From an optimization exercise on the open Yosys and OpenROAD flow, aimed at small area, a short achievable clock period and few clock cycles; shortcuts taken in it are not production practice. RTL that was checked went through simulation tests only; none was proved equivalent to the original. Not every run is shown, and edits may drop behaviour that the tests do not exercise. Only the layout flow was run in run 8; the RTL was not checked for function there.

File: design/flow/constraint.sdc
create_clock -name core_clock -period 14.0 [get_ports {clk}]
set_input_delay 2.8000 -clock core_clock [delete_from_list [all_inputs] [get_ports {clk}]]
set_output_delay 2.8000 -clock core_clock [all_outputs]
set_load 0.01 [all_outputs]
File: design/flow/design.v
`timescale 1ns / 1ps
module regfile (
	input  wire        clk,
	input  wire        we3,
	input  wire [3:0]  ra1,
	input  wire [3:0]  ra2,
	input  wire [3:0]  wa3,
	input  wire [31:0] wd3,
	input  wire [31:0] r15,
	output wire [31:0] rd1,
	output wire [31:0] rd2
);
	reg [31:0] rf [14:0];
	always @(posedge clk)
		if (we3)
			rf[wa3] <= wd3;
	assign rd1 = (ra1 == 4'b1111) ? r15 : rf[ra1];
	assign rd2 = (ra2 == 4'b1111) ? r15 : rf[ra2];
endmodule
`timescale 1ns / 1ps
module alu (
	input  wire [31:0] a,
	input  wire [31:0] b,
	input  wire [3:0]  cmd,
	input  wire        sub,
	input  wire        lop,
	output reg  [31:0] Result,
	output wire [31:0] Sum,
	output wire [3:0]  ALUFlags
);
	wire [31:0] bb = sub ? ~b : b;
	wire [32:0] sum = {1'b0, a} + {1'b0, bb} + {32'b0, sub};
	assign Sum = sum[31:0];
	always @(*)
		if (~lop)
			Result = sum[31:0];
		else
			case (cmd)
				4'b0000, 4'b1000: Result = a & b;
				4'b0001:          Result = a ^ b;
				4'b1100:          Result = a | b;
				default:          Result = sum[31:0];
			endcase
	wire v = (a[31] ^ sum[31]) & ~(a[31] ^ bb[31]);
	assign ALUFlags = {Result[31], Result == 32'b0, sum[32], v};
endmodule
module mulstep (input wire [31:0] a, input wire [8:0] ch, input wire [23:0] as,
                input wire [23:0] ac, output wire [31:0] s, output wire [31:0] c);
  wire one0, two0, neg0;
  wire pp0_0;
  wire pp0_1;
  wire pp0_2;
  wire pp0_3;
  wire pp0_4;
  wire pp0_5;
  wire pp0_6;
  wire pp0_7;
  wire pp0_8;
  wire pp0_9;
  wire pp0_10;
  wire pp0_11;
  wire pp0_12;
  wire pp0_13;
  wire pp0_14;
  wire pp0_15;
  wire pp0_16;
  wire pp0_17;
  wire pp0_18;
  wire pp0_19;
  wire pp0_20;
  wire pp0_21;
  wire pp0_22;
  wire pp0_23;
  wire pp0_24;
  wire pp0_25;
  wire pp0_26;
  wire pp0_27;
  wire pp0_28;
  wire pp0_29;
  wire pp0_30;
  wire pp0_31;
  wire one1, two1, neg1;
  wire pp1_0;
  wire pp1_1;
  wire pp1_2;
  wire pp1_3;
  wire pp1_4;
  wire pp1_5;
  wire pp1_6;
  wire pp1_7;
  wire pp1_8;
  wire pp1_9;
  wire pp1_10;
  wire pp1_11;
  wire pp1_12;
  wire pp1_13;
  wire pp1_14;
  wire pp1_15;
  wire pp1_16;
  wire pp1_17;
  wire pp1_18;
  wire pp1_19;
  wire pp1_20;
  wire pp1_21;
  wire pp1_22;
  wire pp1_23;
  wire pp1_24;
  wire pp1_25;
  wire pp1_26;
  wire pp1_27;
  wire pp1_28;
  wire pp1_29;
  wire one2, two2, neg2;
  wire pp2_0;
  wire pp2_1;
  wire pp2_2;
  wire pp2_3;
  wire pp2_4;
  wire pp2_5;
  wire pp2_6;
  wire pp2_7;
  wire pp2_8;
  wire pp2_9;
  wire pp2_10;
  wire pp2_11;
  wire pp2_12;
  wire pp2_13;
  wire pp2_14;
  wire pp2_15;
  wire pp2_16;
  wire pp2_17;
  wire pp2_18;
  wire pp2_19;
  wire pp2_20;
  wire pp2_21;
  wire pp2_22;
  wire pp2_23;
  wire pp2_24;
  wire pp2_25;
  wire pp2_26;
  wire pp2_27;
  wire one3, two3, neg3;
  wire pp3_0;
  wire pp3_1;
  wire pp3_2;
  wire pp3_3;
  wire pp3_4;
  wire pp3_5;
  wire pp3_6;
  wire pp3_7;
  wire pp3_8;
  wire pp3_9;
  wire pp3_10;
  wire pp3_11;
  wire pp3_12;
  wire pp3_13;
  wire pp3_14;
  wire pp3_15;
  wire pp3_16;
  wire pp3_17;
  wire pp3_18;
  wire pp3_19;
  wire pp3_20;
  wire pp3_21;
  wire pp3_22;
  wire pp3_23;
  wire pp3_24;
  wire pp3_25;
  wire s1, c2;
  wire s3, c4;
  wire s5, c6;
  wire s7, c8;
  wire s9, c10;
  wire s11, c12;
  wire s13, c14;
  wire s15, c16;
  wire s17, c18;
  wire s19, c20;
  wire s21, c22;
  wire s23, c24;
  wire s25, c26;
  wire s27, c28;
  wire s29, c30;
  wire s31, c32;
  wire s33, c34;
  wire s35, c36;
  wire s37, c38;
  wire s39, c40;
  wire s41, c42;
  wire s43, c44;
  wire s45, c46;
  wire s47, c48;
  wire s49, c50;
  wire s51, c52;
  wire s53, c54;
  wire s55, c56;
  wire s57, c58;
  wire s59, c60;
  wire s61, c62;
  wire s63, c64;
  wire s65, c66;
  wire s67, c68;
  wire s69, c70;
  wire s71, c72;
  wire s73, c74;
  wire s75, c76;
  wire s77, c78;
  wire s79, c80;
  wire s81, c82;
  wire s83, c84;
  wire s85, c86;
  wire s87, c88;
  wire s89, c90;
  wire s91, c92;
  wire s93, c94;
  wire s95, c96;
  wire s97, c98;
  wire s99, c100;
  wire s101, c102;
  wire s103, c104;
  wire s105, c106;
  wire s107, c108;
  wire s109, c110;
  wire s111, c112;
  wire s113, c114;
  wire s115, c116;
  wire s117, c118;
  wire s119, c120;
  wire s121, c122;
  wire s123, c124;
  wire s125, c126;
  wire s127, c128;
  wire s129, c130;
  wire s131, c132;
  wire s133, c134;
  wire s135, c136;
  wire s137, c138;
  wire s139, c140;
  wire s141, c142;
  wire s143, c144;
  wire s145, c146;
  wire s147, c148;
  wire s149, c150;
  wire s151, c152;
  wire s153, c154;
  wire s155, c156;
  wire s157, c158;
  wire s159, c160;
  wire s161, c162;
  wire s163, c164;
  wire s165, c166;
  wire s167, c168;
  wire s169, c170;
  wire s171, c172;
  wire s173, c174;
  wire s175, c176;
  wire s177, c178;
  wire s179, c180;
  wire s181, c182;
  wire s183, c184;
  wire s185, c186;
  wire s187, c188;
  wire s189, c190;
  wire s191, c192;
  wire s193, c194;
  wire s195, c196;
  wire s197, c198;
  wire s199, c200;
  wire s201, c202;
  wire s203, c204;
  wire s205, c206;
  wire s207, c208;
  wire s209, c210;
  wire s211, c212;
  wire s213, c214;
  wire s215, c216;
  assign one0 = ch[1] ^ ch[0];
  assign two0 = (ch[2] & ~ch[1] & ~ch[0]) | (~ch[2] & ch[1] & ch[0]);
  assign neg0 = ch[2];
  assign pp0_0 = ((one0 & a[0]) | (two0 & 1'b0)) ^ neg0;
  assign pp0_1 = ((one0 & a[1]) | (two0 & a[0])) ^ neg0;
  assign pp0_2 = ((one0 & a[2]) | (two0 & a[1])) ^ neg0;
  assign pp0_3 = ((one0 & a[3]) | (two0 & a[2])) ^ neg0;
  assign pp0_4 = ((one0 & a[4]) | (two0 & a[3])) ^ neg0;
  assign pp0_5 = ((one0 & a[5]) | (two0 & a[4])) ^ neg0;
  assign pp0_6 = ((one0 & a[6]) | (two0 & a[5])) ^ neg0;
  assign pp0_7 = ((one0 & a[7]) | (two0 & a[6])) ^ neg0;
  assign pp0_8 = ((one0 & a[8]) | (two0 & a[7])) ^ neg0;
  assign pp0_9 = ((one0 & a[9]) | (two0 & a[8])) ^ neg0;
  assign pp0_10 = ((one0 & a[10]) | (two0 & a[9])) ^ neg0;
  assign pp0_11 = ((one0 & a[11]) | (two0 & a[10])) ^ neg0;
  assign pp0_12 = ((one0 & a[12]) | (two0 & a[11])) ^ neg0;
  assign pp0_13 = ((one0 & a[13]) | (two0 & a[12])) ^ neg0;
  assign pp0_14 = ((one0 & a[14]) | (two0 & a[13])) ^ neg0;
  assign pp0_15 = ((one0 & a[15]) | (two0 & a[14])) ^ neg0;
  assign pp0_16 = ((one0 & a[16]) | (two0 & a[15])) ^ neg0;
  assign pp0_17 = ((one0 & a[17]) | (two0 & a[16])) ^ neg0;
  assign pp0_18 = ((one0 & a[18]) | (two0 & a[17])) ^ neg0;
  assign pp0_19 = ((one0 & a[19]) | (two0 & a[18])) ^ neg0;
  assign pp0_20 = ((one0 & a[20]) | (two0 & a[19])) ^ neg0;
  assign pp0_21 = ((one0 & a[21]) | (two0 & a[20])) ^ neg0;
  assign pp0_22 = ((one0 & a[22]) | (two0 & a[21])) ^ neg0;
  assign pp0_23 = ((one0 & a[23]) | (two0 & a[22])) ^ neg0;
  assign pp0_24 = ((one0 & a[24]) | (two0 & a[23])) ^ neg0;
  assign pp0_25 = ((one0 & a[25]) | (two0 & a[24])) ^ neg0;
  assign pp0_26 = ((one0 & a[26]) | (two0 & a[25])) ^ neg0;
  assign pp0_27 = ((one0 & a[27]) | (two0 & a[26])) ^ neg0;
  assign pp0_28 = ((one0 & a[28]) | (two0 & a[27])) ^ neg0;
  assign pp0_29 = ((one0 & a[29]) | (two0 & a[28])) ^ neg0;
  assign pp0_30 = ((one0 & a[30]) | (two0 & a[29])) ^ neg0;
  assign pp0_31 = ((one0 & a[31]) | (two0 & a[30])) ^ neg0;
  assign one1 = ch[3] ^ ch[2];
  assign two1 = (ch[4] & ~ch[3] & ~ch[2]) | (~ch[4] & ch[3] & ch[2]);
  assign neg1 = ch[4];
  assign pp1_0 = ((one1 & a[0]) | (two1 & 1'b0)) ^ neg1;
  assign pp1_1 = ((one1 & a[1]) | (two1 & a[0])) ^ neg1;
  assign pp1_2 = ((one1 & a[2]) | (two1 & a[1])) ^ neg1;
  assign pp1_3 = ((one1 & a[3]) | (two1 & a[2])) ^ neg1;
  assign pp1_4 = ((one1 & a[4]) | (two1 & a[3])) ^ neg1;
  assign pp1_5 = ((one1 & a[5]) | (two1 & a[4])) ^ neg1;
  assign pp1_6 = ((one1 & a[6]) | (two1 & a[5])) ^ neg1;
  assign pp1_7 = ((one1 & a[7]) | (two1 & a[6])) ^ neg1;
  assign pp1_8 = ((one1 & a[8]) | (two1 & a[7])) ^ neg1;
  assign pp1_9 = ((one1 & a[9]) | (two1 & a[8])) ^ neg1;
  assign pp1_10 = ((one1 & a[10]) | (two1 & a[9])) ^ neg1;
  assign pp1_11 = ((one1 & a[11]) | (two1 & a[10])) ^ neg1;
  assign pp1_12 = ((one1 & a[12]) | (two1 & a[11])) ^ neg1;
  assign pp1_13 = ((one1 & a[13]) | (two1 & a[12])) ^ neg1;
  assign pp1_14 = ((one1 & a[14]) | (two1 & a[13])) ^ neg1;
  assign pp1_15 = ((one1 & a[15]) | (two1 & a[14])) ^ neg1;
  assign pp1_16 = ((one1 & a[16]) | (two1 & a[15])) ^ neg1;
  assign pp1_17 = ((one1 & a[17]) | (two1 & a[16])) ^ neg1;
  assign pp1_18 = ((one1 & a[18]) | (two1 & a[17])) ^ neg1;
  assign pp1_19 = ((one1 & a[19]) | (two1 & a[18])) ^ neg1;
  assign pp1_20 = ((one1 & a[20]) | (two1 & a[19])) ^ neg1;
  assign pp1_21 = ((one1 & a[21]) | (two1 & a[20])) ^ neg1;
  assign pp1_22 = ((one1 & a[22]) | (two1 & a[21])) ^ neg1;
  assign pp1_23 = ((one1 & a[23]) | (two1 & a[22])) ^ neg1;
  assign pp1_24 = ((one1 & a[24]) | (two1 & a[23])) ^ neg1;
  assign pp1_25 = ((one1 & a[25]) | (two1 & a[24])) ^ neg1;
  assign pp1_26 = ((one1 & a[26]) | (two1 & a[25])) ^ neg1;
  assign pp1_27 = ((one1 & a[27]) | (two1 & a[26])) ^ neg1;
  assign pp1_28 = ((one1 & a[28]) | (two1 & a[27])) ^ neg1;
  assign pp1_29 = ((one1 & a[29]) | (two1 & a[28])) ^ neg1;
  assign one2 = ch[5] ^ ch[4];
  assign two2 = (ch[6] & ~ch[5] & ~ch[4]) | (~ch[6] & ch[5] & ch[4]);
  assign neg2 = ch[6];
  assign pp2_0 = ((one2 & a[0]) | (two2 & 1'b0)) ^ neg2;
  assign pp2_1 = ((one2 & a[1]) | (two2 & a[0])) ^ neg2;
  assign pp2_2 = ((one2 & a[2]) | (two2 & a[1])) ^ neg2;
  assign pp2_3 = ((one2 & a[3]) | (two2 & a[2])) ^ neg2;
  assign pp2_4 = ((one2 & a[4]) | (two2 & a[3])) ^ neg2;
  assign pp2_5 = ((one2 & a[5]) | (two2 & a[4])) ^ neg2;
  assign pp2_6 = ((one2 & a[6]) | (two2 & a[5])) ^ neg2;
  assign pp2_7 = ((one2 & a[7]) | (two2 & a[6])) ^ neg2;
  assign pp2_8 = ((one2 & a[8]) | (two2 & a[7])) ^ neg2;
  assign pp2_9 = ((one2 & a[9]) | (two2 & a[8])) ^ neg2;
  assign pp2_10 = ((one2 & a[10]) | (two2 & a[9])) ^ neg2;
  assign pp2_11 = ((one2 & a[11]) | (two2 & a[10])) ^ neg2;
  assign pp2_12 = ((one2 & a[12]) | (two2 & a[11])) ^ neg2;
  assign pp2_13 = ((one2 & a[13]) | (two2 & a[12])) ^ neg2;
  assign pp2_14 = ((one2 & a[14]) | (two2 & a[13])) ^ neg2;
  assign pp2_15 = ((one2 & a[15]) | (two2 & a[14])) ^ neg2;
  assign pp2_16 = ((one2 & a[16]) | (two2 & a[15])) ^ neg2;
  assign pp2_17 = ((one2 & a[17]) | (two2 & a[16])) ^ neg2;
  assign pp2_18 = ((one2 & a[18]) | (two2 & a[17])) ^ neg2;
  assign pp2_19 = ((one2 & a[19]) | (two2 & a[18])) ^ neg2;
  assign pp2_20 = ((one2 & a[20]) | (two2 & a[19])) ^ neg2;
  assign pp2_21 = ((one2 & a[21]) | (two2 & a[20])) ^ neg2;
  assign pp2_22 = ((one2 & a[22]) | (two2 & a[21])) ^ neg2;
  assign pp2_23 = ((one2 & a[23]) | (two2 & a[22])) ^ neg2;
  assign pp2_24 = ((one2 & a[24]) | (two2 & a[23])) ^ neg2;
  assign pp2_25 = ((one2 & a[25]) | (two2 & a[24])) ^ neg2;
  assign pp2_26 = ((one2 & a[26]) | (two2 & a[25])) ^ neg2;
  assign pp2_27 = ((one2 & a[27]) | (two2 & a[26])) ^ neg2;
  assign one3 = ch[7] ^ ch[6];
  assign two3 = (ch[8] & ~ch[7] & ~ch[6]) | (~ch[8] & ch[7] & ch[6]);
  assign neg3 = ch[8];
  assign pp3_0 = ((one3 & a[0]) | (two3 & 1'b0)) ^ neg3;
  assign pp3_1 = ((one3 & a[1]) | (two3 & a[0])) ^ neg3;
  assign pp3_2 = ((one3 & a[2]) | (two3 & a[1])) ^ neg3;
  assign pp3_3 = ((one3 & a[3]) | (two3 & a[2])) ^ neg3;
  assign pp3_4 = ((one3 & a[4]) | (two3 & a[3])) ^ neg3;
  assign pp3_5 = ((one3 & a[5]) | (two3 & a[4])) ^ neg3;
  assign pp3_6 = ((one3 & a[6]) | (two3 & a[5])) ^ neg3;
  assign pp3_7 = ((one3 & a[7]) | (two3 & a[6])) ^ neg3;
  assign pp3_8 = ((one3 & a[8]) | (two3 & a[7])) ^ neg3;
  assign pp3_9 = ((one3 & a[9]) | (two3 & a[8])) ^ neg3;
  assign pp3_10 = ((one3 & a[10]) | (two3 & a[9])) ^ neg3;
  assign pp3_11 = ((one3 & a[11]) | (two3 & a[10])) ^ neg3;
  assign pp3_12 = ((one3 & a[12]) | (two3 & a[11])) ^ neg3;
  assign pp3_13 = ((one3 & a[13]) | (two3 & a[12])) ^ neg3;
  assign pp3_14 = ((one3 & a[14]) | (two3 & a[13])) ^ neg3;
  assign pp3_15 = ((one3 & a[15]) | (two3 & a[14])) ^ neg3;
  assign pp3_16 = ((one3 & a[16]) | (two3 & a[15])) ^ neg3;
  assign pp3_17 = ((one3 & a[17]) | (two3 & a[16])) ^ neg3;
  assign pp3_18 = ((one3 & a[18]) | (two3 & a[17])) ^ neg3;
  assign pp3_19 = ((one3 & a[19]) | (two3 & a[18])) ^ neg3;
  assign pp3_20 = ((one3 & a[20]) | (two3 & a[19])) ^ neg3;
  assign pp3_21 = ((one3 & a[21]) | (two3 & a[20])) ^ neg3;
  assign pp3_22 = ((one3 & a[22]) | (two3 & a[21])) ^ neg3;
  assign pp3_23 = ((one3 & a[23]) | (two3 & a[22])) ^ neg3;
  assign pp3_24 = ((one3 & a[24]) | (two3 & a[23])) ^ neg3;
  assign pp3_25 = ((one3 & a[25]) | (two3 & a[24])) ^ neg3;
  assign s1 = pp0_6 ^ pp1_4;
  assign c2 = pp0_6 & pp1_4;
  assign s3 = pp0_7 ^ pp1_5;
  assign c4 = pp0_7 & pp1_5;
  assign s5 = pp0_8 ^ pp1_6 ^ pp2_4;
  assign c6 = (pp0_8 & pp1_6) | (pp0_8 & pp2_4) | (pp1_6 & pp2_4);
  assign s7 = pp3_2 ^ as[0];
  assign c8 = pp3_2 & as[0];
  assign s9 = pp0_9 ^ pp1_7 ^ pp2_5;
  assign c10 = (pp0_9 & pp1_7) | (pp0_9 & pp2_5) | (pp1_7 & pp2_5);
  assign s11 = pp3_3 ^ as[1] ^ ac[1];
  assign c12 = (pp3_3 & as[1]) | (pp3_3 & ac[1]) | (as[1] & ac[1]);
  assign s13 = pp0_10 ^ pp1_8 ^ pp2_6;
  assign c14 = (pp0_10 & pp1_8) | (pp0_10 & pp2_6) | (pp1_8 & pp2_6);
  assign s15 = pp3_4 ^ as[2] ^ ac[2];
  assign c16 = (pp3_4 & as[2]) | (pp3_4 & ac[2]) | (as[2] & ac[2]);
  assign s17 = pp0_11 ^ pp1_9 ^ pp2_7;
  assign c18 = (pp0_11 & pp1_9) | (pp0_11 & pp2_7) | (pp1_9 & pp2_7);
  assign s19 = pp3_5 ^ as[3] ^ ac[3];
  assign c20 = (pp3_5 & as[3]) | (pp3_5 & ac[3]) | (as[3] & ac[3]);
  assign s21 = pp0_12 ^ pp1_10 ^ pp2_8;
  assign c22 = (pp0_12 & pp1_10) | (pp0_12 & pp2_8) | (pp1_10 & pp2_8);
  assign s23 = pp3_6 ^ as[4] ^ ac[4];
  assign c24 = (pp3_6 & as[4]) | (pp3_6 & ac[4]) | (as[4] & ac[4]);
  assign s25 = pp0_13 ^ pp1_11 ^ pp2_9;
  assign c26 = (pp0_13 & pp1_11) | (pp0_13 & pp2_9) | (pp1_11 & pp2_9);
  assign s27 = pp3_7 ^ as[5] ^ ac[5];
  assign c28 = (pp3_7 & as[5]) | (pp3_7 & ac[5]) | (as[5] & ac[5]);
  assign s29 = pp0_14 ^ pp1_12 ^ pp2_10;
  assign c30 = (pp0_14 & pp1_12) | (pp0_14 & pp2_10) | (pp1_12 & pp2_10);
  assign s31 = pp3_8 ^ as[6] ^ ac[6];
  assign c32 = (pp3_8 & as[6]) | (pp3_8 & ac[6]) | (as[6] & ac[6]);
  assign s33 = pp0_15 ^ pp1_13 ^ pp2_11;
  assign c34 = (pp0_15 & pp1_13) | (pp0_15 & pp2_11) | (pp1_13 & pp2_11);
  assign s35 = pp3_9 ^ as[7] ^ ac[7];
  assign c36 = (pp3_9 & as[7]) | (pp3_9 & ac[7]) | (as[7] & ac[7]);
  assign s37 = pp0_16 ^ pp1_14 ^ pp2_12;
  assign c38 = (pp0_16 & pp1_14) | (pp0_16 & pp2_12) | (pp1_14 & pp2_12);
  assign s39 = pp3_10 ^ as[8] ^ ac[8];
  assign c40 = (pp3_10 & as[8]) | (pp3_10 & ac[8]) | (as[8] & ac[8]);
  assign s41 = pp0_17 ^ pp1_15 ^ pp2_13;
  assign c42 = (pp0_17 & pp1_15) | (pp0_17 & pp2_13) | (pp1_15 & pp2_13);
  assign s43 = pp3_11 ^ as[9] ^ ac[9];
  assign c44 = (pp3_11 & as[9]) | (pp3_11 & ac[9]) | (as[9] & ac[9]);
  assign s45 = pp0_18 ^ pp1_16 ^ pp2_14;
  assign c46 = (pp0_18 & pp1_16) | (pp0_18 & pp2_14) | (pp1_16 & pp2_14);
  assign s47 = pp3_12 ^ as[10] ^ ac[10];
  assign c48 = (pp3_12 & as[10]) | (pp3_12 & ac[10]) | (as[10] & ac[10]);
  assign s49 = pp0_19 ^ pp1_17 ^ pp2_15;
  assign c50 = (pp0_19 & pp1_17) | (pp0_19 & pp2_15) | (pp1_17 & pp2_15);
  assign s51 = pp3_13 ^ as[11] ^ ac[11];
  assign c52 = (pp3_13 & as[11]) | (pp3_13 & ac[11]) | (as[11] & ac[11]);
  assign s53 = pp0_20 ^ pp1_18 ^ pp2_16;
  assign c54 = (pp0_20 & pp1_18) | (pp0_20 & pp2_16) | (pp1_18 & pp2_16);
  assign s55 = pp3_14 ^ as[12] ^ ac[12];
  assign c56 = (pp3_14 & as[12]) | (pp3_14 & ac[12]) | (as[12] & ac[12]);
  assign s57 = pp0_21 ^ pp1_19 ^ pp2_17;
  assign c58 = (pp0_21 & pp1_19) | (pp0_21 & pp2_17) | (pp1_19 & pp2_17);
  assign s59 = pp3_15 ^ as[13] ^ ac[13];
  assign c60 = (pp3_15 & as[13]) | (pp3_15 & ac[13]) | (as[13] & ac[13]);
  assign s61 = pp0_22 ^ pp1_20 ^ pp2_18;
  assign c62 = (pp0_22 & pp1_20) | (pp0_22 & pp2_18) | (pp1_20 & pp2_18);
  assign s63 = pp3_16 ^ as[14] ^ ac[14];
  assign c64 = (pp3_16 & as[14]) | (pp3_16 & ac[14]) | (as[14] & ac[14]);
  assign s65 = pp0_23 ^ pp1_21 ^ pp2_19;
  assign c66 = (pp0_23 & pp1_21) | (pp0_23 & pp2_19) | (pp1_21 & pp2_19);
  assign s67 = pp3_17 ^ as[15] ^ ac[15];
  assign c68 = (pp3_17 & as[15]) | (pp3_17 & ac[15]) | (as[15] & ac[15]);
  assign s69 = pp0_24 ^ pp1_22 ^ pp2_20;
  assign c70 = (pp0_24 & pp1_22) | (pp0_24 & pp2_20) | (pp1_22 & pp2_20);
  assign s71 = pp3_18 ^ as[16] ^ ac[16];
  assign c72 = (pp3_18 & as[16]) | (pp3_18 & ac[16]) | (as[16] & ac[16]);
  assign s73 = pp0_25 ^ pp1_23 ^ pp2_21;
  assign c74 = (pp0_25 & pp1_23) | (pp0_25 & pp2_21) | (pp1_23 & pp2_21);
  assign s75 = pp3_19 ^ as[17] ^ ac[17];
  assign c76 = (pp3_19 & as[17]) | (pp3_19 & ac[17]) | (as[17] & ac[17]);
  assign s77 = pp0_26 ^ pp1_24 ^ pp2_22;
  assign c78 = (pp0_26 & pp1_24) | (pp0_26 & pp2_22) | (pp1_24 & pp2_22);
  assign s79 = pp3_20 ^ as[18] ^ ac[18];
  assign c80 = (pp3_20 & as[18]) | (pp3_20 & ac[18]) | (as[18] & ac[18]);
  assign s81 = pp0_27 ^ pp1_25 ^ pp2_23;
  assign c82 = (pp0_27 & pp1_25) | (pp0_27 & pp2_23) | (pp1_25 & pp2_23);
  assign s83 = pp3_21 ^ as[19] ^ ac[19];
  assign c84 = (pp3_21 & as[19]) | (pp3_21 & ac[19]) | (as[19] & ac[19]);
  assign s85 = pp0_28 ^ pp1_26 ^ pp2_24;
  assign c86 = (pp0_28 & pp1_26) | (pp0_28 & pp2_24) | (pp1_26 & pp2_24);
  assign s87 = pp3_22 ^ as[20] ^ ac[20];
  assign c88 = (pp3_22 & as[20]) | (pp3_22 & ac[20]) | (as[20] & ac[20]);
  assign s89 = pp0_29 ^ pp1_27 ^ pp2_25;
  assign c90 = (pp0_29 & pp1_27) | (pp0_29 & pp2_25) | (pp1_27 & pp2_25);
  assign s91 = pp3_23 ^ as[21] ^ ac[21];
  assign c92 = (pp3_23 & as[21]) | (pp3_23 & ac[21]) | (as[21] & ac[21]);
  assign s93 = pp0_30 ^ pp1_28 ^ pp2_26;
  assign c94 = (pp0_30 & pp1_28) | (pp0_30 & pp2_26) | (pp1_28 & pp2_26);
  assign s95 = pp3_24 ^ as[22] ^ ac[22];
  assign c96 = (pp3_24 & as[22]) | (pp3_24 & ac[22]) | (as[22] & ac[22]);
  assign s97 = pp0_31 ^ pp1_29 ^ pp2_27;
  assign c98 = (pp0_31 & pp1_29) | (pp0_31 & pp2_27) | (pp1_29 & pp2_27);
  assign s99 = pp3_25 ^ as[23] ^ ac[23];
  assign c100 = (pp3_25 & as[23]) | (pp3_25 & ac[23]) | (as[23] & ac[23]);
  assign s101 = pp0_4 ^ pp1_2;
  assign c102 = pp0_4 & pp1_2;
  assign s103 = pp0_5 ^ pp1_3;
  assign c104 = pp0_5 & pp1_3;
  assign s105 = s1 ^ pp2_2 ^ pp3_0;
  assign c106 = (s1 & pp2_2) | (s1 & pp3_0) | (pp2_2 & pp3_0);
  assign s107 = s3 ^ pp2_3 ^ pp3_1;
  assign c108 = (s3 & pp2_3) | (s3 & pp3_1) | (pp2_3 & pp3_1);
  assign s109 = s5 ^ s7 ^ ac[0];
  assign c110 = (s5 & s7) | (s5 & ac[0]) | (s7 & ac[0]);
  assign s111 = s9 ^ s11 ^ c6;
  assign c112 = (s9 & s11) | (s9 & c6) | (s11 & c6);
  assign s113 = s13 ^ s15 ^ c10;
  assign c114 = (s13 & s15) | (s13 & c10) | (s15 & c10);
  assign s115 = s17 ^ s19 ^ c14;
  assign c116 = (s17 & s19) | (s17 & c14) | (s19 & c14);
  assign s117 = s21 ^ s23 ^ c18;
  assign c118 = (s21 & s23) | (s21 & c18) | (s23 & c18);
  assign s119 = s25 ^ s27 ^ c22;
  assign c120 = (s25 & s27) | (s25 & c22) | (s27 & c22);
  assign s121 = s29 ^ s31 ^ c26;
  assign c122 = (s29 & s31) | (s29 & c26) | (s31 & c26);
  assign s123 = s33 ^ s35 ^ c30;
  assign c124 = (s33 & s35) | (s33 & c30) | (s35 & c30);
  assign s125 = s37 ^ s39 ^ c34;
  assign c126 = (s37 & s39) | (s37 & c34) | (s39 & c34);
  assign s127 = s41 ^ s43 ^ c38;
  assign c128 = (s41 & s43) | (s41 & c38) | (s43 & c38);
  assign s129 = s45 ^ s47 ^ c42;
  assign c130 = (s45 & s47) | (s45 & c42) | (s47 & c42);
  assign s131 = s49 ^ s51 ^ c46;
  assign c132 = (s49 & s51) | (s49 & c46) | (s51 & c46);
  assign s133 = s53 ^ s55 ^ c50;
  assign c134 = (s53 & s55) | (s53 & c50) | (s55 & c50);
  assign s135 = s57 ^ s59 ^ c54;
  assign c136 = (s57 & s59) | (s57 & c54) | (s59 & c54);
  assign s137 = s61 ^ s63 ^ c58;
  assign c138 = (s61 & s63) | (s61 & c58) | (s63 & c58);
  assign s139 = s65 ^ s67 ^ c62;
  assign c140 = (s65 & s67) | (s65 & c62) | (s67 & c62);
  assign s141 = s69 ^ s71 ^ c66;
  assign c142 = (s69 & s71) | (s69 & c66) | (s71 & c66);
  assign s143 = s73 ^ s75 ^ c70;
  assign c144 = (s73 & s75) | (s73 & c70) | (s75 & c70);
  assign s145 = s77 ^ s79 ^ c74;
  assign c146 = (s77 & s79) | (s77 & c74) | (s79 & c74);
  assign s147 = s81 ^ s83 ^ c78;
  assign c148 = (s81 & s83) | (s81 & c78) | (s83 & c78);
  assign s149 = s85 ^ s87 ^ c82;
  assign c150 = (s85 & s87) | (s85 & c82) | (s87 & c82);
  assign s151 = s89 ^ s91 ^ c86;
  assign c152 = (s89 & s91) | (s89 & c86) | (s91 & c86);
  assign s153 = s93 ^ s95 ^ c90;
  assign c154 = (s93 & s95) | (s93 & c90) | (s95 & c90);
  assign s155 = s97 ^ s99 ^ c94;
  assign c156 = (s97 & s99) | (s97 & c94) | (s99 & c94);
  assign s157 = pp0_2 ^ pp1_0;
  assign c158 = pp0_2 & pp1_0;
  assign s159 = pp0_3 ^ pp1_1;
  assign c160 = pp0_3 & pp1_1;
  assign s161 = s101 ^ pp2_0 ^ neg2;
  assign c162 = (s101 & pp2_0) | (s101 & neg2) | (pp2_0 & neg2);
  assign s163 = s103 ^ pp2_1 ^ c102;
  assign c164 = (s103 & pp2_1) | (s103 & c102) | (pp2_1 & c102);
  assign s165 = s105 ^ neg3 ^ c104;
  assign c166 = (s105 & neg3) | (s105 & c104) | (neg3 & c104);
  assign s167 = s107 ^ c2 ^ c106;
  assign c168 = (s107 & c2) | (s107 & c106) | (c2 & c106);
  assign s169 = s109 ^ c4 ^ c108;
  assign c170 = (s109 & c4) | (s109 & c108) | (c4 & c108);
  assign s171 = s111 ^ c8 ^ c110;
  assign c172 = (s111 & c8) | (s111 & c110) | (c8 & c110);
  assign s173 = s113 ^ c12 ^ c112;
  assign c174 = (s113 & c12) | (s113 & c112) | (c12 & c112);
  assign s175 = s115 ^ c16 ^ c114;
  assign c176 = (s115 & c16) | (s115 & c114) | (c16 & c114);
  assign s177 = s117 ^ c20 ^ c116;
  assign c178 = (s117 & c20) | (s117 & c116) | (c20 & c116);
  assign s179 = s119 ^ c24 ^ c118;
  assign c180 = (s119 & c24) | (s119 & c118) | (c24 & c118);
  assign s181 = s121 ^ c28 ^ c120;
  assign c182 = (s121 & c28) | (s121 & c120) | (c28 & c120);
  assign s183 = s123 ^ c32 ^ c122;
  assign c184 = (s123 & c32) | (s123 & c122) | (c32 & c122);
  assign s185 = s125 ^ c36 ^ c124;
  assign c186 = (s125 & c36) | (s125 & c124) | (c36 & c124);
  assign s187 = s127 ^ c40 ^ c126;
  assign c188 = (s127 & c40) | (s127 & c126) | (c40 & c126);
  assign s189 = s129 ^ c44 ^ c128;
  assign c190 = (s129 & c44) | (s129 & c128) | (c44 & c128);
  assign s191 = s131 ^ c48 ^ c130;
  assign c192 = (s131 & c48) | (s131 & c130) | (c48 & c130);
  assign s193 = s133 ^ c52 ^ c132;
  assign c194 = (s133 & c52) | (s133 & c132) | (c52 & c132);
  assign s195 = s135 ^ c56 ^ c134;
  assign c196 = (s135 & c56) | (s135 & c134) | (c56 & c134);
  assign s197 = s137 ^ c60 ^ c136;
  assign c198 = (s137 & c60) | (s137 & c136) | (c60 & c136);
  assign s199 = s139 ^ c64 ^ c138;
  assign c200 = (s139 & c64) | (s139 & c138) | (c64 & c138);
  assign s201 = s141 ^ c68 ^ c140;
  assign c202 = (s141 & c68) | (s141 & c140) | (c68 & c140);
  assign s203 = s143 ^ c72 ^ c142;
  assign c204 = (s143 & c72) | (s143 & c142) | (c72 & c142);
  assign s205 = s145 ^ c76 ^ c144;
  assign c206 = (s145 & c76) | (s145 & c144) | (c76 & c144);
  assign s207 = s147 ^ c80 ^ c146;
  assign c208 = (s147 & c80) | (s147 & c146) | (c80 & c146);
  assign s209 = s149 ^ c84 ^ c148;
  assign c210 = (s149 & c84) | (s149 & c148) | (c84 & c148);
  assign s211 = s151 ^ c88 ^ c150;
  assign c212 = (s151 & c88) | (s151 & c150) | (c88 & c150);
  assign s213 = s153 ^ c92 ^ c152;
  assign c214 = (s153 & c92) | (s153 & c152) | (c92 & c152);
  assign s215 = s155 ^ c96 ^ c154;
  assign c216 = (s155 & c96) | (s155 & c154) | (c96 & c154);
  assign s = {s215, s213, s211, s209, s207, s205, s203, s201, s199, s197, s195, s193, s191, s189, s187, s185, s183, s181, s179, s177, s175, s173, s171, s169, s167, s165, s163, s161, s159, s157, pp0_1, pp0_0};
  assign c = {c214, c212, c210, c208, c206, c204, c202, c200, c198, c196, c194, c192, c190, c188, c186, c184, c182, c180, c178, c176, c174, c172, c170, c168, c166, c164, c162, c160, c158, neg1, 1'b0, neg0};
endmodule
`timescale 1ns / 1ps
module condcheck (
	input wire [3:0] Cond,
	input wire [3:0] Flags,
	output reg CondEx
);
	wire neg, zero, carry, overflow;
	wire ge;
	assign {neg, zero, carry, overflow} = Flags;
	assign ge = (neg == overflow);
	always @(*) begin
		case (Cond)
			4'b0000: CondEx = zero;
			4'b0001: CondEx = ~zero;
			4'b0010: CondEx = carry;
			4'b0011: CondEx = ~carry;
			4'b0100: CondEx = neg;
			4'b0101: CondEx = ~neg;
			4'b0110: CondEx = overflow;
			4'b0111: CondEx = ~overflow;
			4'b1000: CondEx = carry & ~zero;
			4'b1001: CondEx = ~(carry & ~zero);
			4'b1010: CondEx = ge;
			4'b1011: CondEx = ~ge;
			4'b1100: CondEx = ~zero & ge;
			4'b1101: CondEx = ~(~zero & ge);
			4'b1110: CondEx = 1'b1;
			default: CondEx = 1'b0;
		endcase
	end
endmodule
`timescale 1ns / 1ps
module arm (
	input  wire        clk,
	input  wire        reset,
	output wire        MemWrite,
	output wire [31:0] Adr,
	output wire [31:0] WriteData,
	input  wire [31:0] ReadData
);
	reg  [31:2] fpc;     
	reg  [31:0] ir;      
	reg  [31:28] tgthi;  
	reg         iv;      
	reg  [3:0]  flags;   
	reg         ml, mw;  
	reg  [3:0]  mrd;     
	reg  [2:0]  mcnt;    
	reg  [31:0] xr, yr;  
	wire [31:2] fpc4 = fpc + 30'd1;
	wire [31:0] r15 = {fpc4, 2'b00};
	wire [31:2] tgt = {tgthi, ir[25:0]};
	wire mcyc = ml | mw;
	wire [3:0] cmd    = ir[24:21];
	wire       sbit   = ir[20];
	wire       is_b   = ir[27];
	wire       is_mem = ~ir[27] & ir[26];
	wire       is_mul = ~ir[27] & ~ir[26] & ~ir[25] & ir[7];
	wire       is_dp  = ~ir[27] & ~ir[26] & ~is_mul;
	wire pass;
	condcheck cc (.Cond(ir[31:28]), .Flags(flags), .CondEx(pass));
	wire ex = iv & pass & ~mcyc;
	wire mulfin = mcnt == 3'd4;
	wire mulbusy = ex & is_mul & ~mulfin;
	wire btaken = ex & is_b;
	wire fetch = ~mcyc & ~mulbusy;
	wire [3:0] ra1 = is_mul ? ir[11:8] : ir[19:16];
	wire [3:0] ra2 = is_mem ? ir[15:12] : ir[3:0];
	wire [3:0] wa  = mcyc ? mrd : (is_mul ? ir[19:16] : ir[15:12]);
	wire [31:0] rd1, rd2, res;
	wire [31:0] mulres = xr + yr;
	wire [31:0] exres = mulfin ? mulres : res;
	wire [31:0] wd = mcyc ? ReadData : exres;
	wire we = ml | (ex & (is_dp | mulfin));
	regfile rf (.clk(clk), .we3(we), .ra1(ra1), .ra2(ra2), .wa3(wa), .wd3(wd),
	            .r15(r15), .rd1(rd1), .rd2(rd2));
	reg [31:0] op2;
	always @(*)
		if (is_mem)
			op2 = {20'b0, ir[11:0]};
		else if (ir[25])
			op2 = {24'b0, ir[7:0]};
		else
			op2 = rd2;
	wire sub = ~is_mem & (cmd == 4'b0010);
	wire [31:0] sum;
	wire [3:0] aflags;
	alu alu (.a(rd1), .b(op2), .cmd(cmd), .sub(sub), .lop(is_dp),
	         .Result(res), .Sum(sum), .ALUFlags(aflags));
	reg [8:0] ch;
	always @(*)
		case (mcnt[1:0])
			2'd0: ch = rd1[31:23];
			2'd1: ch = rd1[23:15];
			2'd2: ch = rd1[15:7];
			default: ch = {rd1[7:0], 1'b0};
		endcase
	wire first = mcnt == 3'd0;
	wire [31:0] ps, pc;
	mulstep ms (.a(rd2), .ch(ch), .as(first ? 24'b0 : xr[23:0]), .ac(first ? 24'b0 : yr[23:0]),
	            .s(ps), .c(pc));
	wire setnz = ex & sbit & (is_dp | mulfin);
	wire setcv = ex & sbit & is_dp &
	             ((cmd == 4'b0100) | (cmd == 4'b0010) | (cmd == 4'b1010) | (cmd == 4'b1011));
	always @(posedge clk or posedge reset)
		if (reset)
			flags <= 4'b0;
		else begin
			if (setnz) flags[3:2] <= {exres[31], exres == 32'b0};
			if (setcv) flags[1:0] <= aflags[1:0];
		end
	assign Adr = mcyc ? xr : {(btaken ? tgt : fpc), 2'b00};
	assign MemWrite = mw;
	assign WriteData = yr;
	wire [31:2] ftgt = Adr[31:2] + 30'd2 + {{6{ReadData[23]}}, ReadData[23:0]};
	always @(posedge clk or posedge reset)
		if (reset) begin
			fpc <= 30'b0;
			iv <= 1'b0;
			ml <= 1'b0;
			mw <= 1'b0;
			mcnt <= 3'd0;
		end else begin
			if (fetch) begin
				iv <= 1'b1;
				fpc <= btaken ? tgt + 30'd1 : fpc4;
			end
			ml <= ex & is_mem & ir[20];
			mw <= ex & is_mem & ~ir[20];
			mcnt <= mulbusy ? mcnt + 3'd1 : 3'd0;
		end
	always @(posedge clk) begin
		if (fetch) begin
			if (ReadData[27])
				{tgthi, ir} <= {ftgt[31:28], ReadData[31:26], ftgt[27:2]};
			else
				{tgthi, ir} <= {4'b0, ReadData};
		end
		mrd <= ir[15:12];
		if (mulbusy) begin
			xr <= ps;
			yr <= pc;
		end else begin
			xr <= sum;
			yr <= rd2;
		end
	end
endmodule
File: design/flow/config.mk
export PLATFORM = sky130hd
export DESIGN_NAME = arm
export DESIGN_NICKNAME = arm
export VERILOG_FILES = /design/flow/design.v
export SDC_FILE = /design/flow/constraint.sdc
export NUM_CORES = 4
export LEC_CHECK = 0
export CAP_MARGIN = 20
export CORE_MARGIN = 2
export CORE_UTILIZATION = 40
export SLEW_MARGIN = 20
File: design/flow/run.sh
#!/bin/bash
# synth_recipe.tcl (not shown) runs the flow's synth.tcl, then flattens the netlist and writes it again
# the make line also repeats each setting of config.mk as NAME=value (left out here)
make -C /OpenROAD-flow-scripts/flow DESIGN_CONFIG=/design/flow/config.mk WORK_HOME=/design/flow/orfs CLKGATE_MAP_FILE= SYNTH_SCRIPT=/design/flow/synth_recipe.tcl finish
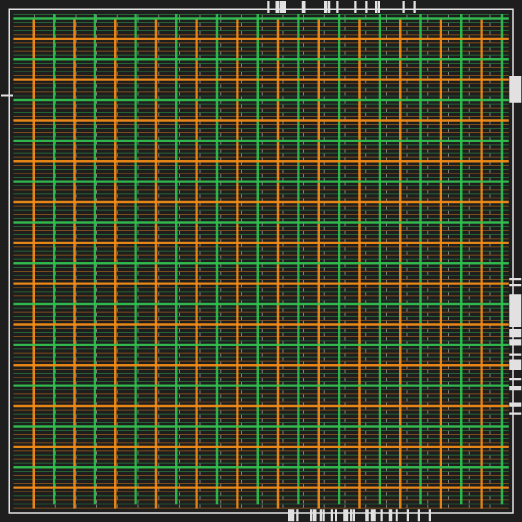
Run 1: power grid
Drawn at 1.5 px/um. Pins as bars on the die edge. Tap cells in gray.
color	net
orange	VSS
green	VDD
met4 straps	24
rows	121
signal pins	99
met1 rails	122
met5 straps	24
Die Ht: 334.8 um
core area: 108700 um2

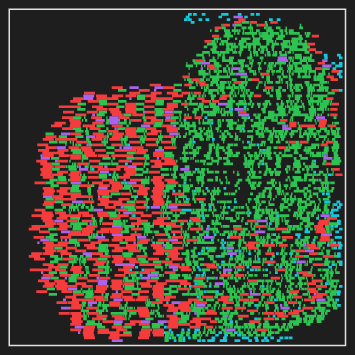
Run 1: placement by cell class
Drawn at 1 px/um.
color	class	cells
green	combinational and other logic	3315
purple	clock drivers and dummy loads	134
cyan	other buffers and delay cells	225
red	flops	624
final non-filler cell area: 49010 um2
fraction of area in registers: 36.44%
final core occ: 45.08%

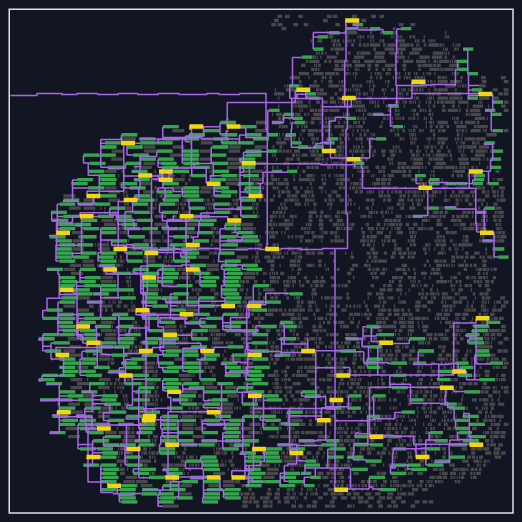
Run 1: clock wires, drivers and flops
Drawn at 1.5 px/um.
[purple] clock wires | length: 8750 um
[yellow] clock drivers | count: 73
[green] flip-flops | count: 624
flops lie	widely spread
worst skew pair latency: 0.68 ns
Setup Skew: 0.05825 ns

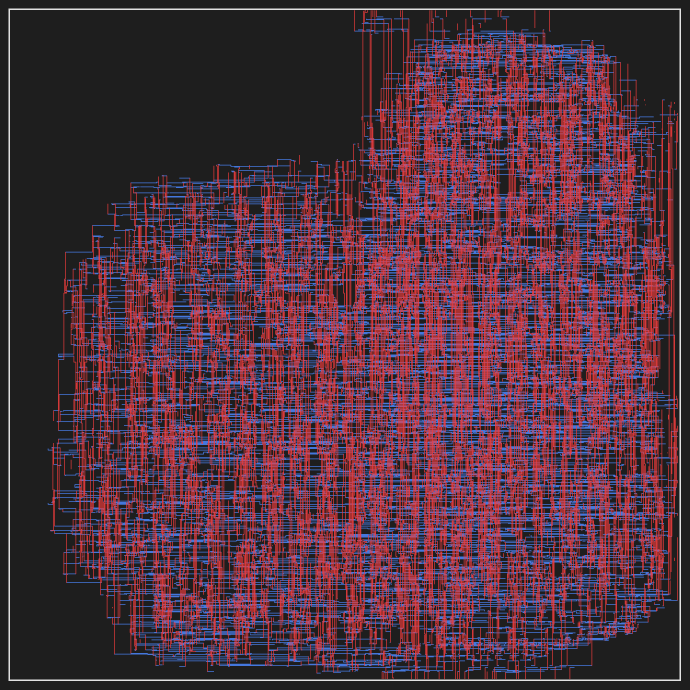
Run 1: metal layers overlaid
Drawn at 2 px/um. Two of the layers only.
color	layer	wire length
red	metal 2	77.0 mm
blue	metal 1	64.7 mm
routed len/inst: 30.02 um
via count: 36740
WL final: 171500 um
total global-route track usage: 29.95%

==> metrics.yaml, run 1 <==
synthesis:
  syn_area_per_cell_um2: 10.28
  synth_common_cells: "nand2_1, edfxtp_1, nor2_1"
  yosys_warnings: 4
  synthAdderAreaFrac_pct: 10.06
  synth-xor-area-share_pct: 4.303
  synthMuxAreaShare_pct: 12.08
  yosys.area.top_type_share_pct: 35.41
  synth_top_family_by_area: "compound AO/OA/AOI/OAI gates"
  synth-simple-area-share_pct: 13.02
  synth-compound-area-share_pct: 15.46
  ys_types: 104
  syn_inst: 4258
  yosysSeqAreaShare_pct: 40.81
  synth.most_common_cell: "nand2_1"
  yosys-top-cells-area: "edfxtp_1, mux4_2, ha_1, nand2_1, fa_1"
  synth_ff_type: "edfxtp_1"
  synth_edf_count: 516
  synth_area_um2: 43760
worst_setup_path:
  worst_setup_path_start_kind: "flop"
  cp_slowest_cell: "buf_4"
  end_kind: "flop"
  startpoint: "ir[25]"
  path_max_fanout: 44
  critical_path_class: "reg -> reg"
  cpMostUsedCell: "xnor2_1"
  cp.required_ns: 14.48
  regToRegStartpoint: "ir[25]"
  critPathTopFamily: "buffers and inverters"
  max_stage_delay_ns: 0.70
  cp.arrival_ns: 9.95
  path_buf_inv: 5
floorplan:
  fp.dieW_um: 334.8
  io_pins: 99
  rows: 121
  die-area_um2: 112100
  taps: 1414
global_routing:
  first_global_vias: 34520
  overflow: 0
  grt_pass1_wl_um: 244300
cts:
  clockRootBuffer: "clkbuf_16"
  clock_path_buffers: 3
  cts.sinks: 624
  cts_resized: 0
  path_clk_slew_ns: 0.06
  hold_buffers: 0
  htree_num_levels: 3
  cts_buffers: 73
  post_cts_buffers: 0
  cts_tree: "done"
detailed_routing:
  drc_errors: 0
  ant_nets: 0
  drt_iter0_drc: 4859
  drt_pass1_iterations: 6
  via_per_inst: 6.430
run:
  max-cap-violations: 0
sta:
  fin_ws_ns: 4.529
  fin_crit_ns: 9.471
  slew_headroom_pct: 18.97
  hold_violations: 0
  worst_pin_slew_ns: 1.214
  drv_slew: 0
  setup-violations-final: 0
  finalCritPeriodShare_pct: 67.65
  holdWs_ns: 0.4688
  fmax_ghz: 0.1056
  finalSetupTns_ns: 0
layout:
  buffers: 225
  fin_nets: 4566
  seq_area_um2: 17860
  clockBufferCount: 80
  dominant-cell-class: "multi-input gates"
  final-clk-cell-share_pct: 5.055
  inv_count: 143
  fillers: 10080
  drive_above_1_share_pct: 12.89
  final-nonclk-buf-share_pct: 3.952
  multi_input_area_share_pct: 49.83
  diodes: 2
  multi_input_gates: 3172
  fin_cells: 5714
  seq_cell_count: 624
  regMostFlops: "rf.rf"
placement:
  portBuffers: 98
  hpwl_um: 116200
  dp_slack_ns: 4.753
  dpl_cell_area_um2: 46510
status:
  status: "timing/DRC/antenna clean"
hold_path:
  min_from: "iv"
Testbench counts for the RTL of run 1, summed over its fixed seeds: cycles 35,928.
## run 1: per-layer routing
layer | GRT usage, % | share of wire, % | vias up
met3 | 5.563 | 10 | 486
li1 | - | - | 15770
met4 | 18.48 | 7.1 | 6
met1 | 38.72 | 38 | 18220
met2 | 46.62 | 45 | 2257
met5 | 0 | 0.019 | -
## run 1: worst paths after layout
path                                end  slack (ns)  depth (start not counted)
max in group asynchronous       mcnt[1]       10.85                          2
worst max register to register   xr[31]        4.53                         29
worst min register to register       iv        0.47                          1
worst max-delay path             xr[31]        4.53                         29
worst min-delay path                 iv        0.47                          1
min in group asynchronous       fpc[24]        2.61                          2
## run 1: placed cells by master (no fill, tap or decap), types with 28 or more instances in the layout
master	count
buf_4	124
xnor2_1	140
nor2_1	345
ha_1	195
edfxtp_1	516
inv_1	135
nor3_1	39
mux2i_1	87
fa_1	98
nand2b_1	40
a211oi_1	40
a21o_1	33
dfrtp_1	40
a31oi_1	140
o21ai_0	211
mux2_2	36
nand3_1	62
clkbuf_16	73
xor2_1	75
a311oi_1	30
nand2_1	617
o22ai_1	157
a22oi_1	28
dfxtp_1	68
and2_1	59
clkdlybuf4s50_1	97
mux4_2	172
a21oi_1	203
## Run 2: what changed since run 1
--- a/design/flow/design.v
+++ b/design/flow/design.v
@@ -2,20 +2,29 @@
 module regfile (
 	input  wire        clk,
 	input  wire        we3,
-	input  wire [3:0]  ra1,
-	input  wire [3:0]  ra2,
+	input  wire [16:0] s1,
+	input  wire [16:0] s2,
 	input  wire [3:0]  wa3,
 	input  wire [31:0] wd3,
 	input  wire [31:0] r15,
-	output wire [31:0] rd1,
-	output wire [31:0] rd2
+	input  wire [31:0] x1,
+	input  wire [31:0] x2,
+	output reg  [31:0] rd1,
+	output reg  [31:0] rd2
 );
 	reg [31:0] rf [14:0];
 	always @(posedge clk)
 		if (we3)
 			rf[wa3] <= wd3;
-	assign rd1 = (ra1 == 4'b1111) ? r15 : rf[ra1];
-	assign rd2 = (ra2 == 4'b1111) ? r15 : rf[ra2];
+	integer i;
+	always @(*) begin
+		rd1 = ({32{s1[15]}} & r15) | ({32{s1[16]}} & x1);
+		rd2 = ({32{s2[15]}} & r15) | ({32{s2[16]}} & x2);
+		for (i = 0; i < 15; i = i + 1) begin
+			rd1 = rd1 | ({32{s1[i]}} & rf[i]);
+			rd2 = rd2 | ({32{s2[i]}} & rf[i]);
+		end
+	end
 endmodule
 `timescale 1ns / 1ps
 module alu (
@@ -670,8 +679,6 @@
 	reg  [3:0]  mrd;     
 	reg  [2:0]  mcnt;    
 	reg  [31:0] xr, yr;  
-	wire [31:2] fpc4 = fpc + 30'd1;
-	wire [31:0] r15 = {fpc4, 2'b00};
 	wire [31:2] tgt = {tgthi, ir[25:0]};
 	wire mcyc = ml | mw;
 	wire [3:0] cmd    = ir[24:21];
@@ -686,17 +693,18 @@
 	wire mulfin = mcnt == 3'd4;
 	wire mulbusy = ex & is_mul & ~mulfin;
 	wire btaken = ex & is_b;
+	wire [31:2] fpc4 = fpc + 30'd1;
+	wire [31:0] r15 = {fpc4, 2'b00};
 	wire fetch = ~mcyc & ~mulbusy;
-	wire [3:0] ra1 = is_mul ? ir[11:8] : ir[19:16];
-	wire [3:0] ra2 = is_mem ? ir[15:12] : ir[3:0];
-	wire [3:0] wa  = mcyc ? mrd : (is_mul ? ir[19:16] : ir[15:12]);
+	reg  [16:0] s1, s2;         
+	reg  [3:0]  wax;            
+	wire [3:0] wa = mcyc ? mrd : wax;
 	wire [31:0] rd1, rd2, res;
-	wire [31:0] mulres = xr + yr;
-	wire [31:0] exres = mulfin ? mulres : res;
+	wire [31:0] exres = res;
 	wire [31:0] wd = mcyc ? ReadData : exres;
 	wire we = ml | (ex & (is_dp | mulfin));
-	regfile rf (.clk(clk), .we3(we), .ra1(ra1), .ra2(ra2), .wa3(wa), .wd3(wd),
-	            .r15(r15), .rd1(rd1), .rd2(rd2));
+	regfile rf (.clk(clk), .we3(we), .s1(s1), .s2(s2), .wa3(wa), .wd3(wd),
+	            .r15(r15), .x1(xr), .x2(yr), .rd1(rd1), .rd2(rd2));
 	reg [31:0] op2;
 	always @(*)
 		if (is_mem)
@@ -759,7 +767,16 @@
 			else
 				{tgthi, ir} <= {4'b0, ReadData};
 		end
-		mrd <= ir[15:12];
+		if (fetch) begin
+			s1 <= 17'b1 << ((ReadData[27:25] == 3'b000 && ReadData[7]) ? ReadData[11:8] : ReadData[19:16]);
+			s2 <= 17'b1 << ((ReadData[27:26] == 2'b01) ? ReadData[15:12] : ReadData[3:0]);
+			wax <= (ReadData[27:25] == 3'b000 && ReadData[7]) ? ReadData[19:16] : ReadData[15:12];
+		end
+		if (mulbusy && mcnt == 3'd3) begin
+			s1 <= 17'h10000;
+			s2 <= 17'h10000;
+		end
+		mrd <= wax;
 		if (mulbusy) begin
 			xr <= ps;
 			yr <= pc;
==> design/flow/flow/run.sh (new file) <==
#!/bin/bash
set -euo pipefail
bash standard.sh SETUP_SLACK_MARGIN=8 finish > standard.log 2>&1
==> design/flow/standard.sh (new file) <==
#!/bin/bash
# synth_recipe.tcl (not shown) runs the flow's synth.tcl, then flattens the netlist and writes it again
# the make line also repeats each setting of config.mk as NAME=value (left out here)
make -C /OpenROAD-flow-scripts/flow DESIGN_CONFIG=/design/flow/config.mk WORK_HOME=/design/flow/orfs CLKGATE_MAP_FILE= SYNTH_SCRIPT=/design/flow/synth_recipe.tcl "${@:-finish}"
removed: design/flow/run.sh
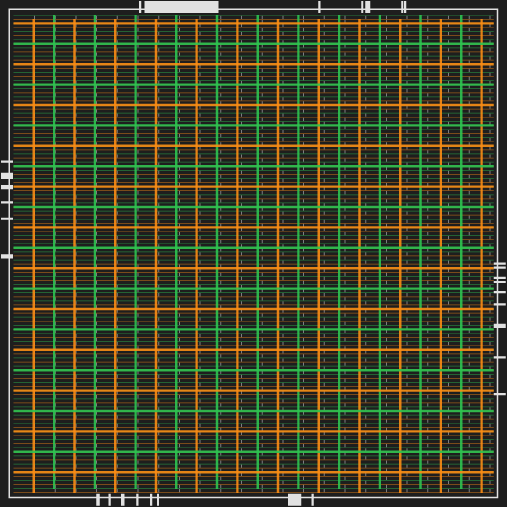
Run 2: power grid
Drawn at 1.5 px/um. Pins as bars on the die edge. Tap cells in gray.
color	net
green	VDD
orange	VSS
met4 straps	23
met1 rails	118
met5 straps	23
signal pins	99
rows	117
Die Ht: 324.5 um
DIE WIDTH: 324.5 um
core area: 101900 um2

==> metrics.yaml, run 2 <==
synthesis:
  yosys_warnings: 4
  synth_ff_type: "edfxtp_1"
  syn_inst: 4050
  synth_edf_count: 520
  syn_area_per_cell_um2: 10.14
  synth_area_um2: 41080
  synth_common_cells: "edfxtp_1, a22oi_1, nand2_1"
  synth.most_common_cell: "edfxtp_1"
  yosys-top-cells-area: "edfxtp_1, a22oi_1, ha_1, dfxtp_1, fa_1"
  yosys.area.top_type_share_pct: 38.01
worst_setup_path:
  max_stage_delay_ns: 0.45
  cp_slowest_cell: "and3_2"
  path_buf_inv: 2
  rrSetupSlack_ns: 7.92
  path_max_fanout: 32
  cp_num_cells: 22
  r2r-end: "rf.rf[2][28]"
  critPathTopFamily: "compound AO/OA/AOI/OAI gates"
  cp-endpoint: "rf.rf[2][28]"
  end_kind: "flop"
detailed_routing:
  drc_errors: 0
  wl_um: 210200
  drt_pass1_iterations: 8
  wl_per_cell_um: 37.04
  drt_iter0_drc: 7455
  vias: 39840
  via_per_inst: 7.020
hold_path:
  hold_path_end: "mrd[1]"
  min_from: "wax[1]"
floorplan:
  io_pins: 99
  taps: 1368
  die-area_um2: 105300
layout:
  seq_cell_count: 661
  layout_commonest_cell: "edfxtp_1"
  final-nonclk-buf-share_pct: 7.927
  fin_cells: 5676
  diodes: 18
  inv_count: 131
  buffers: 403
  fillers: 9349
  fin_nets: 4527
  seq_area_um2: 18720
  clockBufferCount: 104
placement:
  dpl_cell_area_um2: 43880
  portBuffers: 98
  hpwl_um: 135300
sta:
  finalSetupTns_ns: 0
  fin_ws_ns: 7.924
  holdWs_ns: 0.4023
  worst_pin_slew_ns: 1.219
  hold_violations: 0
  drv_slew: 0
cts:
  cts_buffers: 75
  path_clk_slew_ns: 0.06
  clk-insertion-delay-late_ns: 0.68
  cts_tree: "done"
  hold_buffers: 0
  htree_num_levels: 3
global_routing:
  first_global_vias: 36320
  grtUsageMet3_pct: 16.47
  grt-busiest-layer: "met2"
run:
  max-cap-violations: 0
status:
  status: "timing/DRC/antenna clean"
Testbench counts for the RTL of run 2, summed over its fixed seeds: cycles 35,928.
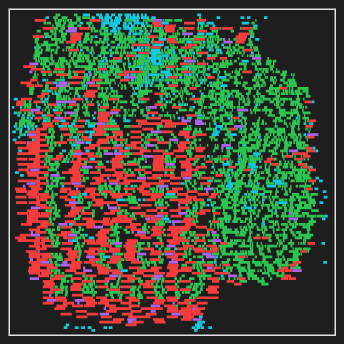
Run 2: placement by cell class
Drawn at 1 px/um.
color	class	cells
red	flops	661
green	combinational and other logic	3088
cyan	other buffers and delay cells	403
purple	clock drivers and dummy loads	138
fraction of area in registers: 37.49%
num rows: 117
final core occ: 49.01%

## run 2: changes by cell type in the layout (fill, tap and decap cells not counted), sizes merged, moves of 90 or more
cell / change
a22oi: +367
nand2: -268
buf: +196
a221oi: +111
mux4: -172
a31oi: -90
o22ai: -117
## run 2: cells by family (layout without fill, tap and decap cells)
| logic type | Yosys count | after routing | synth area share, % |
|---|---|---|---|
| other | 0 | 18 | 0 |
| flip-flops | 661 | 661 | 45.37 |
| multiplexers | 40 | 40 | 1.069 |
| AO/OA/AOI/OAI | 1362 | 1363 | 22.83 |
| AND/OR/NAND/NOR | 1090 | 1096 | 12.61 |
| XOR/XNOR | 194 | 194 | 4.154 |
| adder cells (fa/ha/maj) | 264 | 264 | 9.832 |
| buffers and inverters | 439 | 672 | 4.130 |
## run 2: what timing repair did
item	CTS	global route
pin swaps	60	92
gates resized for setup	367	209
buffers inserted	71	80
endpoints found under the setup margin	284	200
cloned	13	8
## run 2: routing by layer
layer,share of wire [%],vias to the layer above
li1,-,15850
met4,9.0,16
met3,16,993
met2,40,3711
met1,35,19280
met5,0.088,-
## Run 3: what changed since run 2
==> design/flow/flow/run.sh (replaced) <==
#!/bin/bash
set -euo pipefail
bash standard.sh SETUP_SLACK_MARGIN=8.3 TNS_END_PERCENT=30 finish > standard.log 2>&1
--- a/design/flow/config.mk
+++ b/design/flow/config.mk
@@ -7,5 +7,6 @@
 export LEC_CHECK = 0
 export CAP_MARGIN = 20
 export CORE_MARGIN = 2
-export CORE_UTILIZATION = 40
+export CORE_UTILIZATION = 55
+export PLACE_DENSITY = 0.72
 export SLEW_MARGIN = 20
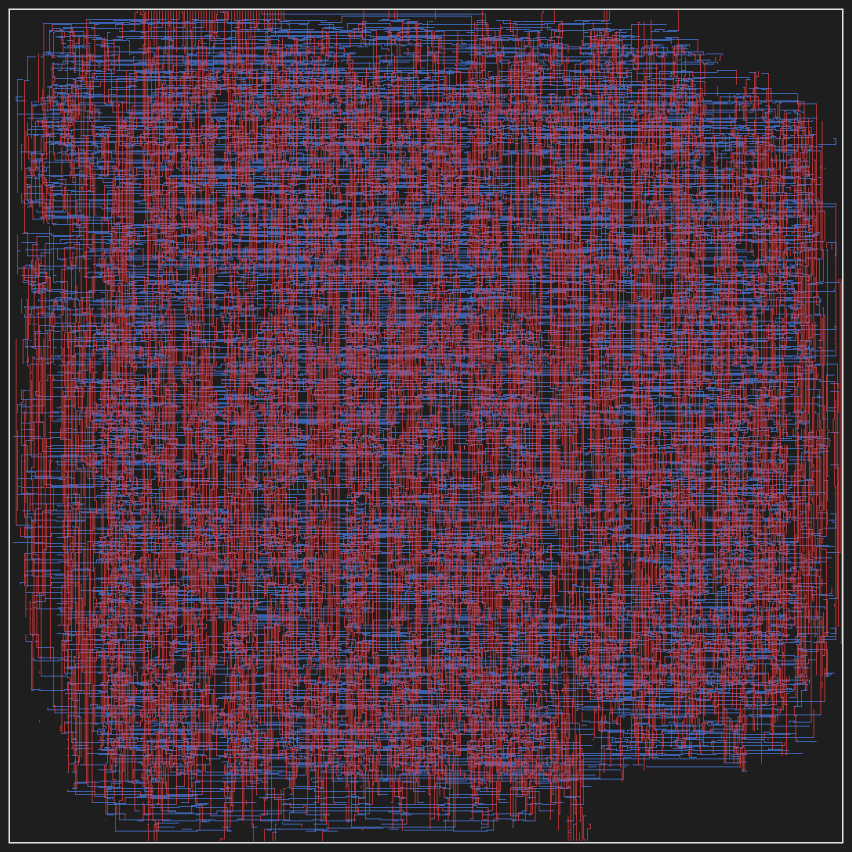
Run 3: metal layers overlaid
Drawn at 3 px/um. Two of the layers only.
color	layer	wire length
blue	metal 1	65.2 mm
red	metal 2	79.0 mm
total global-route track usage: 50.26%
via count: 41380
routed len/inst: 38.48 um
WL final: 204900 um

==> metrics.yaml, run 3 <==
status:
  status: "timing/DRC/antenna clean"
layout:
  final-clk-cell-share_pct: 4.812
  inv_count: 131
  drive_above_1_share_pct: 20.72
  fin_nets: 4581
  fillers: 5597
  layout_commonest_cell: "edfxtp_1"
  clockBufferCount: 94
  seq_cell_count: 661
  multi_input_gates: 2956
  diodes: 18
  regMostFlops: "rf.rf"
  sh_seq_area_pct: 37.35
  multi_input_area_share_pct: 45.36
  layout_common_cells: "edfxtp_1, a22oi_1, nand2_1, buf_4, nor2_1"
  dominant-cell-class: "multi-input gates"
  finalInstanceArea_um2: 50210
  buffers: 459
cts:
  cts.sinks: 661
  clock_path_buffers: 3
  htree_num_levels: 3
  cts_tree: "done"
  cts_buffers: 74
  cts_resized: 420
  clockRootBuffer: "clkbuf_16"
  clk-insertion-delay-late_ns: 0.68
  path_clk_slew_ns: 0.06
  hold_buffers: 0
  post_cts_buffers: 78
worst_setup_path:
  max_stage_delay_ns: 0.65
  worst_r2r_path_depth: 16
  critical_path_class: "reg -> reg"
  cp.arrival_ns: 6.50
  path_max_fanout: 9
  startpoint: "xr[22]"
  cp.required_ns: 14.41
  critPathTopFamily: "compound AO/OA/AOI/OAI gates"
  rrSetupSlack_ns: 7.91
  end_kind: "flop"
  r2r-end: "xr[25]"
  path_buf_inv: 2
  regToRegStartpoint: "xr[22]"
  cp_slowest_cell: "nand4_1"
  cp-endpoint: "xr[25]"
  worst_setup_path_start_kind: "flop"
sta:
  finalCritPeriodShare_pct: 43.50
  setup-violations-final: 0
  holdWs_ns: 0.3961
  fin_crit_ns: 6.090
  worst_pin_slew_ns: 1.283
  drv_slew: 0
  hold_violations: 0
run:
  max-cap-violations: 0
detailed_routing:
  routed.top_layer: "met5"
  wl_met1_um: 65180
  ant_nets: 0
  met2_length_um: 78980
  met3_wirelength_um: 38680
floorplan:
  fp.dieW_um: 277.3
  taps: 969
  core_area_um2: 74200
  die_h_um: 277.3
  die-area_um2: 76890
  rows: 100
synthesis:
  synthAdderAreaFrac_pct: 9.832
  syn_inst: 4050
  synth_nets: 4348
  yosysSeqAreaShare_pct: 45.37
  ys_types: 92
  syn_area_per_cell_um2: 10.14
  synth-simple-area-share_pct: 12.61
  synth-compound-area-share_pct: 22.83
  synthMuxAreaShare_pct: 1.069
  yosys.area.top_type_share_pct: 38.01
  synth_edf_count: 520
  yosys-top-cells-area: "edfxtp_1, a22oi_1, ha_1, dfxtp_1, fa_1"
  synth_area_um2: 41080
  synth_ff_type: "edfxtp_1"
  synth_common_cells: "edfxtp_1, a22oi_1, nand2_1"
  yosys_warnings: 4
  synth.most_common_cell: "edfxtp_1"
global_routing:
  grt_use_met1_pct: 60.36
  first_global_vias: 36720
  overflow: 0
  grt-busiest-layer: "met2"
  grtUsageMet3_pct: 25.41
  grtUsageMet2_pct: 68.04
  grt_pass1_wl_um: 272600
placement:
  hpwl_um: 128100
  dpl_cell_area_um2: 43460
hold_path:
  hold_path_end: "mrd[0]"
  min_path_cells: 0
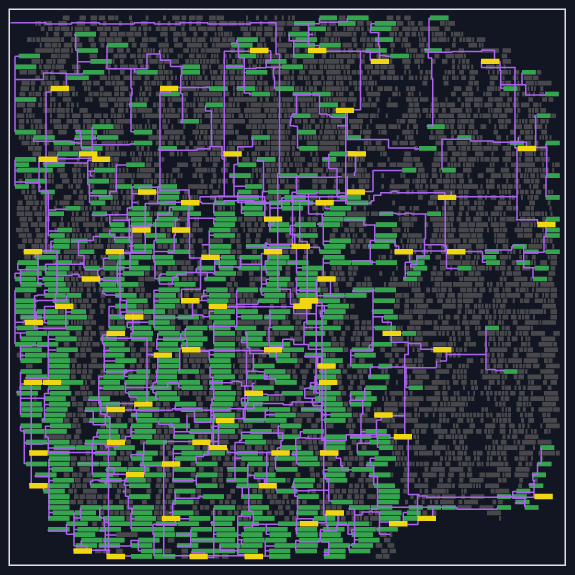
Run 3: clock wires, drivers and flops
Drawn at 2 px/um.
[yellow] clock drivers | count: 74
[purple] clock wires | length: 8480 um
[green] flip-flops | count: 661
routed clock nets	75
Setup Skew: 0.04283 ns

==> run 3: changes by cell type in the layout (fill, tap and decap cells not counted), moves of 8 or more <==
cell / previous run / this run
a211oi_2: 8 / 18
nand2_2: 12 / 21
a21oi_2: 8 / 16
dfxtp_2: 26 / 14
dfxtp_4: 6 / 18
o21ai_0: 188 / 196
a211oi_1: 25 / 16
buf_6: 45 / 31
buf_2: 10 / 18
buf_4: 231 / 283
==> run 3: per-stage QoR <==
| stage | setup WS, ns | instances | util [%] |
|---|---|---|---|
| floorplan | 8.269 | 4050 | - |
| global placement | 6.505 | 4951 | 58.58 |
| detailed placement | 6.628 | 4951 | 58.58 |
| CTS | 8.039 | 5174 | 64.79 |
| global route | 7.817 | 5310 | 67.62 |
| finish | 7.910 | 5326 | 67.68 |
## Run 4: what changed since run 3
--- a/design/flow/design.v
+++ b/design/flow/design.v
@@ -2,13 +2,11 @@
 module regfile (
 	input  wire        clk,
 	input  wire        we3,
-	input  wire [16:0] s1,
-	input  wire [16:0] s2,
+	input  wire [15:0] s1,
+	input  wire [15:0] s2,
 	input  wire [3:0]  wa3,
 	input  wire [31:0] wd3,
 	input  wire [31:0] r15,
-	input  wire [31:0] x1,
-	input  wire [31:0] x2,
 	output reg  [31:0] rd1,
 	output reg  [31:0] rd2
 );
@@ -18,8 +16,8 @@
 			rf[wa3] <= wd3;
 	integer i;
 	always @(*) begin
-		rd1 = ({32{s1[15]}} & r15) | ({32{s1[16]}} & x1);
-		rd2 = ({32{s2[15]}} & r15) | ({32{s2[16]}} & x2);
+		rd1 = {32{s1[15]}} & r15;
+		rd2 = {32{s2[15]}} & r15;
 		for (i = 0; i < 15; i = i + 1) begin
 			rd1 = rd1 | ({32{s1[i]}} & rf[i]);
 			rd2 = rd2 | ({32{s2[i]}} & rf[i]);
@@ -670,16 +668,21 @@
 	output wire [31:0] WriteData,
 	input  wire [31:0] ReadData
 );
-	reg  [31:2] fpc;     
-	reg  [31:0] ir;      
-	reg  [31:28] tgthi;  
-	reg         iv;      
-	reg  [3:0]  flags;   
-	reg         ml, mw;  
-	reg  [3:0]  mrd;     
-	reg  [2:0]  mcnt;    
-	reg  [31:0] xr, yr;  
-	wire [31:2] tgt = {tgthi, ir[25:0]};
+	reg  [31:0] areg;     
+	reg  [31:0] yr;       
+	reg  [31:2] fpc;      
+	reg         ev;       
+	reg  [31:0] ir;       
+	reg  [31:28] althi;   
+	reg         ptk;      
+	reg  [31:0] A, B;     
+	reg  [3:0]  src1, src2;  
+	reg         bimm;     
+	reg  [3:0]  wa;       
+	reg         ml, mw;   
+	reg  [3:0]  mrd;      
+	reg  [2:0]  mcnt;     
+	reg  [3:0]  flags;    
 	wire mcyc = ml | mw;
 	wire [3:0] cmd    = ir[24:21];
 	wire       sbit   = ir[20];
@@ -689,47 +692,25 @@
 	wire       is_dp  = ~ir[27] & ~ir[26] & ~is_mul;
 	wire pass;
 	condcheck cc (.Cond(ir[31:28]), .Flags(flags), .CondEx(pass));
-	wire ex = iv & pass & ~mcyc;
+	wire ev_now = ev & ~mcyc;
+	wire ex = ev_now & pass;
 	wire mulfin = mcnt == 3'd4;
 	wire mulbusy = ex & is_mul & ~mulfin;
-	wire btaken = ex & is_b;
-	wire [31:2] fpc4 = fpc + 30'd1;
-	wire [31:0] r15 = {fpc4, 2'b00};
+	wire ldst = ex & is_mem;
+	wire mispred = ev_now & is_b & (pass ^ ptk);
+	wire [31:2] alt = {althi, ir[25:0]};
 	wire fetch = ~mcyc & ~mulbusy;
-	reg  [16:0] s1, s2;         
-	reg  [3:0]  wax;            
-	wire [3:0] wa = mcyc ? mrd : wax;
-	wire [31:0] rd1, rd2, res;
-	wire [31:0] exres = res;
-	wire [31:0] wd = mcyc ? ReadData : exres;
-	wire we = ml | (ex & (is_dp | mulfin));
-	regfile rf (.clk(clk), .we3(we), .s1(s1), .s2(s2), .wa3(wa), .wd3(wd),
-	            .r15(r15), .x1(xr), .x2(yr), .rd1(rd1), .rd2(rd2));
-	reg [31:0] op2;
-	always @(*)
-		if (is_mem)
-			op2 = {20'b0, ir[11:0]};
-		else if (ir[25])
-			op2 = {24'b0, ir[7:0]};
-		else
-			op2 = rd2;
+	wire [31:0] op2 = is_mem ? {20'b0, ir[11:0]} : B;
 	wire sub = ~is_mem & (cmd == 4'b0010);
-	wire [31:0] sum;
+	wire [31:0] res, sum;
 	wire [3:0] aflags;
-	alu alu (.a(rd1), .b(op2), .cmd(cmd), .sub(sub), .lop(is_dp),
+	alu alu (.a(A), .b(op2), .cmd(cmd), .sub(sub), .lop(is_dp),
 	         .Result(res), .Sum(sum), .ALUFlags(aflags));
-	reg [8:0] ch;
-	always @(*)
-		case (mcnt[1:0])
-			2'd0: ch = rd1[31:23];
-			2'd1: ch = rd1[23:15];
-			2'd2: ch = rd1[15:7];
-			default: ch = {rd1[7:0], 1'b0};
-		endcase
+	wire ewe = ex & (is_dp | mulfin);    
 	wire first = mcnt == 3'd0;
 	wire [31:0] ps, pc;
-	mulstep ms (.a(rd2), .ch(ch), .as(first ? 24'b0 : xr[23:0]), .ac(first ? 24'b0 : yr[23:0]),
-	            .s(ps), .c(pc));
+	mulstep ms (.a(B), .ch(A[31:23]), .as(first ? 24'b0 : areg[23:0]),
+	            .ac(first ? 24'b0 : yr[23:0]), .s(ps), .c(pc));
 	wire setnz = ex & sbit & (is_dp | mulfin);
 	wire setcv = ex & sbit & is_dp &
 	             ((cmd == 4'b0100) | (cmd == 4'b0010) | (cmd == 4'b1010) | (cmd == 4'b1011));
@@ -737,52 +718,81 @@
 		if (reset)
 			flags <= 4'b0;
 		else begin
-			if (setnz) flags[3:2] <= {exres[31], exres == 32'b0};
+			if (setnz) flags[3:2] <= {res[31], res == 32'b0};
 			if (setcv) flags[1:0] <= aflags[1:0];
 		end
-	assign Adr = mcyc ? xr : {(btaken ? tgt : fpc), 2'b00};
-	assign MemWrite = mw;
-	assign WriteData = yr;
-	wire [31:2] ftgt = Adr[31:2] + 30'd2 + {{6{ReadData[23]}}, ReadData[23:0]};
+	wire [31:0] RD = ReadData;
+	wire f_mem  = ~RD[27] & RD[26];
+	wire f_mul  = ~RD[27] & ~RD[26] & ~RD[25] & RD[7];
+	wire f_imm8 = ~RD[27] & ~RD[26] & RD[25];
+	wire [3:0] rs1 = f_mul ? RD[11:8] : RD[19:16];
+	wire [3:0] rs2 = f_mem ? RD[15:12] : RD[3:0];
+	wire [3:0] rdst = f_mul ? RD[19:16] : RD[15:12];
+	wire [31:2] fa4 = areg[31:2] + 30'd1;
+	wire [31:0] r15 = {areg[31:2] + 30'd2, 2'b00};
+	wire [31:2] ftgt = areg[31:2] + 30'd2 + {{6{RD[23]}}, RD[23:0]};
+	wire pred = RD[27] & ((RD[31:28] == 4'b1110) | RD[23]);
+	wire [31:2] pnext = pred ? ftgt : fa4;
+	wire [31:2] palt = pred ? fa4 : ftgt;
+	wire [31:0] rd1, rd2;
+	wire we = ml | ewe;
+	regfile rf (.clk(clk), .we3(we), .s1(16'b1 << rs1), .s2(16'b1 << rs2),
+	            .wa3(ml ? mrd : wa), .wd3(ml ? ReadData : res),
+	            .r15(r15), .rd1(rd1), .rd2(rd2));
+	wire byp1 = ewe & (wa == rs1);
+	wire byp2 = ewe & (wa == rs2);
 	always @(posedge clk or posedge reset)
 		if (reset) begin
-			fpc <= 30'b0;
-			iv <= 1'b0;
+			areg <= 32'b0;
+			ev <= 1'b0;
 			ml <= 1'b0;
 			mw <= 1'b0;
 			mcnt <= 3'd0;
 		end else begin
-			if (fetch) begin
-				iv <= 1'b1;
-				fpc <= btaken ? tgt + 30'd1 : fpc4;
-			end
-			ml <= ex & is_mem & ir[20];
-			mw <= ex & is_mem & ~ir[20];
+			if (ldst)
+				areg <= sum;
+			else if (mispred)
+				areg <= {alt, 2'b00};
+			else if (mcyc)
+				areg <= {fpc, 2'b00};
+			else if (mulbusy)
+				areg <= (mcnt == 3'd3) ? {fpc, 2'b00} : ps;
+			else
+				areg <= {pnext, 2'b00};
+			if (fetch)
+				ev <= ~mispred;
+			ml <= ldst & ir[20];
+			mw <= ldst & ~ir[20];
 			mcnt <= mulbusy ? mcnt + 3'd1 : 3'd0;
 		end
 	always @(posedge clk) begin
 		if (fetch) begin
-			if (ReadData[27])
-				{tgthi, ir} <= {ftgt[31:28], ReadData[31:26], ftgt[27:2]};
+			fpc <= pnext;
+			if (RD[27])
+				{althi, ir} <= {palt[31:28], RD[31:26], palt[27:2]};
 			else
-				{tgthi, ir} <= {4'b0, ReadData};
-		end
-		if (fetch) begin
-			s1 <= 17'b1 << ((ReadData[27:25] == 3'b000 && ReadData[7]) ? ReadData[11:8] : ReadData[19:16]);
-			s2 <= 17'b1 << ((ReadData[27:26] == 2'b01) ? ReadData[15:12] : ReadData[3:0]);
-			wax <= (ReadData[27:25] == 3'b000 && ReadData[7]) ? ReadData[19:16] : ReadData[15:12];
-		end
-		if (mulbusy && mcnt == 3'd3) begin
-			s1 <= 17'h10000;
-			s2 <= 17'h10000;
-		end
-		mrd <= wax;
-		if (mulbusy) begin
-			xr <= ps;
-			yr <= pc;
-		end else begin
-			xr <= sum;
-			yr <= rd2;
+				{althi, ir} <= {4'b0, RD};
+			ptk <= pred;
+			A <= byp1 ? res : rd1;
+			B <= f_imm8 ? {24'b0, RD[7:0]} : (byp2 ? res : rd2);
+			src1 <= rs1;
+			src2 <= rs2;
+			bimm <= f_imm8;
+			wa <= rdst;
+		end else if (ml) begin
+			if (src1 == mrd) A <= ReadData;
+			if (src2 == mrd && !bimm) B <= ReadData;
+		end else if (mulbusy) begin
+			if (mcnt == 3'd3) begin
+				A <= ps;
+				B <= pc;
+			end else
+				A <= {A[23:0], 8'b0};
 		end
+		mrd <= wa;
+		yr <= mulbusy ? pc : B;
 	end
+	assign Adr = areg;
+	assign MemWrite = mw;
+	assign WriteData = yr;
 endmodule
==> design/flow/flow/run.sh (replaced) <==
#!/bin/bash
set -euo pipefail
bash standard.sh SETUP_SLACK_MARGIN=9 TNS_END_PERCENT=10 finish > standard.log 2>&1
--- a/design/flow/config.mk
+++ b/design/flow/config.mk
@@ -7,6 +7,5 @@
 export LEC_CHECK = 0
 export CAP_MARGIN = 20
 export CORE_MARGIN = 2
-export CORE_UTILIZATION = 55
-export PLACE_DENSITY = 0.72
+export CORE_UTILIZATION = 40
 export SLEW_MARGIN = 20
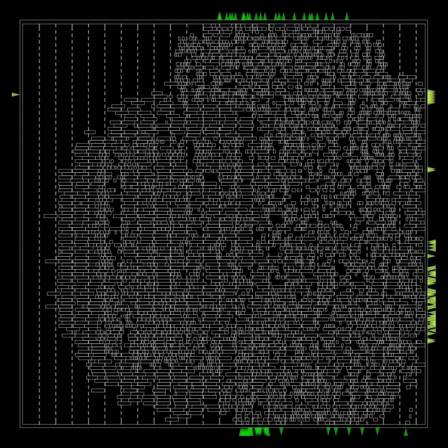
Run 4: cell placement
sequential cell count: 702
final core occ: 49.11%
fillcell total: 10190
number of tapcells: 1512
num rows: 124

==> metrics.yaml, run 4 <==
status:
  status: "timing/DRC/antenna clean"
cts:
  cts_tree: "done"
  clock_path_buffers: 3
  clockRootBuffer: "clkbuf_16"
  hold_buffers: 0
  htree_num_levels: 3
  path_clk_slew_ns: 0.07
  post_cts_buffers: 151
  cts.sinks: 702
  cts_buffers: 80
  cts_resized: 366
  clk-insertion-delay-late_ns: 0.71
layout:
  fin_nets: 5142
  largest_reg_flops: 480
  layout_commonest_cell: "edfxtp_1"
  regMostFlops: "rf.rf"
  areaGrowthSynthToFinish_pct: 21.89
  drive_above_1_share_pct: 17.89
  fin_cells: 6469
  layout_common_cells: "edfxtp_1, nand2_1, a21oi_1, buf_4, nor2_1"
synthesis:
  yosys_warnings: 4
  synth_common_cells: "edfxtp_1, nand2_1, nor2_1"
  yosys-top-cells-area: "edfxtp_1, nand2_1, fa_1, a22oi_1, ha_1"
  synth_top_cell_by_area: "edfxtp_1"
  yosysSeqAreaShare_pct: 44.52
  synth_ff_type: "edfxtp_1"
  synth_seq_cells: 702
  ys_async_sr_fraction_pct: 5.983
  synth_area_um2: 46070
  synth_nets: 4972
  synth_edf_count: 624
  syn_inst: 4704
  synth.most_common_cell: "edfxtp_1"
  syn_area_per_cell_um2: 9.793
  ys_types: 81
  yosys.area.top_type_share_pct: 40.68
worst_setup_path:
  r2r-end: "areg[24]"
  path_cells: "buf_6 > buf_6 > nor4b_4 > buf_4 > buf_6 > buf_6 > mux2i_4 > buf_12 > buf_12 > nand2_8 > nor2_4 > buf_6 > a22o_1 > a221oi_4 > o2111ai_2 > a211o_1 > o211ai_1 > o211ai_1"
  cp-endpoint: "A[14]"
  cp.required_ns: 14.40
  critical_path_class: "in -> reg"
  startpoint: "ReadData[7]"
  max_stage_delay_ns: 0.36
  critPathTopFamily: "compound AO/OA/AOI/OAI gates"
  path_buf_inv: 8
  regToRegStartpoint: "areg[3]"
  worst_setup_path_start_kind: "input port"
  rrSetupSlack_ns: 8.78
  cp_num_cells: 18
  end_kind: "flop"
  cp_slowest_cell: "a211o_1"
  path_max_fanout: 9
  cpMostUsedCell: "buf_6"
  worst_r2r_path_depth: 18
  cp.arrival_ns: 5.75
sta:
  finalCritPeriodShare_pct: 38.25
  holdWs_ns: 0.4635
  fin_ws_ns: 8.645
  worst_pin_slew_ns: 1.355
  finClkSkew_ns: 0.06085
  drv_slew: 0
  finalSetupTns_ns: 0
  fin_crit_ns: 5.355
  hold_violations: 0
  fmax_ghz: 0.1868
  setup-violations-final: 0
  slew_headroom_pct: 9.355
  grt_setup_unrepaired: "yes"
floorplan:
  fp.dieW_um: 343.4
  io_pins: 99
  core_area_um2: 114300
  die-area_um2: 117900
  die_h_um: 343.4
  start_util_pct: 40.29
global_routing:
  grt-busiest-layer: "met2"
  track_usage_pct: 39.45
  grt_pass1_wl_um: 326700
  grt_use_met1_pct: 47.15
  grtUsageMet2_pct: 55.41
  first_global_vias: 41480
  grt_start_max_net_pins: 82
  grtUsageMet3_pct: 15.87
  overflow: 0
  antenna_found_initial: 21
placement:
  placedCellCount: 6100
  dpl_cell_area_um2: 49370
  dp_slack_ns: 5.838
  hpwl_um: 155100
  gp_congestion: 1.064
  portBuffers: 98
detailed_routing:
  drt_iter0_drc: 8490
  wl_per_cell_um: 37.19
  via_per_inst: 7.069
  vias: 45730
  wl_um: 240600
  ant_nets: 0
  met2_length_um: 96080
  met3_wirelength_um: 36840
  drc_errors: 0
  drt_pass1_iterations: 15
  wl_met1_um: 81350
  routed.top_layer: "met5"
hold_path:
  hold_path.class: "reg -> reg"
  min_from: "mcnt[0]"
  min_path_cells: 1
  hold_path_end: "mcnt[0]"
run:
  max-cap-violations: 0
Testbench counts for the RTL of run 4, summed over its fixed seeds: cycles 36,909.
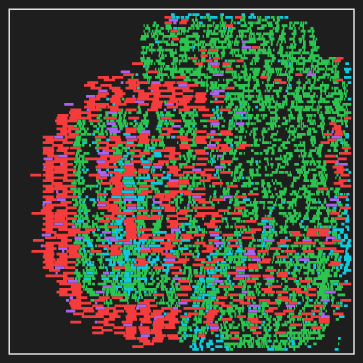
Run 4: placement by cell class
Drawn at 1 px/um.
color	class	cells
red	flops	702
green	combinational and other logic	3604
purple	clock drivers and dummy loads	149
cyan	other buffers and delay cells	486
final non-filler cell area: 56150 um2
fraction of area in registers: 36.55%

==> run 4: changes by cell type in the layout (fill, tap and decap cells not counted), moves of 65 or more <==
cell | previous run | this run
nand2_1 | 327 | 542
a22oi_1 | 384 | 232
o21ai_0 | 196 | 282
edfxtp_1 | 520 | 624
o211ai_1 | 4 | 93
or3_1 | 11 | 76
maj3_1 | 0 | 71
inv_1 | 125 | 212
==> run 4: final cells by class <==
type | instances | area [um2] | share of cell area [%]
multi-input combinational | 3380 | 25080 | 44.66
sequential | 702 | 20520 | 36.55
timing repair buffer | 486 | 4975 | 8.860
clock buffer | 95 | 2098 | 3.737
tap | 1512 | 1892 | 3.369
inverter | 224 | 879.6 | 1.566
clock inverter | 54 | 670.6 | 1.194
antenna | 16 | 40.04 | 0.07130
==> run 4: cells by family (layout without fill, tap and decap cells) <==
family                   after synthesis  in the layout  share of synthesized area (%)
flip-flops                           702            702                          44.52
adder cells (fa/ha/maj)              305            305                          9.496
AO/OA/AOI/OAI                       1521           1521                          22.53
other                                  0             16                              0
XOR/XNOR                             181            181                          3.441
AND/OR/NAND/NOR                     1251           1252                          11.99
multiplexers                         121            121                          2.806
buffers and inverters                623            859                          5.215
## Run 5: what changed since run 4
--- a/design/flow/design.v
+++ b/design/flow/design.v
@@ -671,18 +671,25 @@
 	reg  [31:0] areg;     
 	reg  [31:0] yr;       
 	reg  [31:2] fpc;      
-	reg         ev;       
-	reg  [31:0] ir;       
-	reg  [31:28] althi;   
-	reg         ptk;      
-	reg  [31:0] A, B;     
-	reg  [3:0]  src1, src2;  
-	reg         bimm;     
-	reg  [3:0]  wa;       
 	reg         ml, mw;   
 	reg  [3:0]  mrd;      
 	reg  [2:0]  mcnt;     
 	reg  [3:0]  flags;    
+	reg         dv;
+	reg  [31:0] dir;      
+	reg  [31:28] dalthi;  
+	reg         dptk;     
+	reg  [3:0]  drs1, drs2;  
+	reg         dimm8;    
+	reg  [3:0]  dwa;      
+	reg         ev;
+	reg  [31:0] ir;
+	reg  [31:28] althi;
+	reg         ptk;
+	reg  [31:0] A, B;
+	reg  [3:0]  src1, src2;
+	reg         bimm;
+	reg  [3:0]  wa;
 	wire mcyc = ml | mw;
 	wire [3:0] cmd    = ir[24:21];
 	wire       sbit   = ir[20];
@@ -699,7 +706,7 @@
 	wire ldst = ex & is_mem;
 	wire mispred = ev_now & is_b & (pass ^ ptk);
 	wire [31:2] alt = {althi, ir[25:0]};
-	wire fetch = ~mcyc & ~mulbusy;
+	wire adv = ~mcyc & ~mulbusy;    
 	wire [31:0] op2 = is_mem ? {20'b0, ir[11:0]} : B;
 	wire sub = ~is_mem & (cmd == 4'b0010);
 	wire [31:0] res, sum;
@@ -721,64 +728,71 @@
 			if (setnz) flags[3:2] <= {res[31], res == 32'b0};
 			if (setcv) flags[1:0] <= aflags[1:0];
 		end
+	wire [31:2] fa4 = areg[31:2] + 30'd1;
+	wire [31:0] rd1, rd2;
+	wire we = ml | ewe;
+	regfile rf (.clk(clk), .we3(we), .s1(16'b1 << drs1), .s2(16'b1 << drs2),
+	            .wa3(ml ? mrd : wa), .wd3(ml ? ReadData : res),
+	            .r15({fa4, 2'b00}), .rd1(rd1), .rd2(rd2));
+	wire byp1 = ewe & (wa == drs1);
+	wire byp2 = ewe & (wa == drs2);
 	wire [31:0] RD = ReadData;
 	wire f_mem  = ~RD[27] & RD[26];
 	wire f_mul  = ~RD[27] & ~RD[26] & ~RD[25] & RD[7];
-	wire f_imm8 = ~RD[27] & ~RD[26] & RD[25];
 	wire [3:0] rs1 = f_mul ? RD[11:8] : RD[19:16];
 	wire [3:0] rs2 = f_mem ? RD[15:12] : RD[3:0];
-	wire [3:0] rdst = f_mul ? RD[19:16] : RD[15:12];
-	wire [31:2] fa4 = areg[31:2] + 30'd1;
-	wire [31:0] r15 = {areg[31:2] + 30'd2, 2'b00};
-	wire [31:2] ftgt = areg[31:2] + 30'd2 + {{6{RD[23]}}, RD[23:0]};
+	wire [31:3] f8hi = areg[31:3] + 29'd1;
+	wire [31:2] ftgt = {f8hi, areg[2]} + {{6{RD[23]}}, RD[23:0]};
 	wire pred = RD[27] & ((RD[31:28] == 4'b1110) | RD[23]);
 	wire [31:2] pnext = pred ? ftgt : fa4;
 	wire [31:2] palt = pred ? fa4 : ftgt;
-	wire [31:0] rd1, rd2;
-	wire we = ml | ewe;
-	regfile rf (.clk(clk), .we3(we), .s1(16'b1 << rs1), .s2(16'b1 << rs2),
-	            .wa3(ml ? mrd : wa), .wd3(ml ? ReadData : res),
-	            .r15(r15), .rd1(rd1), .rd2(rd2));
-	wire byp1 = ewe & (wa == rs1);
-	wire byp2 = ewe & (wa == rs2);
 	always @(posedge clk or posedge reset)
 		if (reset) begin
 			areg <= 32'b0;
 			ev <= 1'b0;
+			dv <= 1'b0;
 			ml <= 1'b0;
 			mw <= 1'b0;
 			mcnt <= 3'd0;
 		end else begin
-			if (ldst)
+			if (~ldst & ~mispred & ~mcyc & ~mulbusy)
+				areg <= {pnext, 2'b00};
+			else if (ldst)
 				areg <= sum;
 			else if (mispred)
 				areg <= {alt, 2'b00};
-			else if (mcyc)
-				areg <= {fpc, 2'b00};
-			else if (mulbusy)
-				areg <= (mcnt == 3'd3) ? {fpc, 2'b00} : ps;
+			else if (mulbusy & (mcnt != 3'd3))
+				areg <= ps;
 			else
-				areg <= {pnext, 2'b00};
-			if (fetch)
-				ev <= ~mispred;
+				areg <= {fpc, 2'b00};
+			if (adv) begin
+				ev <= dv & ~mispred;
+				dv <= ~mispred;
+			end
 			ml <= ldst & ir[20];
 			mw <= ldst & ~ir[20];
 			mcnt <= mulbusy ? mcnt + 3'd1 : 3'd0;
 		end
 	always @(posedge clk) begin
-		if (fetch) begin
+		if (adv) begin
 			fpc <= pnext;
 			if (RD[27])
-				{althi, ir} <= {palt[31:28], RD[31:26], palt[27:2]};
+				{dalthi, dir} <= {palt[31:28], RD[31:26], palt[27:2]};
 			else
-				{althi, ir} <= {4'b0, RD};
-			ptk <= pred;
+				{dalthi, dir} <= {4'b0, RD};
+			dptk <= pred;
+			drs1 <= rs1;
+			drs2 <= rs2;
+			dimm8 <= ~RD[27] & ~RD[26] & RD[25];
+			dwa <= f_mul ? RD[19:16] : RD[15:12];
+			{althi, ir} <= {dalthi, dir};
+			ptk <= dptk;
 			A <= byp1 ? res : rd1;
-			B <= f_imm8 ? {24'b0, RD[7:0]} : (byp2 ? res : rd2);
-			src1 <= rs1;
-			src2 <= rs2;
-			bimm <= f_imm8;
-			wa <= rdst;
+			B <= dimm8 ? {24'b0, dir[7:0]} : (byp2 ? res : rd2);
+			src1 <= drs1;
+			src2 <= drs2;
+			bimm <= dimm8;
+			wa <= dwa;
 		end else if (ml) begin
 			if (src1 == mrd) A <= ReadData;
 			if (src2 == mrd && !bimm) B <= ReadData;
==> design/flow/flow/run.sh (replaced) <==
#!/bin/bash
set -euo pipefail
bash standard.sh SETUP_SLACK_MARGIN=9.7 TNS_END_PERCENT=10 finish > standard.log 2>&1
==> design/flow/config.mk (replaced) <==
export PLATFORM = sky130hd
export DESIGN_NAME = arm
export DESIGN_NICKNAME = arm
export VERILOG_FILES = /design/flow/design.v
export SDC_FILE = /design/flow/constraint.sdc
export NUM_CORES = 4
export LEC_CHECK = 0
export CAP_MARGIN = 30
export CORE_MARGIN = 2
export CORE_UTILIZATION = 40
export SLEW_MARGIN = 30
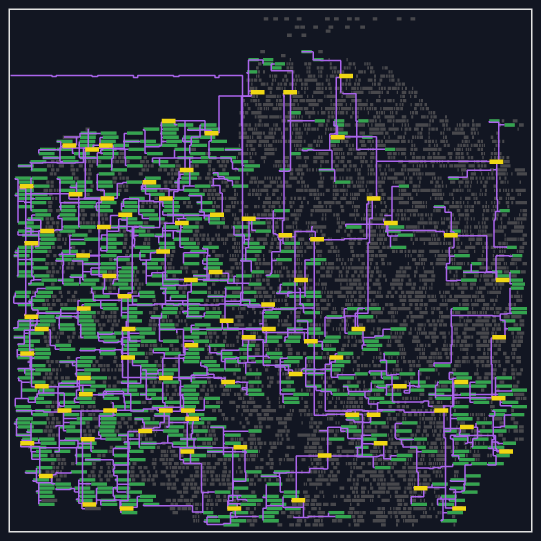
Run 5: clock wires, drivers and flops
Drawn at 1.5 px/um.
[green] flip-flops | count: 753
[yellow] clock drivers | count: 84
[purple] clock wires | length: 10600 um
routed clock nets	85
Setup Skew: 0.02874 ns
worst skew pair latency: 0.71 ns

==> metrics.yaml, run 5 <==
detailed_routing:
  drt_iter0_drc: 7492
  wl_per_cell_um: 35.00
  ant_nets: 0
  vias: 43780
  drc_errors: 0
hold_path:
  hold_path.class: "reg -> reg"
  hold_path_end: "ir[13]"
  min_from: "dir[13]"
synthesis:
  synth_top_family_by_area: "compound AO/OA/AOI/OAI gates"
  yosys_warnings: 4
  syn_area_per_cell_um2: 10.08
  ys_async_sr_fraction_pct: 5.710
  synth_common_cells: "edfxtp_1, nand2_1, clkbuf_1"
  syn_inst: 4675
  synth_ff_type: "edfxtp_1"
  synth_edf_count: 674
  synthAdderAreaFrac_pct: 9.278
  ys_types: 84
  synth-compound-area-share_pct: 21.24
  synth.most_common_cell: "edfxtp_1"
  synth-xor-area-share_pct: 2.991
  synth_seq_cells: 753
  synth_top_cell_by_area: "edfxtp_1"
layout:
  final-clk-cell-share_pct: 4.971
  multi_input_area_share_pct: 44.59
  dominant-cell-class: "multi-input gates"
  regMostFlops: "rf.rf"
  largest_reg_flops: 480
  final-nonclk-buf-share_pct: 6.354
  drive_above_1_share_pct: 17.39
  seq_cell_count: 753
  layout_common_cells: "edfxtp_1, nand2_1, a22oi_1, o21ai_0, buf_4"
  areaGrowthSynthToFinish_pct: 19.33
  fillers: 10520
sta:
  finalSetupTns_ns: 0
  slew_headroom_pct: 20.02
  worst_pin_slew_ns: 1.191
  setup-violations-final: 0
  finalCritPeriodShare_pct: 36.25
  fin_crit_ns: 5.075
  hold_violations: 0
floorplan:
  taps: 1524
  rows: 125
  start_util_pct: 40.46
cts:
  cts_buffers: 84
  clockRootBuffer: "clkbuf_16"
  path_clk_slew_ns: 0.07
  hold_buffers: 0
global_routing:
  grt_start_max_net_pins: 93
  first_global_vias: 40400
  antenna_found_initial: 14
  grt_use_met1_pct: 44.09
  track_usage_pct: 35.32
  overflow: 0
placement:
  portBuffers: 98
  gp_congestion: 1.024
  hpwl_um: 140600
worst_setup_path:
  startpoint: "ReadData[16]"
  cp.arrival_ns: 5.65
  cp.required_ns: 14.57
  critical_path_class: "in -> reg"
  worst_r2r_path_depth: 18
  regToRegStartpoint: "areg[4]"
  cp_num_cells: 13
  critPathTopFamily: "compound AO/OA/AOI/OAI gates"
  end_kind: "flop"
status:
  status: "timing/DRC/antenna clean"
Testbench counts for the RTL of run 5, summed over its fixed seeds: cycles 37,962.
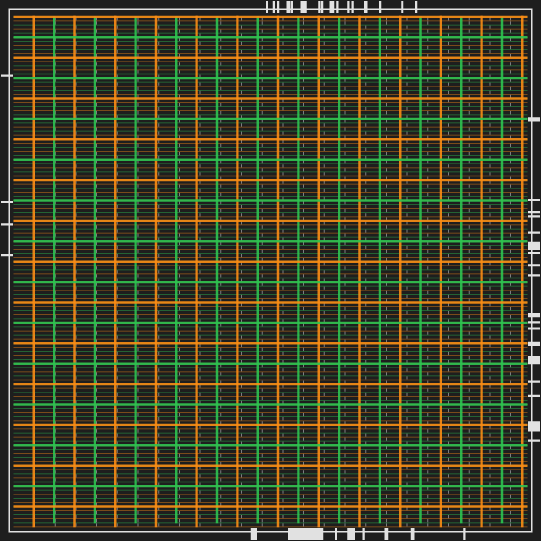
Run 5: power grid
Drawn at 1.5 px/um. Pins as bars on the die edge. Tap cells in gray.
color	net
orange	VSS
green	VDD
met1 rails	126
met4 straps	25
signal pins	99
DIE WIDTH: 347.3 um
Die Ht: 347.3 um
core area: 116500 um2

==> run 5: cell types whose count changed after synthesis, sizes merged, moves of 31 or more <==
cell,delta
a22oi,+96
nor2,-80
clkbuf,+55
buf,-54
nand3,+51
edfxtp,+50
a21oi,-47
a221oi,-36
a22o,-35
nor3,+31
==> run 5: metal layers <==
metal	routed length, um	up-vias
li1	-	17820
met1	78280	21260
met2	93880	3756
met3	30920	927
met4	18930	12
met5	82	-
==> run 5: metrics by stage <==
step / instance area (um2) / hold WS [ns] / utilization [%] / setup WS [ns]
final: 56260 / 0.4184 / 48.28 / 8.925
after global routing: 56240 / 0.4076 / 48.27 / 8.813
after CTS: 54500 / 0.4106 / 46.78 / 8.985
after detailed placement: 50140 / 0.4068 / 43.03 / 7.587
after global placement: 50070 / 0.4010 / 42.97 / 7.630
after floorplan: 47210 / 0.3462 / - / 8.564
## Run 6: what changed since run 5
--- a/design/flow/design.v
+++ b/design/flow/design.v
@@ -687,8 +687,7 @@
 	reg  [31:28] althi;
 	reg         ptk;
 	reg  [31:0] A, B;
-	reg  [3:0]  src1, src2;
-	reg         bimm;
+	reg         patcha, patchb;  
 	reg  [3:0]  wa;
 	wire mcyc = ml | mw;
 	wire [3:0] cmd    = ir[24:21];
@@ -731,11 +730,12 @@
 	wire [31:2] fa4 = areg[31:2] + 30'd1;
 	wire [31:0] rd1, rd2;
 	wire we = ml | ewe;
-	regfile rf (.clk(clk), .we3(we), .s1(16'b1 << drs1), .s2(16'b1 << drs2),
+	regfile rf (.clk(clk), .we3(we), .s1(16'b1 << drs1), .s2(dimm8 ? 16'b0 : 16'b1 << drs2),
 	            .wa3(ml ? mrd : wa), .wd3(ml ? ReadData : res),
 	            .r15({fa4, 2'b00}), .rd1(rd1), .rd2(rd2));
 	wire byp1 = ewe & (wa == drs1);
-	wire byp2 = ewe & (wa == drs2);
+	wire byp2 = ewe & (wa == drs2) & ~dimm8;
+	wire ldnext = ldst & ir[20];    
 	wire [31:0] RD = ReadData;
 	wire f_mem  = ~RD[27] & RD[26];
 	wire f_mul  = ~RD[27] & ~RD[26] & ~RD[25] & RD[7];
@@ -743,7 +743,7 @@
 	wire [3:0] rs2 = f_mem ? RD[15:12] : RD[3:0];
 	wire [31:3] f8hi = areg[31:3] + 29'd1;
 	wire [31:2] ftgt = {f8hi, areg[2]} + {{6{RD[23]}}, RD[23:0]};
-	wire pred = RD[27] & ((RD[31:28] == 4'b1110) | RD[23]);
+	wire pred = RD[27];    
 	wire [31:2] pnext = pred ? ftgt : fa4;
 	wire [31:2] palt = pred ? fa4 : ftgt;
 	always @(posedge clk or posedge reset)
@@ -788,14 +788,13 @@
 			{althi, ir} <= {dalthi, dir};
 			ptk <= dptk;
 			A <= byp1 ? res : rd1;
-			B <= dimm8 ? {24'b0, dir[7:0]} : (byp2 ? res : rd2);
-			src1 <= drs1;
-			src2 <= drs2;
-			bimm <= dimm8;
+			B <= byp2 ? res : (rd2 | {24'b0, dimm8 ? dir[7:0] : 8'b0});
+			patcha <= ldnext & (drs1 == wa);
+			patchb <= ldnext & (drs2 == wa) & ~dimm8;
 			wa <= dwa;
 		end else if (ml) begin
-			if (src1 == mrd) A <= ReadData;
-			if (src2 == mrd && !bimm) B <= ReadData;
+			if (patcha) A <= ReadData;
+			if (patchb) B <= ReadData;
 		end else if (mulbusy) begin
 			if (mcnt == 3'd3) begin
 				A <= ps;
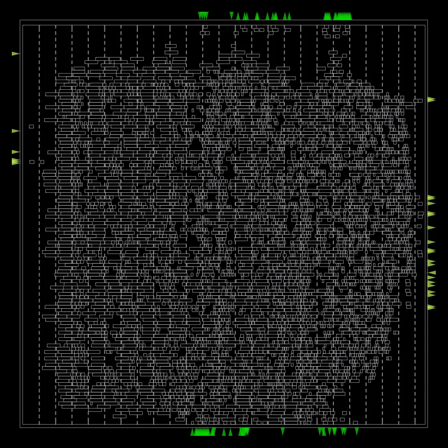
Run 6: cell placement
fillcell total: 10470
final cell count without fillers: 6197

==> metrics.yaml, run 6 <==
synthesis:
  synth-compound-area-share_pct: 20.91
  syn_inst: 4569
  yosys_warnings: 4
  synth_top_family_by_area: "compound AO/OA/AOI/OAI gates"
  yosys-top-cells-area: "edfxtp_1, a22oi_1, nand2_1, fa_1, ha_1"
  ys_types: 84
  synth_area_um2: 46330
  synth_common_cells: "edfxtp_1, nand2_1, clkbuf_1"
  synth_nets: 4837
  synth_ff_type: "edfxtp_1"
  synthAdderAreaFrac_pct: 9.550
  synth_top_cell_by_area: "edfxtp_1"
  yosys.area.top_type_share_pct: 43.10
  synthMuxAreaShare_pct: 2.695
  ys_async_sr_fraction_pct: 5.780
  synth-xor-area-share_pct: 2.911
  synth_seq_cells: 744
  synth-simple-area-share_pct: 12.22
status:
  status: "timing/DRC/antenna clean"
sta:
  fin_crit_ns: 4.918
  slew_headroom_pct: 33.95
  finalCritPeriodShare_pct: 35.13
  fmax_ghz: 0.2033
  finClkSkew_ns: 0.03011
  worst_pin_slew_ns: 0.9804
  setup-violations-final: 0
  hold_violations: 0
  holdWs_ns: 0.4164
  finalSetupTns_ns: 0
  grt_setup_unrepaired: "yes"
floorplan:
  die-area_um2: 118600
  die_h_um: 344.3
  start_util_pct: 40.41
  fp.dieW_um: 344.3
  core_area_um2: 114700
  taps: 1512
  io_pins: 99
  rows: 124
worst_setup_path:
  critical_path_class: "in -> reg"
  end_kind: "flop"
  cp.required_ns: 14.42
  cp-endpoint: "fpc[30]"
  startpoint: "ReadData[0]"
  worst_r2r_path_depth: 21
  r2r-end: "fpc[31]"
  cp.arrival_ns: 5.34
  path_max_fanout: 4
  regToRegStartpoint: "areg[6]"
  rrSetupSlack_ns: 9.29
layout:
  buffers: 347
  multi_input_gates: 3247
  largest_reg_flops: 480
  layout_commonest_cell: "edfxtp_1"
  layout_common_cells: "edfxtp_1, nand2_1, a22oi_1, o21ai_0, a21oi_1"
  finalInstanceArea_um2: 54430
  fin_nets: 4882
  final-clk-cell-share_pct: 5.244
  inv_count: 191
  multi_input_area_um2: 23970
  areaGrowthSynthToFinish_pct: 17.48
  seq_cell_count: 744
  regMostFlops: "rf.rf"
  sh_seq_area_pct: 40.04
  final-nonclk-buf-share_pct: 5.858
  dominant-cell-class: "multi-input gates"
  seq_area_um2: 21790
  multi_input_area_share_pct: 44.04
  clockBufferCount: 106
cts:
  clockRootBuffer: "clkbuf_16"
  post_cts_buffers: 49
  cts_buffers: 83
  clk-insertion-delay-late_ns: 0.66
  cts_resized: 234
  clock_path_buffers: 3
  cts_tree: "done"
  hold_buffers: 0
  htree_num_levels: 3
  path_clk_slew_ns: 0.06
  cts.sinks: 744
hold_path:
  hold_path_end: "ir[22]"
  hold_path.class: "reg -> reg"
  min_from: "dir[22]"
  min_path_cells: 0
detailed_routing:
  drt_iter0_drc: 7055
  drt_pass1_iterations: 9
  via_per_inst: 6.667
placement:
  portBuffers: 98
  hpwl_um: 125600
  gp_congestion: 0.9671
  dpl_cell_area_um2: 49280
run:
  max-cap-violations: 0
global_routing:
  grt_start_max_net_pins: 90
  antenna_found_initial: 7
  grt_pass1_wl_um: 275300
  first_global_vias: 38650
Testbench counts for the RTL of run 6, summed over its fixed seeds: cycles 37,970.
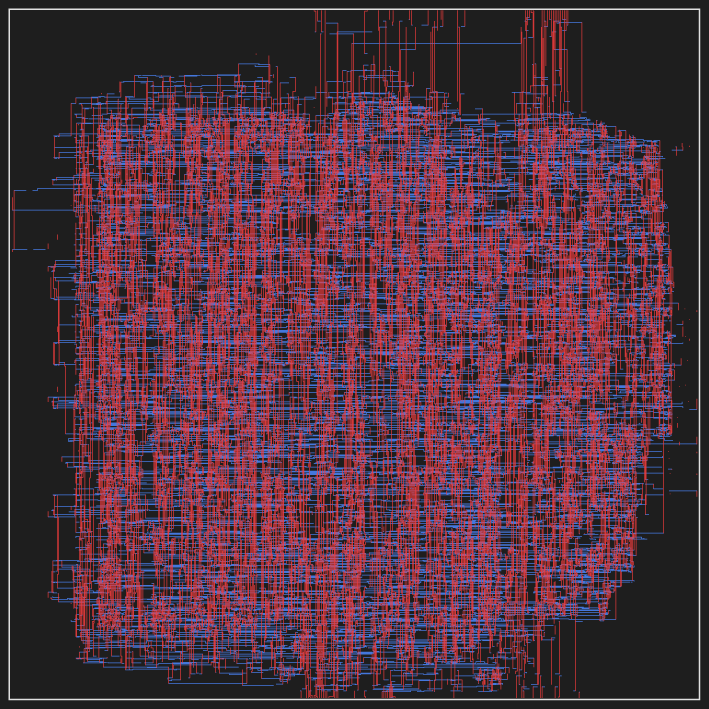
Run 6: metal layers overlaid
Drawn at 2 px/um. Two of the layers only.
color	layer	wire length
red	metal 2	84.8 mm
blue	metal 1	73.4 mm
via count: 41320
routed len/inst: 31.69 um
total global-route track usage: 32.02%
WL final: 196400 um

[run 6: changes by cell type after synthesis, moves of 10 or more]
| cell | delta |
|---|---|
| o211ai_1 | -14 |
| nor2_1 | +19 |
| o41ai_1 | +10 |
| nor3_1 | -22 |
| inv_1 | -18 |
| a31oi_1 | +11 |
| o21ai_0 | -27 |
| o21a_1 | -13 |
[run 6: critical path: stages]
cell	delay [ns]
buf_8	0.10
ha_4	0.15
fa_2	0.33
a21o_1	0.18
a21oi_2	0.18
o21ba_4	0.17
o21a_4	0.17
o21ai_4	0.07
a22o_1	0.23
o41a_1	0.37
nand4_1	0.11
o21ai_2	0.08
nor2_1	0.14
xnor2_1	0.08
a21o_1	0.16
[run 6: metal layers]
layer	vias up	track usage (%)	share of wire, %
li1	17360	-	-
met1	20050	42.12	37
met2	3210	47.80	43
met3	693	8.614	13
met4	4	17.83	6.5
met5	-	0	0.014
[run 6: per-stage QoR]
step                      setup WS (ns)  cells  utilization [%]
after global placement            7.627   5938            42.96
after floorplan                   8.730   4569                -
after global routing              8.993   6194            47.46
after detailed placement          7.550   5938            42.98
final                             9.082   6197            47.47
after CTS                         9.019   6144            46.54
## Run 7: what changed since run 6
--- a/design/flow/design.v
+++ b/design/flow/design.v
@@ -678,14 +678,12 @@
 	reg         dv;
 	reg  [31:0] dir;      
 	reg  [31:28] dalthi;  
-	reg         dptk;     
 	reg  [3:0]  drs1, drs2;  
 	reg         dimm8;    
 	reg  [3:0]  dwa;      
 	reg         ev;
 	reg  [31:0] ir;
 	reg  [31:28] althi;
-	reg         ptk;
 	reg  [31:0] A, B;
 	reg         patcha, patchb;  
 	reg  [3:0]  wa;
@@ -703,7 +701,7 @@
 	wire mulfin = mcnt == 3'd4;
 	wire mulbusy = ex & is_mul & ~mulfin;
 	wire ldst = ex & is_mem;
-	wire mispred = ev_now & is_b & (pass ^ ptk);
+	wire mispred = ev_now & is_b & ~pass;    
 	wire [31:2] alt = {althi, ir[25:0]};
 	wire adv = ~mcyc & ~mulbusy;    
 	wire [31:0] op2 = is_mem ? {20'b0, ir[11:0]} : B;
@@ -743,9 +741,7 @@
 	wire [3:0] rs2 = f_mem ? RD[15:12] : RD[3:0];
 	wire [31:3] f8hi = areg[31:3] + 29'd1;
 	wire [31:2] ftgt = {f8hi, areg[2]} + {{6{RD[23]}}, RD[23:0]};
-	wire pred = RD[27];    
-	wire [31:2] pnext = pred ? ftgt : fa4;
-	wire [31:2] palt = pred ? fa4 : ftgt;
+	wire [31:2] pnext = RD[27] ? ftgt : fa4;
 	always @(posedge clk or posedge reset)
 		if (reset) begin
 			areg <= 32'b0;
@@ -777,16 +773,14 @@
 		if (adv) begin
 			fpc <= pnext;
 			if (RD[27])
-				{dalthi, dir} <= {palt[31:28], RD[31:26], palt[27:2]};
+				{dalthi, dir} <= {fa4[31:28], RD[31:26], fa4[27:2]};
 			else
 				{dalthi, dir} <= {4'b0, RD};
-			dptk <= pred;
 			drs1 <= rs1;
 			drs2 <= rs2;
 			dimm8 <= ~RD[27] & ~RD[26] & RD[25];
 			dwa <= f_mul ? RD[19:16] : RD[15:12];
 			{althi, ir} <= {dalthi, dir};
-			ptk <= dptk;
 			A <= byp1 ? res : rd1;
 			B <= byp2 ? res : (rd2 | {24'b0, dimm8 ? dir[7:0] : 8'b0});
 			patcha <= ldnext & (drs1 == wa);
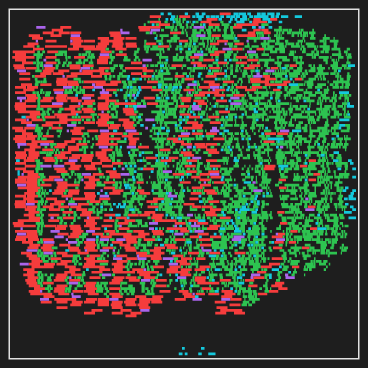
Run 7: placement by cell class
Drawn at 1 px/um.
color	class	cells
purple	clock drivers and dummy loads	155
red	flops	744
cyan	other buffers and delay cells	397
green	combinational and other logic	3571
core area: 117800 um2
num rows: 126
fraction of area in registers: 39.00%
final core occ: 47.45%
final non-filler cell area: 55870 um2

==> metrics.yaml, run 7 <==
sta:
  fin_ws_ns: 8.820
  finalSetupTns_ns: 0
  hold_violations: 0
  setup-violations-final: 0
  drv_slew: 0
  slew_headroom_pct: 27.56
  holdWs_ns: 0.4147
  finClkSkew_ns: 0.02972
  fmax_ghz: 0.1931
  grt_setup_unrepaired: "yes"
  finalCritPeriodShare_pct: 37.00
  fin_crit_ns: 5.180
  worst_pin_slew_ns: 1.077
placement:
  dp_slack_ns: 7.393
  placedCellCount: 6089
  hpwl_um: 134100
  gp_congestion: 1.014
  dpl_cell_area_um2: 50090
  portBuffers: 98
worst_setup_path:
  worst_setup_path_start_kind: "input port"
  path_cells: "clkdlybuf4s15_2 > ha_1 > nor3_1 > o21ai_4 > a31oi_4 > nor4_4 > o41a_4 > buf_6 > a41oi_4 > nand2b_1 > a211oi_2 > nor2_2 > mux2_2"
  max_stage_delay_ns: 0.38
  end_kind: "flop"
  cp_slowest_cell: "o41a_4"
  path_buf_inv: 2
  path_max_fanout: 5
  critical_path_class: "in -> reg"
  critPathTopFamily: "compound AO/OA/AOI/OAI gates"
  cp.arrival_ns: 5.60
  rrSetupSlack_ns: 9.01
  cp.required_ns: 14.42
detailed_routing:
  drt_pass1_iterations: 6
  via_per_inst: 6.746
  drc_errors: 0
  vias: 43220
  met2_length_um: 88470
  drt_iter0_drc: 7339
  met3_wirelength_um: 29010
  routed.top_layer: "met5"
  wl_um: 210100
  wl_met1_um: 79120
  wl_per_cell_um: 32.79
  ant_nets: 0
layout:
  diodes: 4
  multi_input_gates: 3372
  final-clk-cell-share_pct: 5.014
  largest_reg_flops: 480
  clockBufferCount: 105
  inv_count: 199
  layout_common_cells: "edfxtp_1, nand2_1, a22oi_1, o21ai_0, buf_4"
  fillers: 10730
  layout_commonest_cell: "edfxtp_1"
  final-nonclk-buf-share_pct: 6.382
  seq_cell_count: 744
  regMostFlops: "rf.rf"
  dominant-cell-class: "multi-input gates"
  buffers: 397
  multi_input_area_um2: 25010
  seq_area_um2: 21790
  drive_above_1_share_pct: 16.60
  areaGrowthSynthToFinish_pct: 18.09
  fin_nets: 5067
  fin_cells: 6407
  multi_input_area_share_pct: 44.75
cts:
  cts_tree: "done"
  hold_buffers: 0
  clock_path_buffers: 3
  htree_num_levels: 3
  clk-insertion-delay-late_ns: 0.69
  cts.sinks: 744
  path_clk_slew_ns: 0.06
  clockRootBuffer: "clkbuf_16"
  cts_buffers: 85
synthesis:
  yosysSeqAreaShare_pct: 46.00
  synth_edf_count: 665
  synth_nets: 4984
  synth_area_um2: 47320
  ys_async_sr_fraction_pct: 5.780
  synth_seq_cells: 744
  synth_common_cells: "edfxtp_1, nand2_1, o21ai_0"
  synth_top_cell_by_area: "edfxtp_1"
  synth.most_common_cell: "edfxtp_1"
  synth_ff_type: "edfxtp_1"
  syn_inst: 4716
  yosys-top-cells-area: "edfxtp_1, a22oi_1, nand2_1, fa_1, o21ai_0"
  yosys.area.top_type_share_pct: 42.20
  syn_area_per_cell_um2: 10.03
  yosys_warnings: 4
  ys_types: 105
global_routing:
  grt_pass1_wl_um: 291500
  grt_use_met1_pct: 43.78
  antenna_found_initial: 18
  grt_start_max_net_pins: 85
  first_global_vias: 39810
  track_usage_pct: 33.22
  grtUsageMet2_pct: 48.63
  grt-busiest-layer: "met2"
  grtUsageMet3_pct: 11.04
  overflow: 0
hold_path:
  hold_path.class: "reg -> reg"
status:
  status: "timing/DRC/antenna clean"
floorplan:
  die-area_um2: 121100
  taps: 1536
  start_util_pct: 40.18
  io_pins: 99
run:
  max-cap-violations: 0
Testbench counts for the RTL of run 7, summed over its fixed seeds: cycles 37,970.
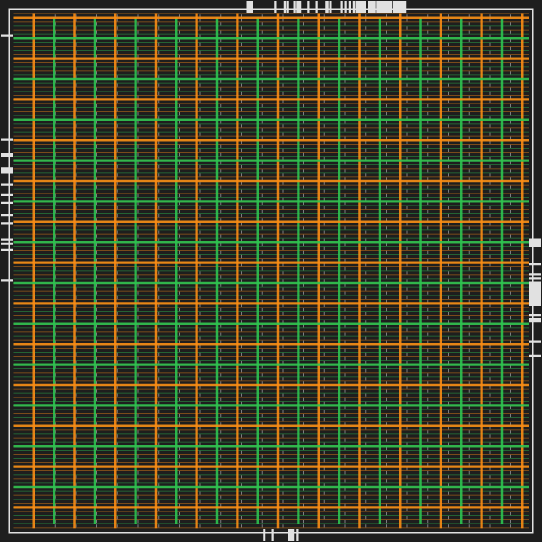
Run 7: power grid
Drawn at 1.5 px/um. Pins as bars on the die edge. Tap cells in gray.
color	net
orange	VSS
green	VDD
met1 rails	127
met4 straps	25
signal pins	99
tap cells	1536
Die Ht: 347.9 um
DIE WIDTH: 347.9 um

[run 7: changes by cell type after synthesis, moves of 21 or more]
cell | previous run | this run
a21oi_1 | 260 | 237
clkbuf_1 | 339 | 308
a22oi_1 | 322 | 353
buf_2 | 8 | 32
nor3_1 | 42 | 82
o21ai_0 | 309 | 361
nor2_1 | 275 | 242
buf_1 | 40 | 61
[run 7: cells by family (layout without fill, tap and decap cells)]
kind of cell    Yosys count  in the layout  synth area share (%)
flops                   744            744                 46.00
fa+ha+maj               310            310                 9.351
mux                     110            110                 2.459
xor+xnor                143            143                 2.663
buf+inv                 602            751                 4.884
simple gates           1319           1321                 13.02
compound gates         1488           1488                 21.62
other cells               0              4                     0
[run 7: repair_timing]
item / 4_1_cts / 5_1_grt
endpoints found under the setup margin: 532 / 460
setup buffers: 79 / 70
gates resized for setup: 287 / 166
cloned: 5 / 5
pin swaps: 102 / 73
[run 7: worst paths after layout]
check / from / end / depth (start not counted)
min in group asynchronous: reset / areg[31] / 3
max in group asynchronous: reset / areg[10] / 3
min: dir[25] / ir[25] / 0
max reg2reg: areg[3] / fpc[28] / 18
min reg2reg: dir[25] / ir[25] / 0
max: ReadData[4] / fpc[28] / 13
## Run 8: large edit since run 7, in outline
design/flow/design.v: 805 -> 730 lines; modules unchanged: 1
  flopenr: new, 19 lines
  flopr: new, 17 lines
  flopr2: new, 25 lines
  mux2: new, 13 lines
  mux3: new, 15 lines
  extend: new, 16 lines
  regfile: edited, 25 -> 27 lines
  alu: edited, 26 -> 30 lines
  condlogic: new, 60 lines
  mainfsm: new, 96 lines
  decode: new, 95 lines
  controller: new, 75 lines
  datapath: new, 133 lines
  arm: edited, 143 -> 64 lines
  removed: mulstep
==> module flopenr as of run 8 <==
module flopenr (
	clk,
	reset,
	en,
	d,
	q
);
	parameter WIDTH = 8;
	input wire clk;
	input wire reset;
	input wire en;
	input wire [WIDTH - 1:0] d;
	output reg [WIDTH - 1:0] q;
	always @(posedge clk or posedge reset)
		if (reset)
			q <= 0;
		else if (en)
			q <= d;
endmodule
==> module flopr as of run 8 <==
module flopr (
	clk,
	reset,
	d,
	q
);
	parameter WIDTH = 8;
	input wire clk;
	input wire reset;
	input wire [WIDTH - 1:0] d;
	output reg [WIDTH - 1:0] q;
	always @(posedge clk or posedge reset)
		if (reset)
			q <= 0;
		else
			q <= d;
endmodule
==> module mux2 as of run 8 <==
module mux2 (
	d0,
	d1,
	s,
	y
);
	parameter WIDTH = 8;
	input wire [WIDTH - 1:0] d0;
	input wire [WIDTH - 1:0] d1;
	input wire s;
	output wire [WIDTH - 1:0] y;
	assign y = (s ? d1 : d0);
endmodule
==> module controller as of run 8 <==
module controller (
	clk,
	reset,
	Instr,
	InstrMul,
	ALUFlags,
	PCWrite,
	MemWrite,
	RegWrite,
	IRWrite,
	AdrSrc,
	RegSrc,
	ALUSrcA,
	ALUSrcB,
	ResultSrc,
	ImmSrc,
	ALUControl
);
	input wire clk;
	input wire reset;
	input wire [31:12] Instr;
	input wire [3:0] InstrMul;
	input wire [3:0] ALUFlags;
	output wire PCWrite;
	output wire MemWrite;
	output wire RegWrite;
	output wire IRWrite;
	output wire AdrSrc;
	output wire [1:0] RegSrc;
	output wire [1:0] ALUSrcA;
	output wire [1:0] ALUSrcB;
	output wire [1:0] ResultSrc;
	output wire [1:0] ImmSrc;
  output wire [2:0] ALUControl;
	wire [1:0] FlagW;
	wire PCS;
	wire NextPC;
	wire RegW;
	wire MemW;
	decode dec(
		.clk(clk),
		.reset(reset),
		.Op(Instr[27:26]),
		.Funct(Instr[25:20]),
		.MulFunct(InstrMul),
		.Rd(Instr[15:12]),
		.FlagW(FlagW),
		.PCS(PCS),
		.NextPC(NextPC),
		.RegW(RegW),
		.MemW(MemW),
		.IRWrite(IRWrite),
		.AdrSrc(AdrSrc),
		.ResultSrc(ResultSrc),
		.ALUSrcA(ALUSrcA),
		.ALUSrcB(ALUSrcB),
		.ImmSrc(ImmSrc),
		.RegSrc(RegSrc),
		.ALUControl(ALUControl)
	);
	condlogic cl(
		.clk(clk),
		.reset(reset),
		.Cond(Instr[31:28]),
		.ALUFlags(ALUFlags),
		.FlagW(FlagW),
		.PCS(PCS),
		.NextPC(NextPC),
		.RegW(RegW),
		.MemW(MemW),
		.PCWrite(PCWrite),
		.RegWrite(RegWrite),
		.MemWrite(MemWrite)
	);
endmodule
==> design/flow/run.sh (new file) <==
#!/bin/bash
# synth_recipe.tcl (not shown) runs the flow's synth.tcl, then flattens the netlist and writes it again
# the make line also repeats each setting of config.mk as NAME=value (left out here)
make -C /OpenROAD-flow-scripts/flow DESIGN_CONFIG=/design/flow/config.mk WORK_HOME=/design/flow/orfs CLKGATE_MAP_FILE= SYNTH_SCRIPT=/design/flow/synth_recipe.tcl finish
--- a/design/flow/config.mk
+++ b/design/flow/config.mk
@@ -6,6 +6,6 @@
 export NUM_CORES = 4
 export LEC_CHECK = 0
-export CAP_MARGIN = 30
+export CAP_MARGIN = 20
 export CORE_MARGIN = 2
 export CORE_UTILIZATION = 40
-export SLEW_MARGIN = 30
+export SLEW_MARGIN = 20
removed: design/flow/flow/run.sh
removed: design/flow/standard.sh
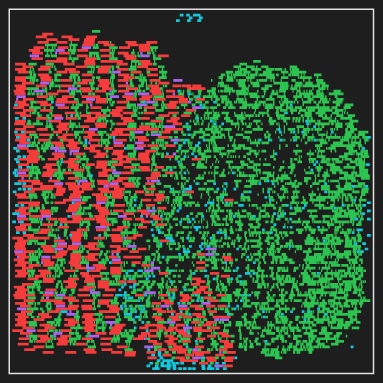
Run 8: placement by cell class
Drawn at 1 px/um.
color	class	cells
red	flops	681
green	combinational and other logic	4103
purple	clock drivers and dummy loads	121
cyan	other buffers and delay cells	343
final non-filler cell area: 58010 um2
core area: 127700 um2
fraction of area in registers: 33.52%

==> metrics.yaml, run 8 <==
cts:
  post_cts_buffers: 5
  cts_tree: "done"
  cts.sinks: 681
  clk-insertion-delay-late_ns: 0.62
  path_clk_slew_ns: 0.06
  clock_path_buffers: 3
  htree_num_levels: 3
  clockRootBuffer: "clkbuf_16"
  cts_resized: 10
  hold_buffers: 0
  cts_buffers: 68
detailed_routing:
  ant_nets: 0
  drt_iter0_drc: 4928
  drc_errors: 0
  via_per_inst: 6.060
  drt_pass1_iterations: 8
sta:
  fmax_ghz: 0.07279
  drv_slew: 0
  hold_violations: 0
  finalCritPeriodShare_pct: 98.13
  fin_crit_ns: 13.74
  holdWs_ns: 0.5377
  slew_headroom_pct: 17.65
  finClkSkew_ns: 0.01676
  setup-violations-final: 0
  fin_ws_ns: 0.2613
  worst_pin_slew_ns: 1.235
  grt_setup_unrepaired: "no"
  finalSetupTns_ns: 0
worst_setup_path:
  cp_num_cells: 36
  cpMostUsedCell: "fa_1"
  critical_path_class: "reg -> out"
  worst_r2r_path_depth: 33
  cp.arrival_ns: 10.94
  end_kind: "output port"
  cp-endpoint: "Adr[21]"
  startpoint: "c.dec.fsm.state[1]"
  cp.required_ns: 11.20
  path_buf_inv: 11
  critPathTopFamily: "adder cells"
  rrSetupSlack_ns: 2.78
  r2r-end: "c.cl.flagreg1.q[0]"
  cp_slowest_cell: "clkdlybuf4s50_1"
  path_max_fanout: 12
  regToRegStartpoint: "c.dec.fsm.state[1]"
  max_stage_delay_ns: 0.58
  worst_setup_path_start_kind: "flop"
global_routing:
  antenna_found_initial: 21
  overflow: 0
  first_global_vias: 41540
  grt_pass1_wl_um: 302600
  grt_start_max_net_pins: 160
synthesis:
  synth_common_cells: "nand2_1, edfxtp_1, nor2_1"
  yosysSeqAreaShare_pct: 37.77
  syn_inst: 5096
  synth_ff_type: "edfxtp_1"
  syn_area_per_cell_um2: 10.10
  synth_nets: 5761
  synth_edf_count: 480
  synth.most_common_cell: "nand2_1"
  synth_area_um2: 51480
  synth_seq_cells: 681
  yosys-top-cells-area: "edfxtp_1, fa_1, dfrtp_1, nand2_1, ha_1"
  yosys_warnings: 11
  yosys.area.top_type_share_pct: 28.00
  synth_top_cell_by_area: "edfxtp_1"
  ys_types: 82
  ys_async_sr_fraction_pct: 29.52
floorplan:
  fp.dieW_um: 362.8
  die-area_um2: 131600
  rows: 131
  io_pins: 99
  die_h_um: 362.8
  start_util_pct: 40.32
layout:
  regMostFlops: "dp.rf.rf"
  final_core_util_pct: 45.43
  fin_cells: 6915
  layout_common_cells: "nand2_1, edfxtp_1, inv_1, nor2_1, fa_1"
  areaGrowthSynthToFinish_pct: 12.67
  largest_reg_flops: 480
  drive_above_1_share_pct: 11.72
  fin_nets: 5862
  layout_commonest_cell: "nand2_1"
run:
  max-cap-violations: 0
hold_path:
  hold_path.class: "reg -> reg"
  min_path_cells: 1
  min_from: "dp.rdreg.q[28]"
  hold_path_end: "dp.rdreg.q[28]"
placement:
  placedCellCount: 6769
  hpwl_um: 156100
  dpl_cell_area_um2: 55460
  dp_slack_ns: 0.2069
  portBuffers: 98
  gp_congestion: 1.048
status:
  status: "timing/DRC/antenna clean"
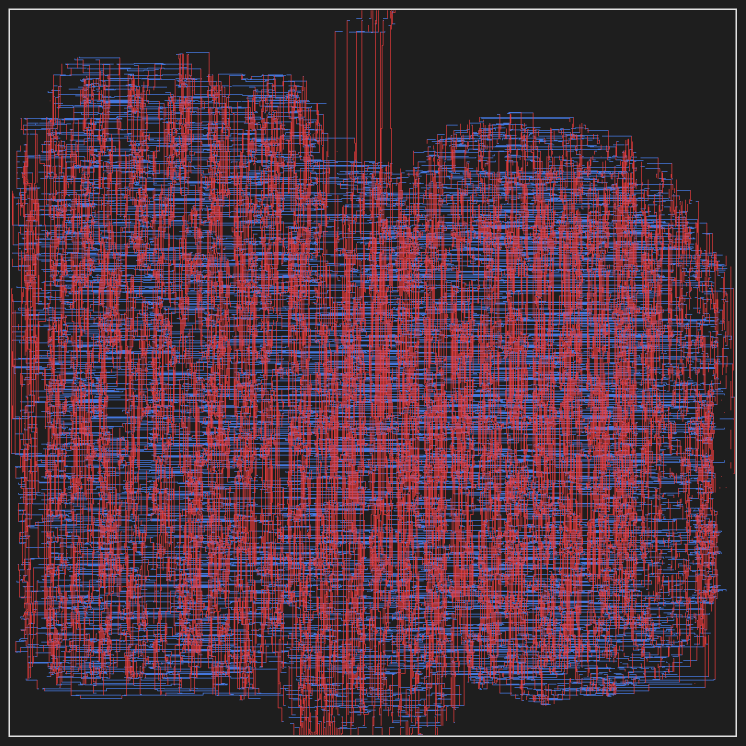
Run 8: metal layers overlaid
Drawn at 2 px/um. Two of the layers only.
color	layer	wire length
blue	metal 1	81.6 mm
red	metal 2	97.0 mm
total global-route track usage: 32.31%
via count: 41900
WL final: 214300 um
routed len/inst: 31.00 um

## run 8: cell count changes after synthesis, moves of 158 or more
cell,change
fa_1,+311
nand2_1,+447
nor2_1,+230
dfrtp_1,+158
a22oi_1,-340
edfxtp_1,-185
o21ai_0,-244
inv_1,+270
## run 8: cell type report
type                    count  area [um2]
fillers                 12080       69680
multi-input cells        3626       29540
flip-flops and latches    681       19440
repair buffers            343        2930
well taps                1662        2079
clock buffers              88        1871
inverters                 476        1821
clock inverters            33       302.8
diodes                      5       12.51
repair inverters            1       5.005
## run 8: cells by family (layout without fill, tap and decap cells)
group                    Yosys count  after routing  share of synthesized area, %
AO/OA/AOI/OAI                    729            729                         9.955
XOR/XNOR                         126            126                         2.304
adder cells (fa/ha/maj)          631            631                         21.30
buffers and inverters            789            941                         5.770
flip-flops                       681            681                         37.77
multiplexers                     254            254                         7.318
other                              0              5                             0
AND/OR/NAND/NOR                 1886           1886                         15.59
## run 8: layer usage
metal	track usage, %	up-vias	part of all wire [%]
met5	0	-	0.040
met1	41.46	21180	38
met4	18.62	14	6.9
met2	51.12	2416	45
li1	-	17690	-
met3	6.220	602	9.7

==> notes/layouts.md <==
Pictures saved along the way, in no particular order.

Cell placement.
image #1
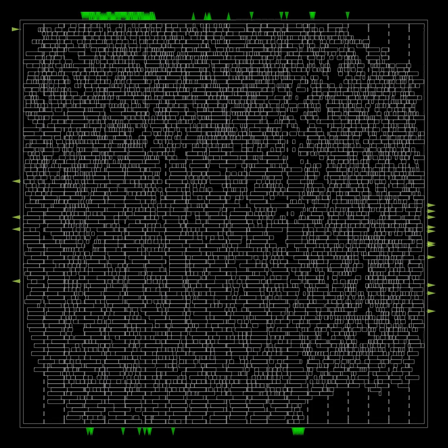
image #2
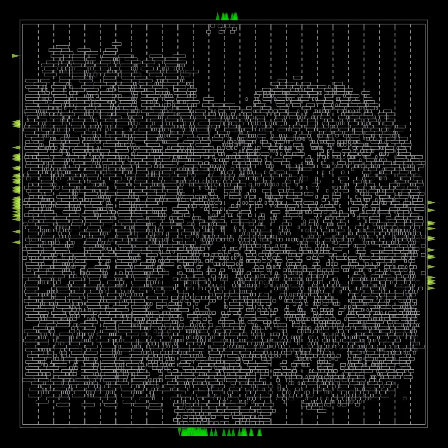
image #3
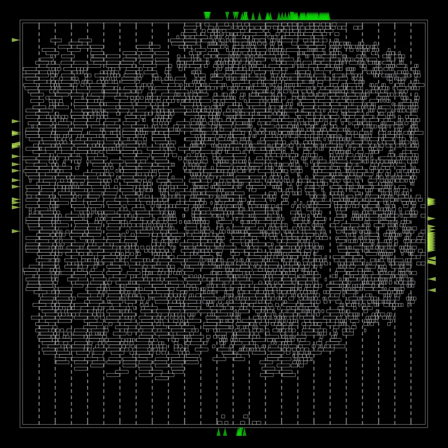
image #4
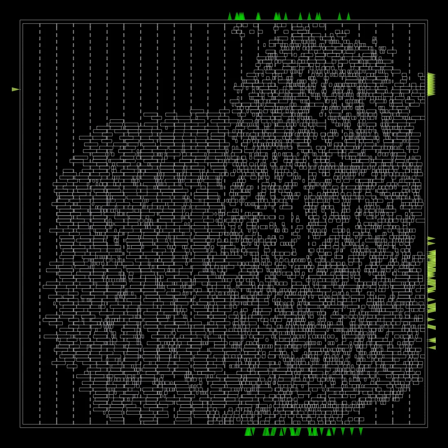
image #5
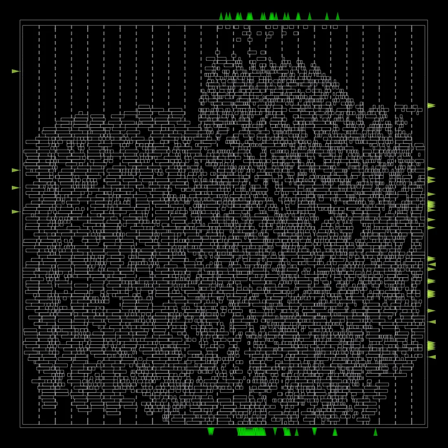
run 5: image #5
run 8: image #2
run 1: image #4
run 7: image #3
run 3: image #1


## Gallery

Clock wires, drivers and flops.
panel A
Drawn at 1.5 px/um.
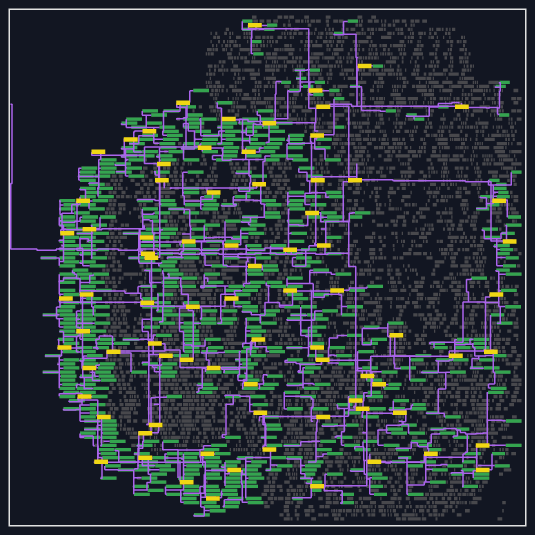
panel B
Drawn at 1.5 px/um.
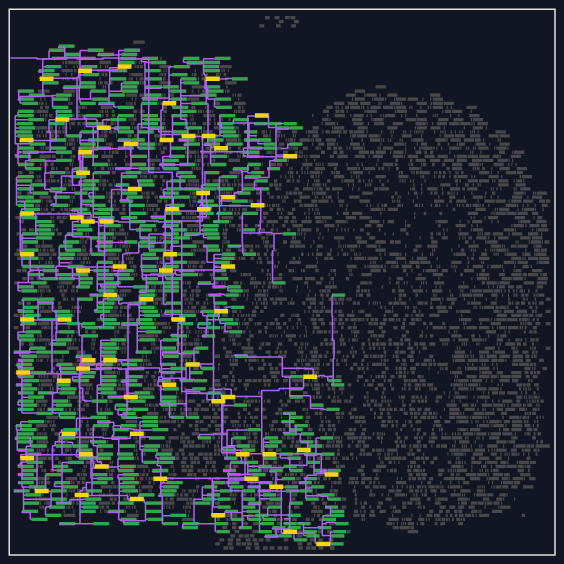
panel C
Drawn at 2 px/um.
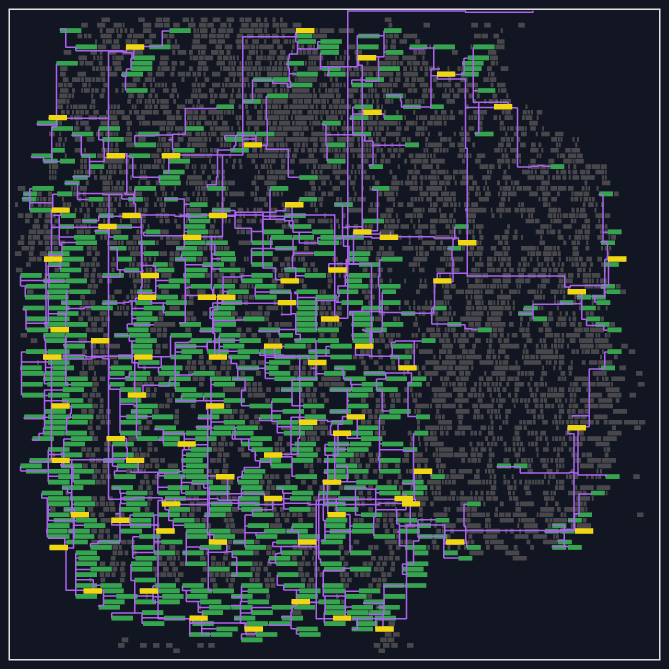
panel D
Drawn at 1.5 px/um.
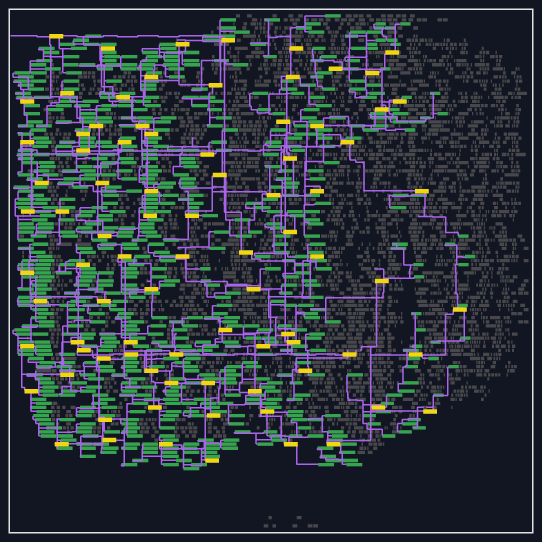
Panel B comes from run 8.
Panel A comes from run 4.
Panel C comes from run 2.
Panel D comes from run 7.

Key to panel D:
[purple] clock wires | length: 10100 um
[yellow] clock drivers | count: 85
[green] flip-flops | count: 744
routed clock nets	86

[port drivers added, routing unchanged]
The flow's constraints put no driver on any port. The routed layouts listed below were extracted and timed again, unchanged, in two steps.
Step 1 (the two cells are an assumption about what drives the block):
set clk [get_ports {clk}]
set_driving_cell -lib_cell sky130_fd_sc_hd__clkbuf_16 $clk
set_driving_cell -lib_cell sky130_fd_sc_hd__buf_2 [delete_from_list [all_inputs] $clk]
Step 2 moves the port delays by t, midway between the first and last clock arrival at a register: inputs arrive t later, outputs are due t later. That takes back most of the time a late clock gives input paths.
a / b / c = no drivers / after step 1 / after step 2; a / b = the first two.
run	t, ns	slack for setup (ns)	latest minus earliest clock arrival (ns)	worst register clock-pin slew, ns	cell pins on the clock port's net
run 1	0.711	4.529 / 4.529 / 4.529	0.058 / 0.058	0.07 / 0.07	1
run 2	0.718	7.924 / 7.909 / 7.438	0.041 / 0.041	0.07 / 0.07	1
run 3	0.732	7.910 / 7.890 / 7.312	0.043 / 0.043	0.07 / 0.07	1
run 4	0.750	8.645 / 8.672 / 7.922	0.061 / 0.061	0.07 / 0.07	1
run 5	0.770	8.925 / 8.936 / 8.199	0.033 / 0.033	0.07 / 0.07	1
run 6	0.718	9.082 / 9.067 / 8.355	0.032 / 0.032	0.07 / 0.07	1
run 7	0.744	8.820 / 8.767 / 8.022	0.030 / 0.029	0.07 / 0.07	1
run 8	0.684	0.261 / 0.192 / 0.876	0.017 / 0.017	0.08 / 0.08	1
After both steps setup and hold are still met in every run listed. For run 7, which loses most, drivers alone change the setup slack by -0.053 ns; drivers and shift together by -0.798 ns.
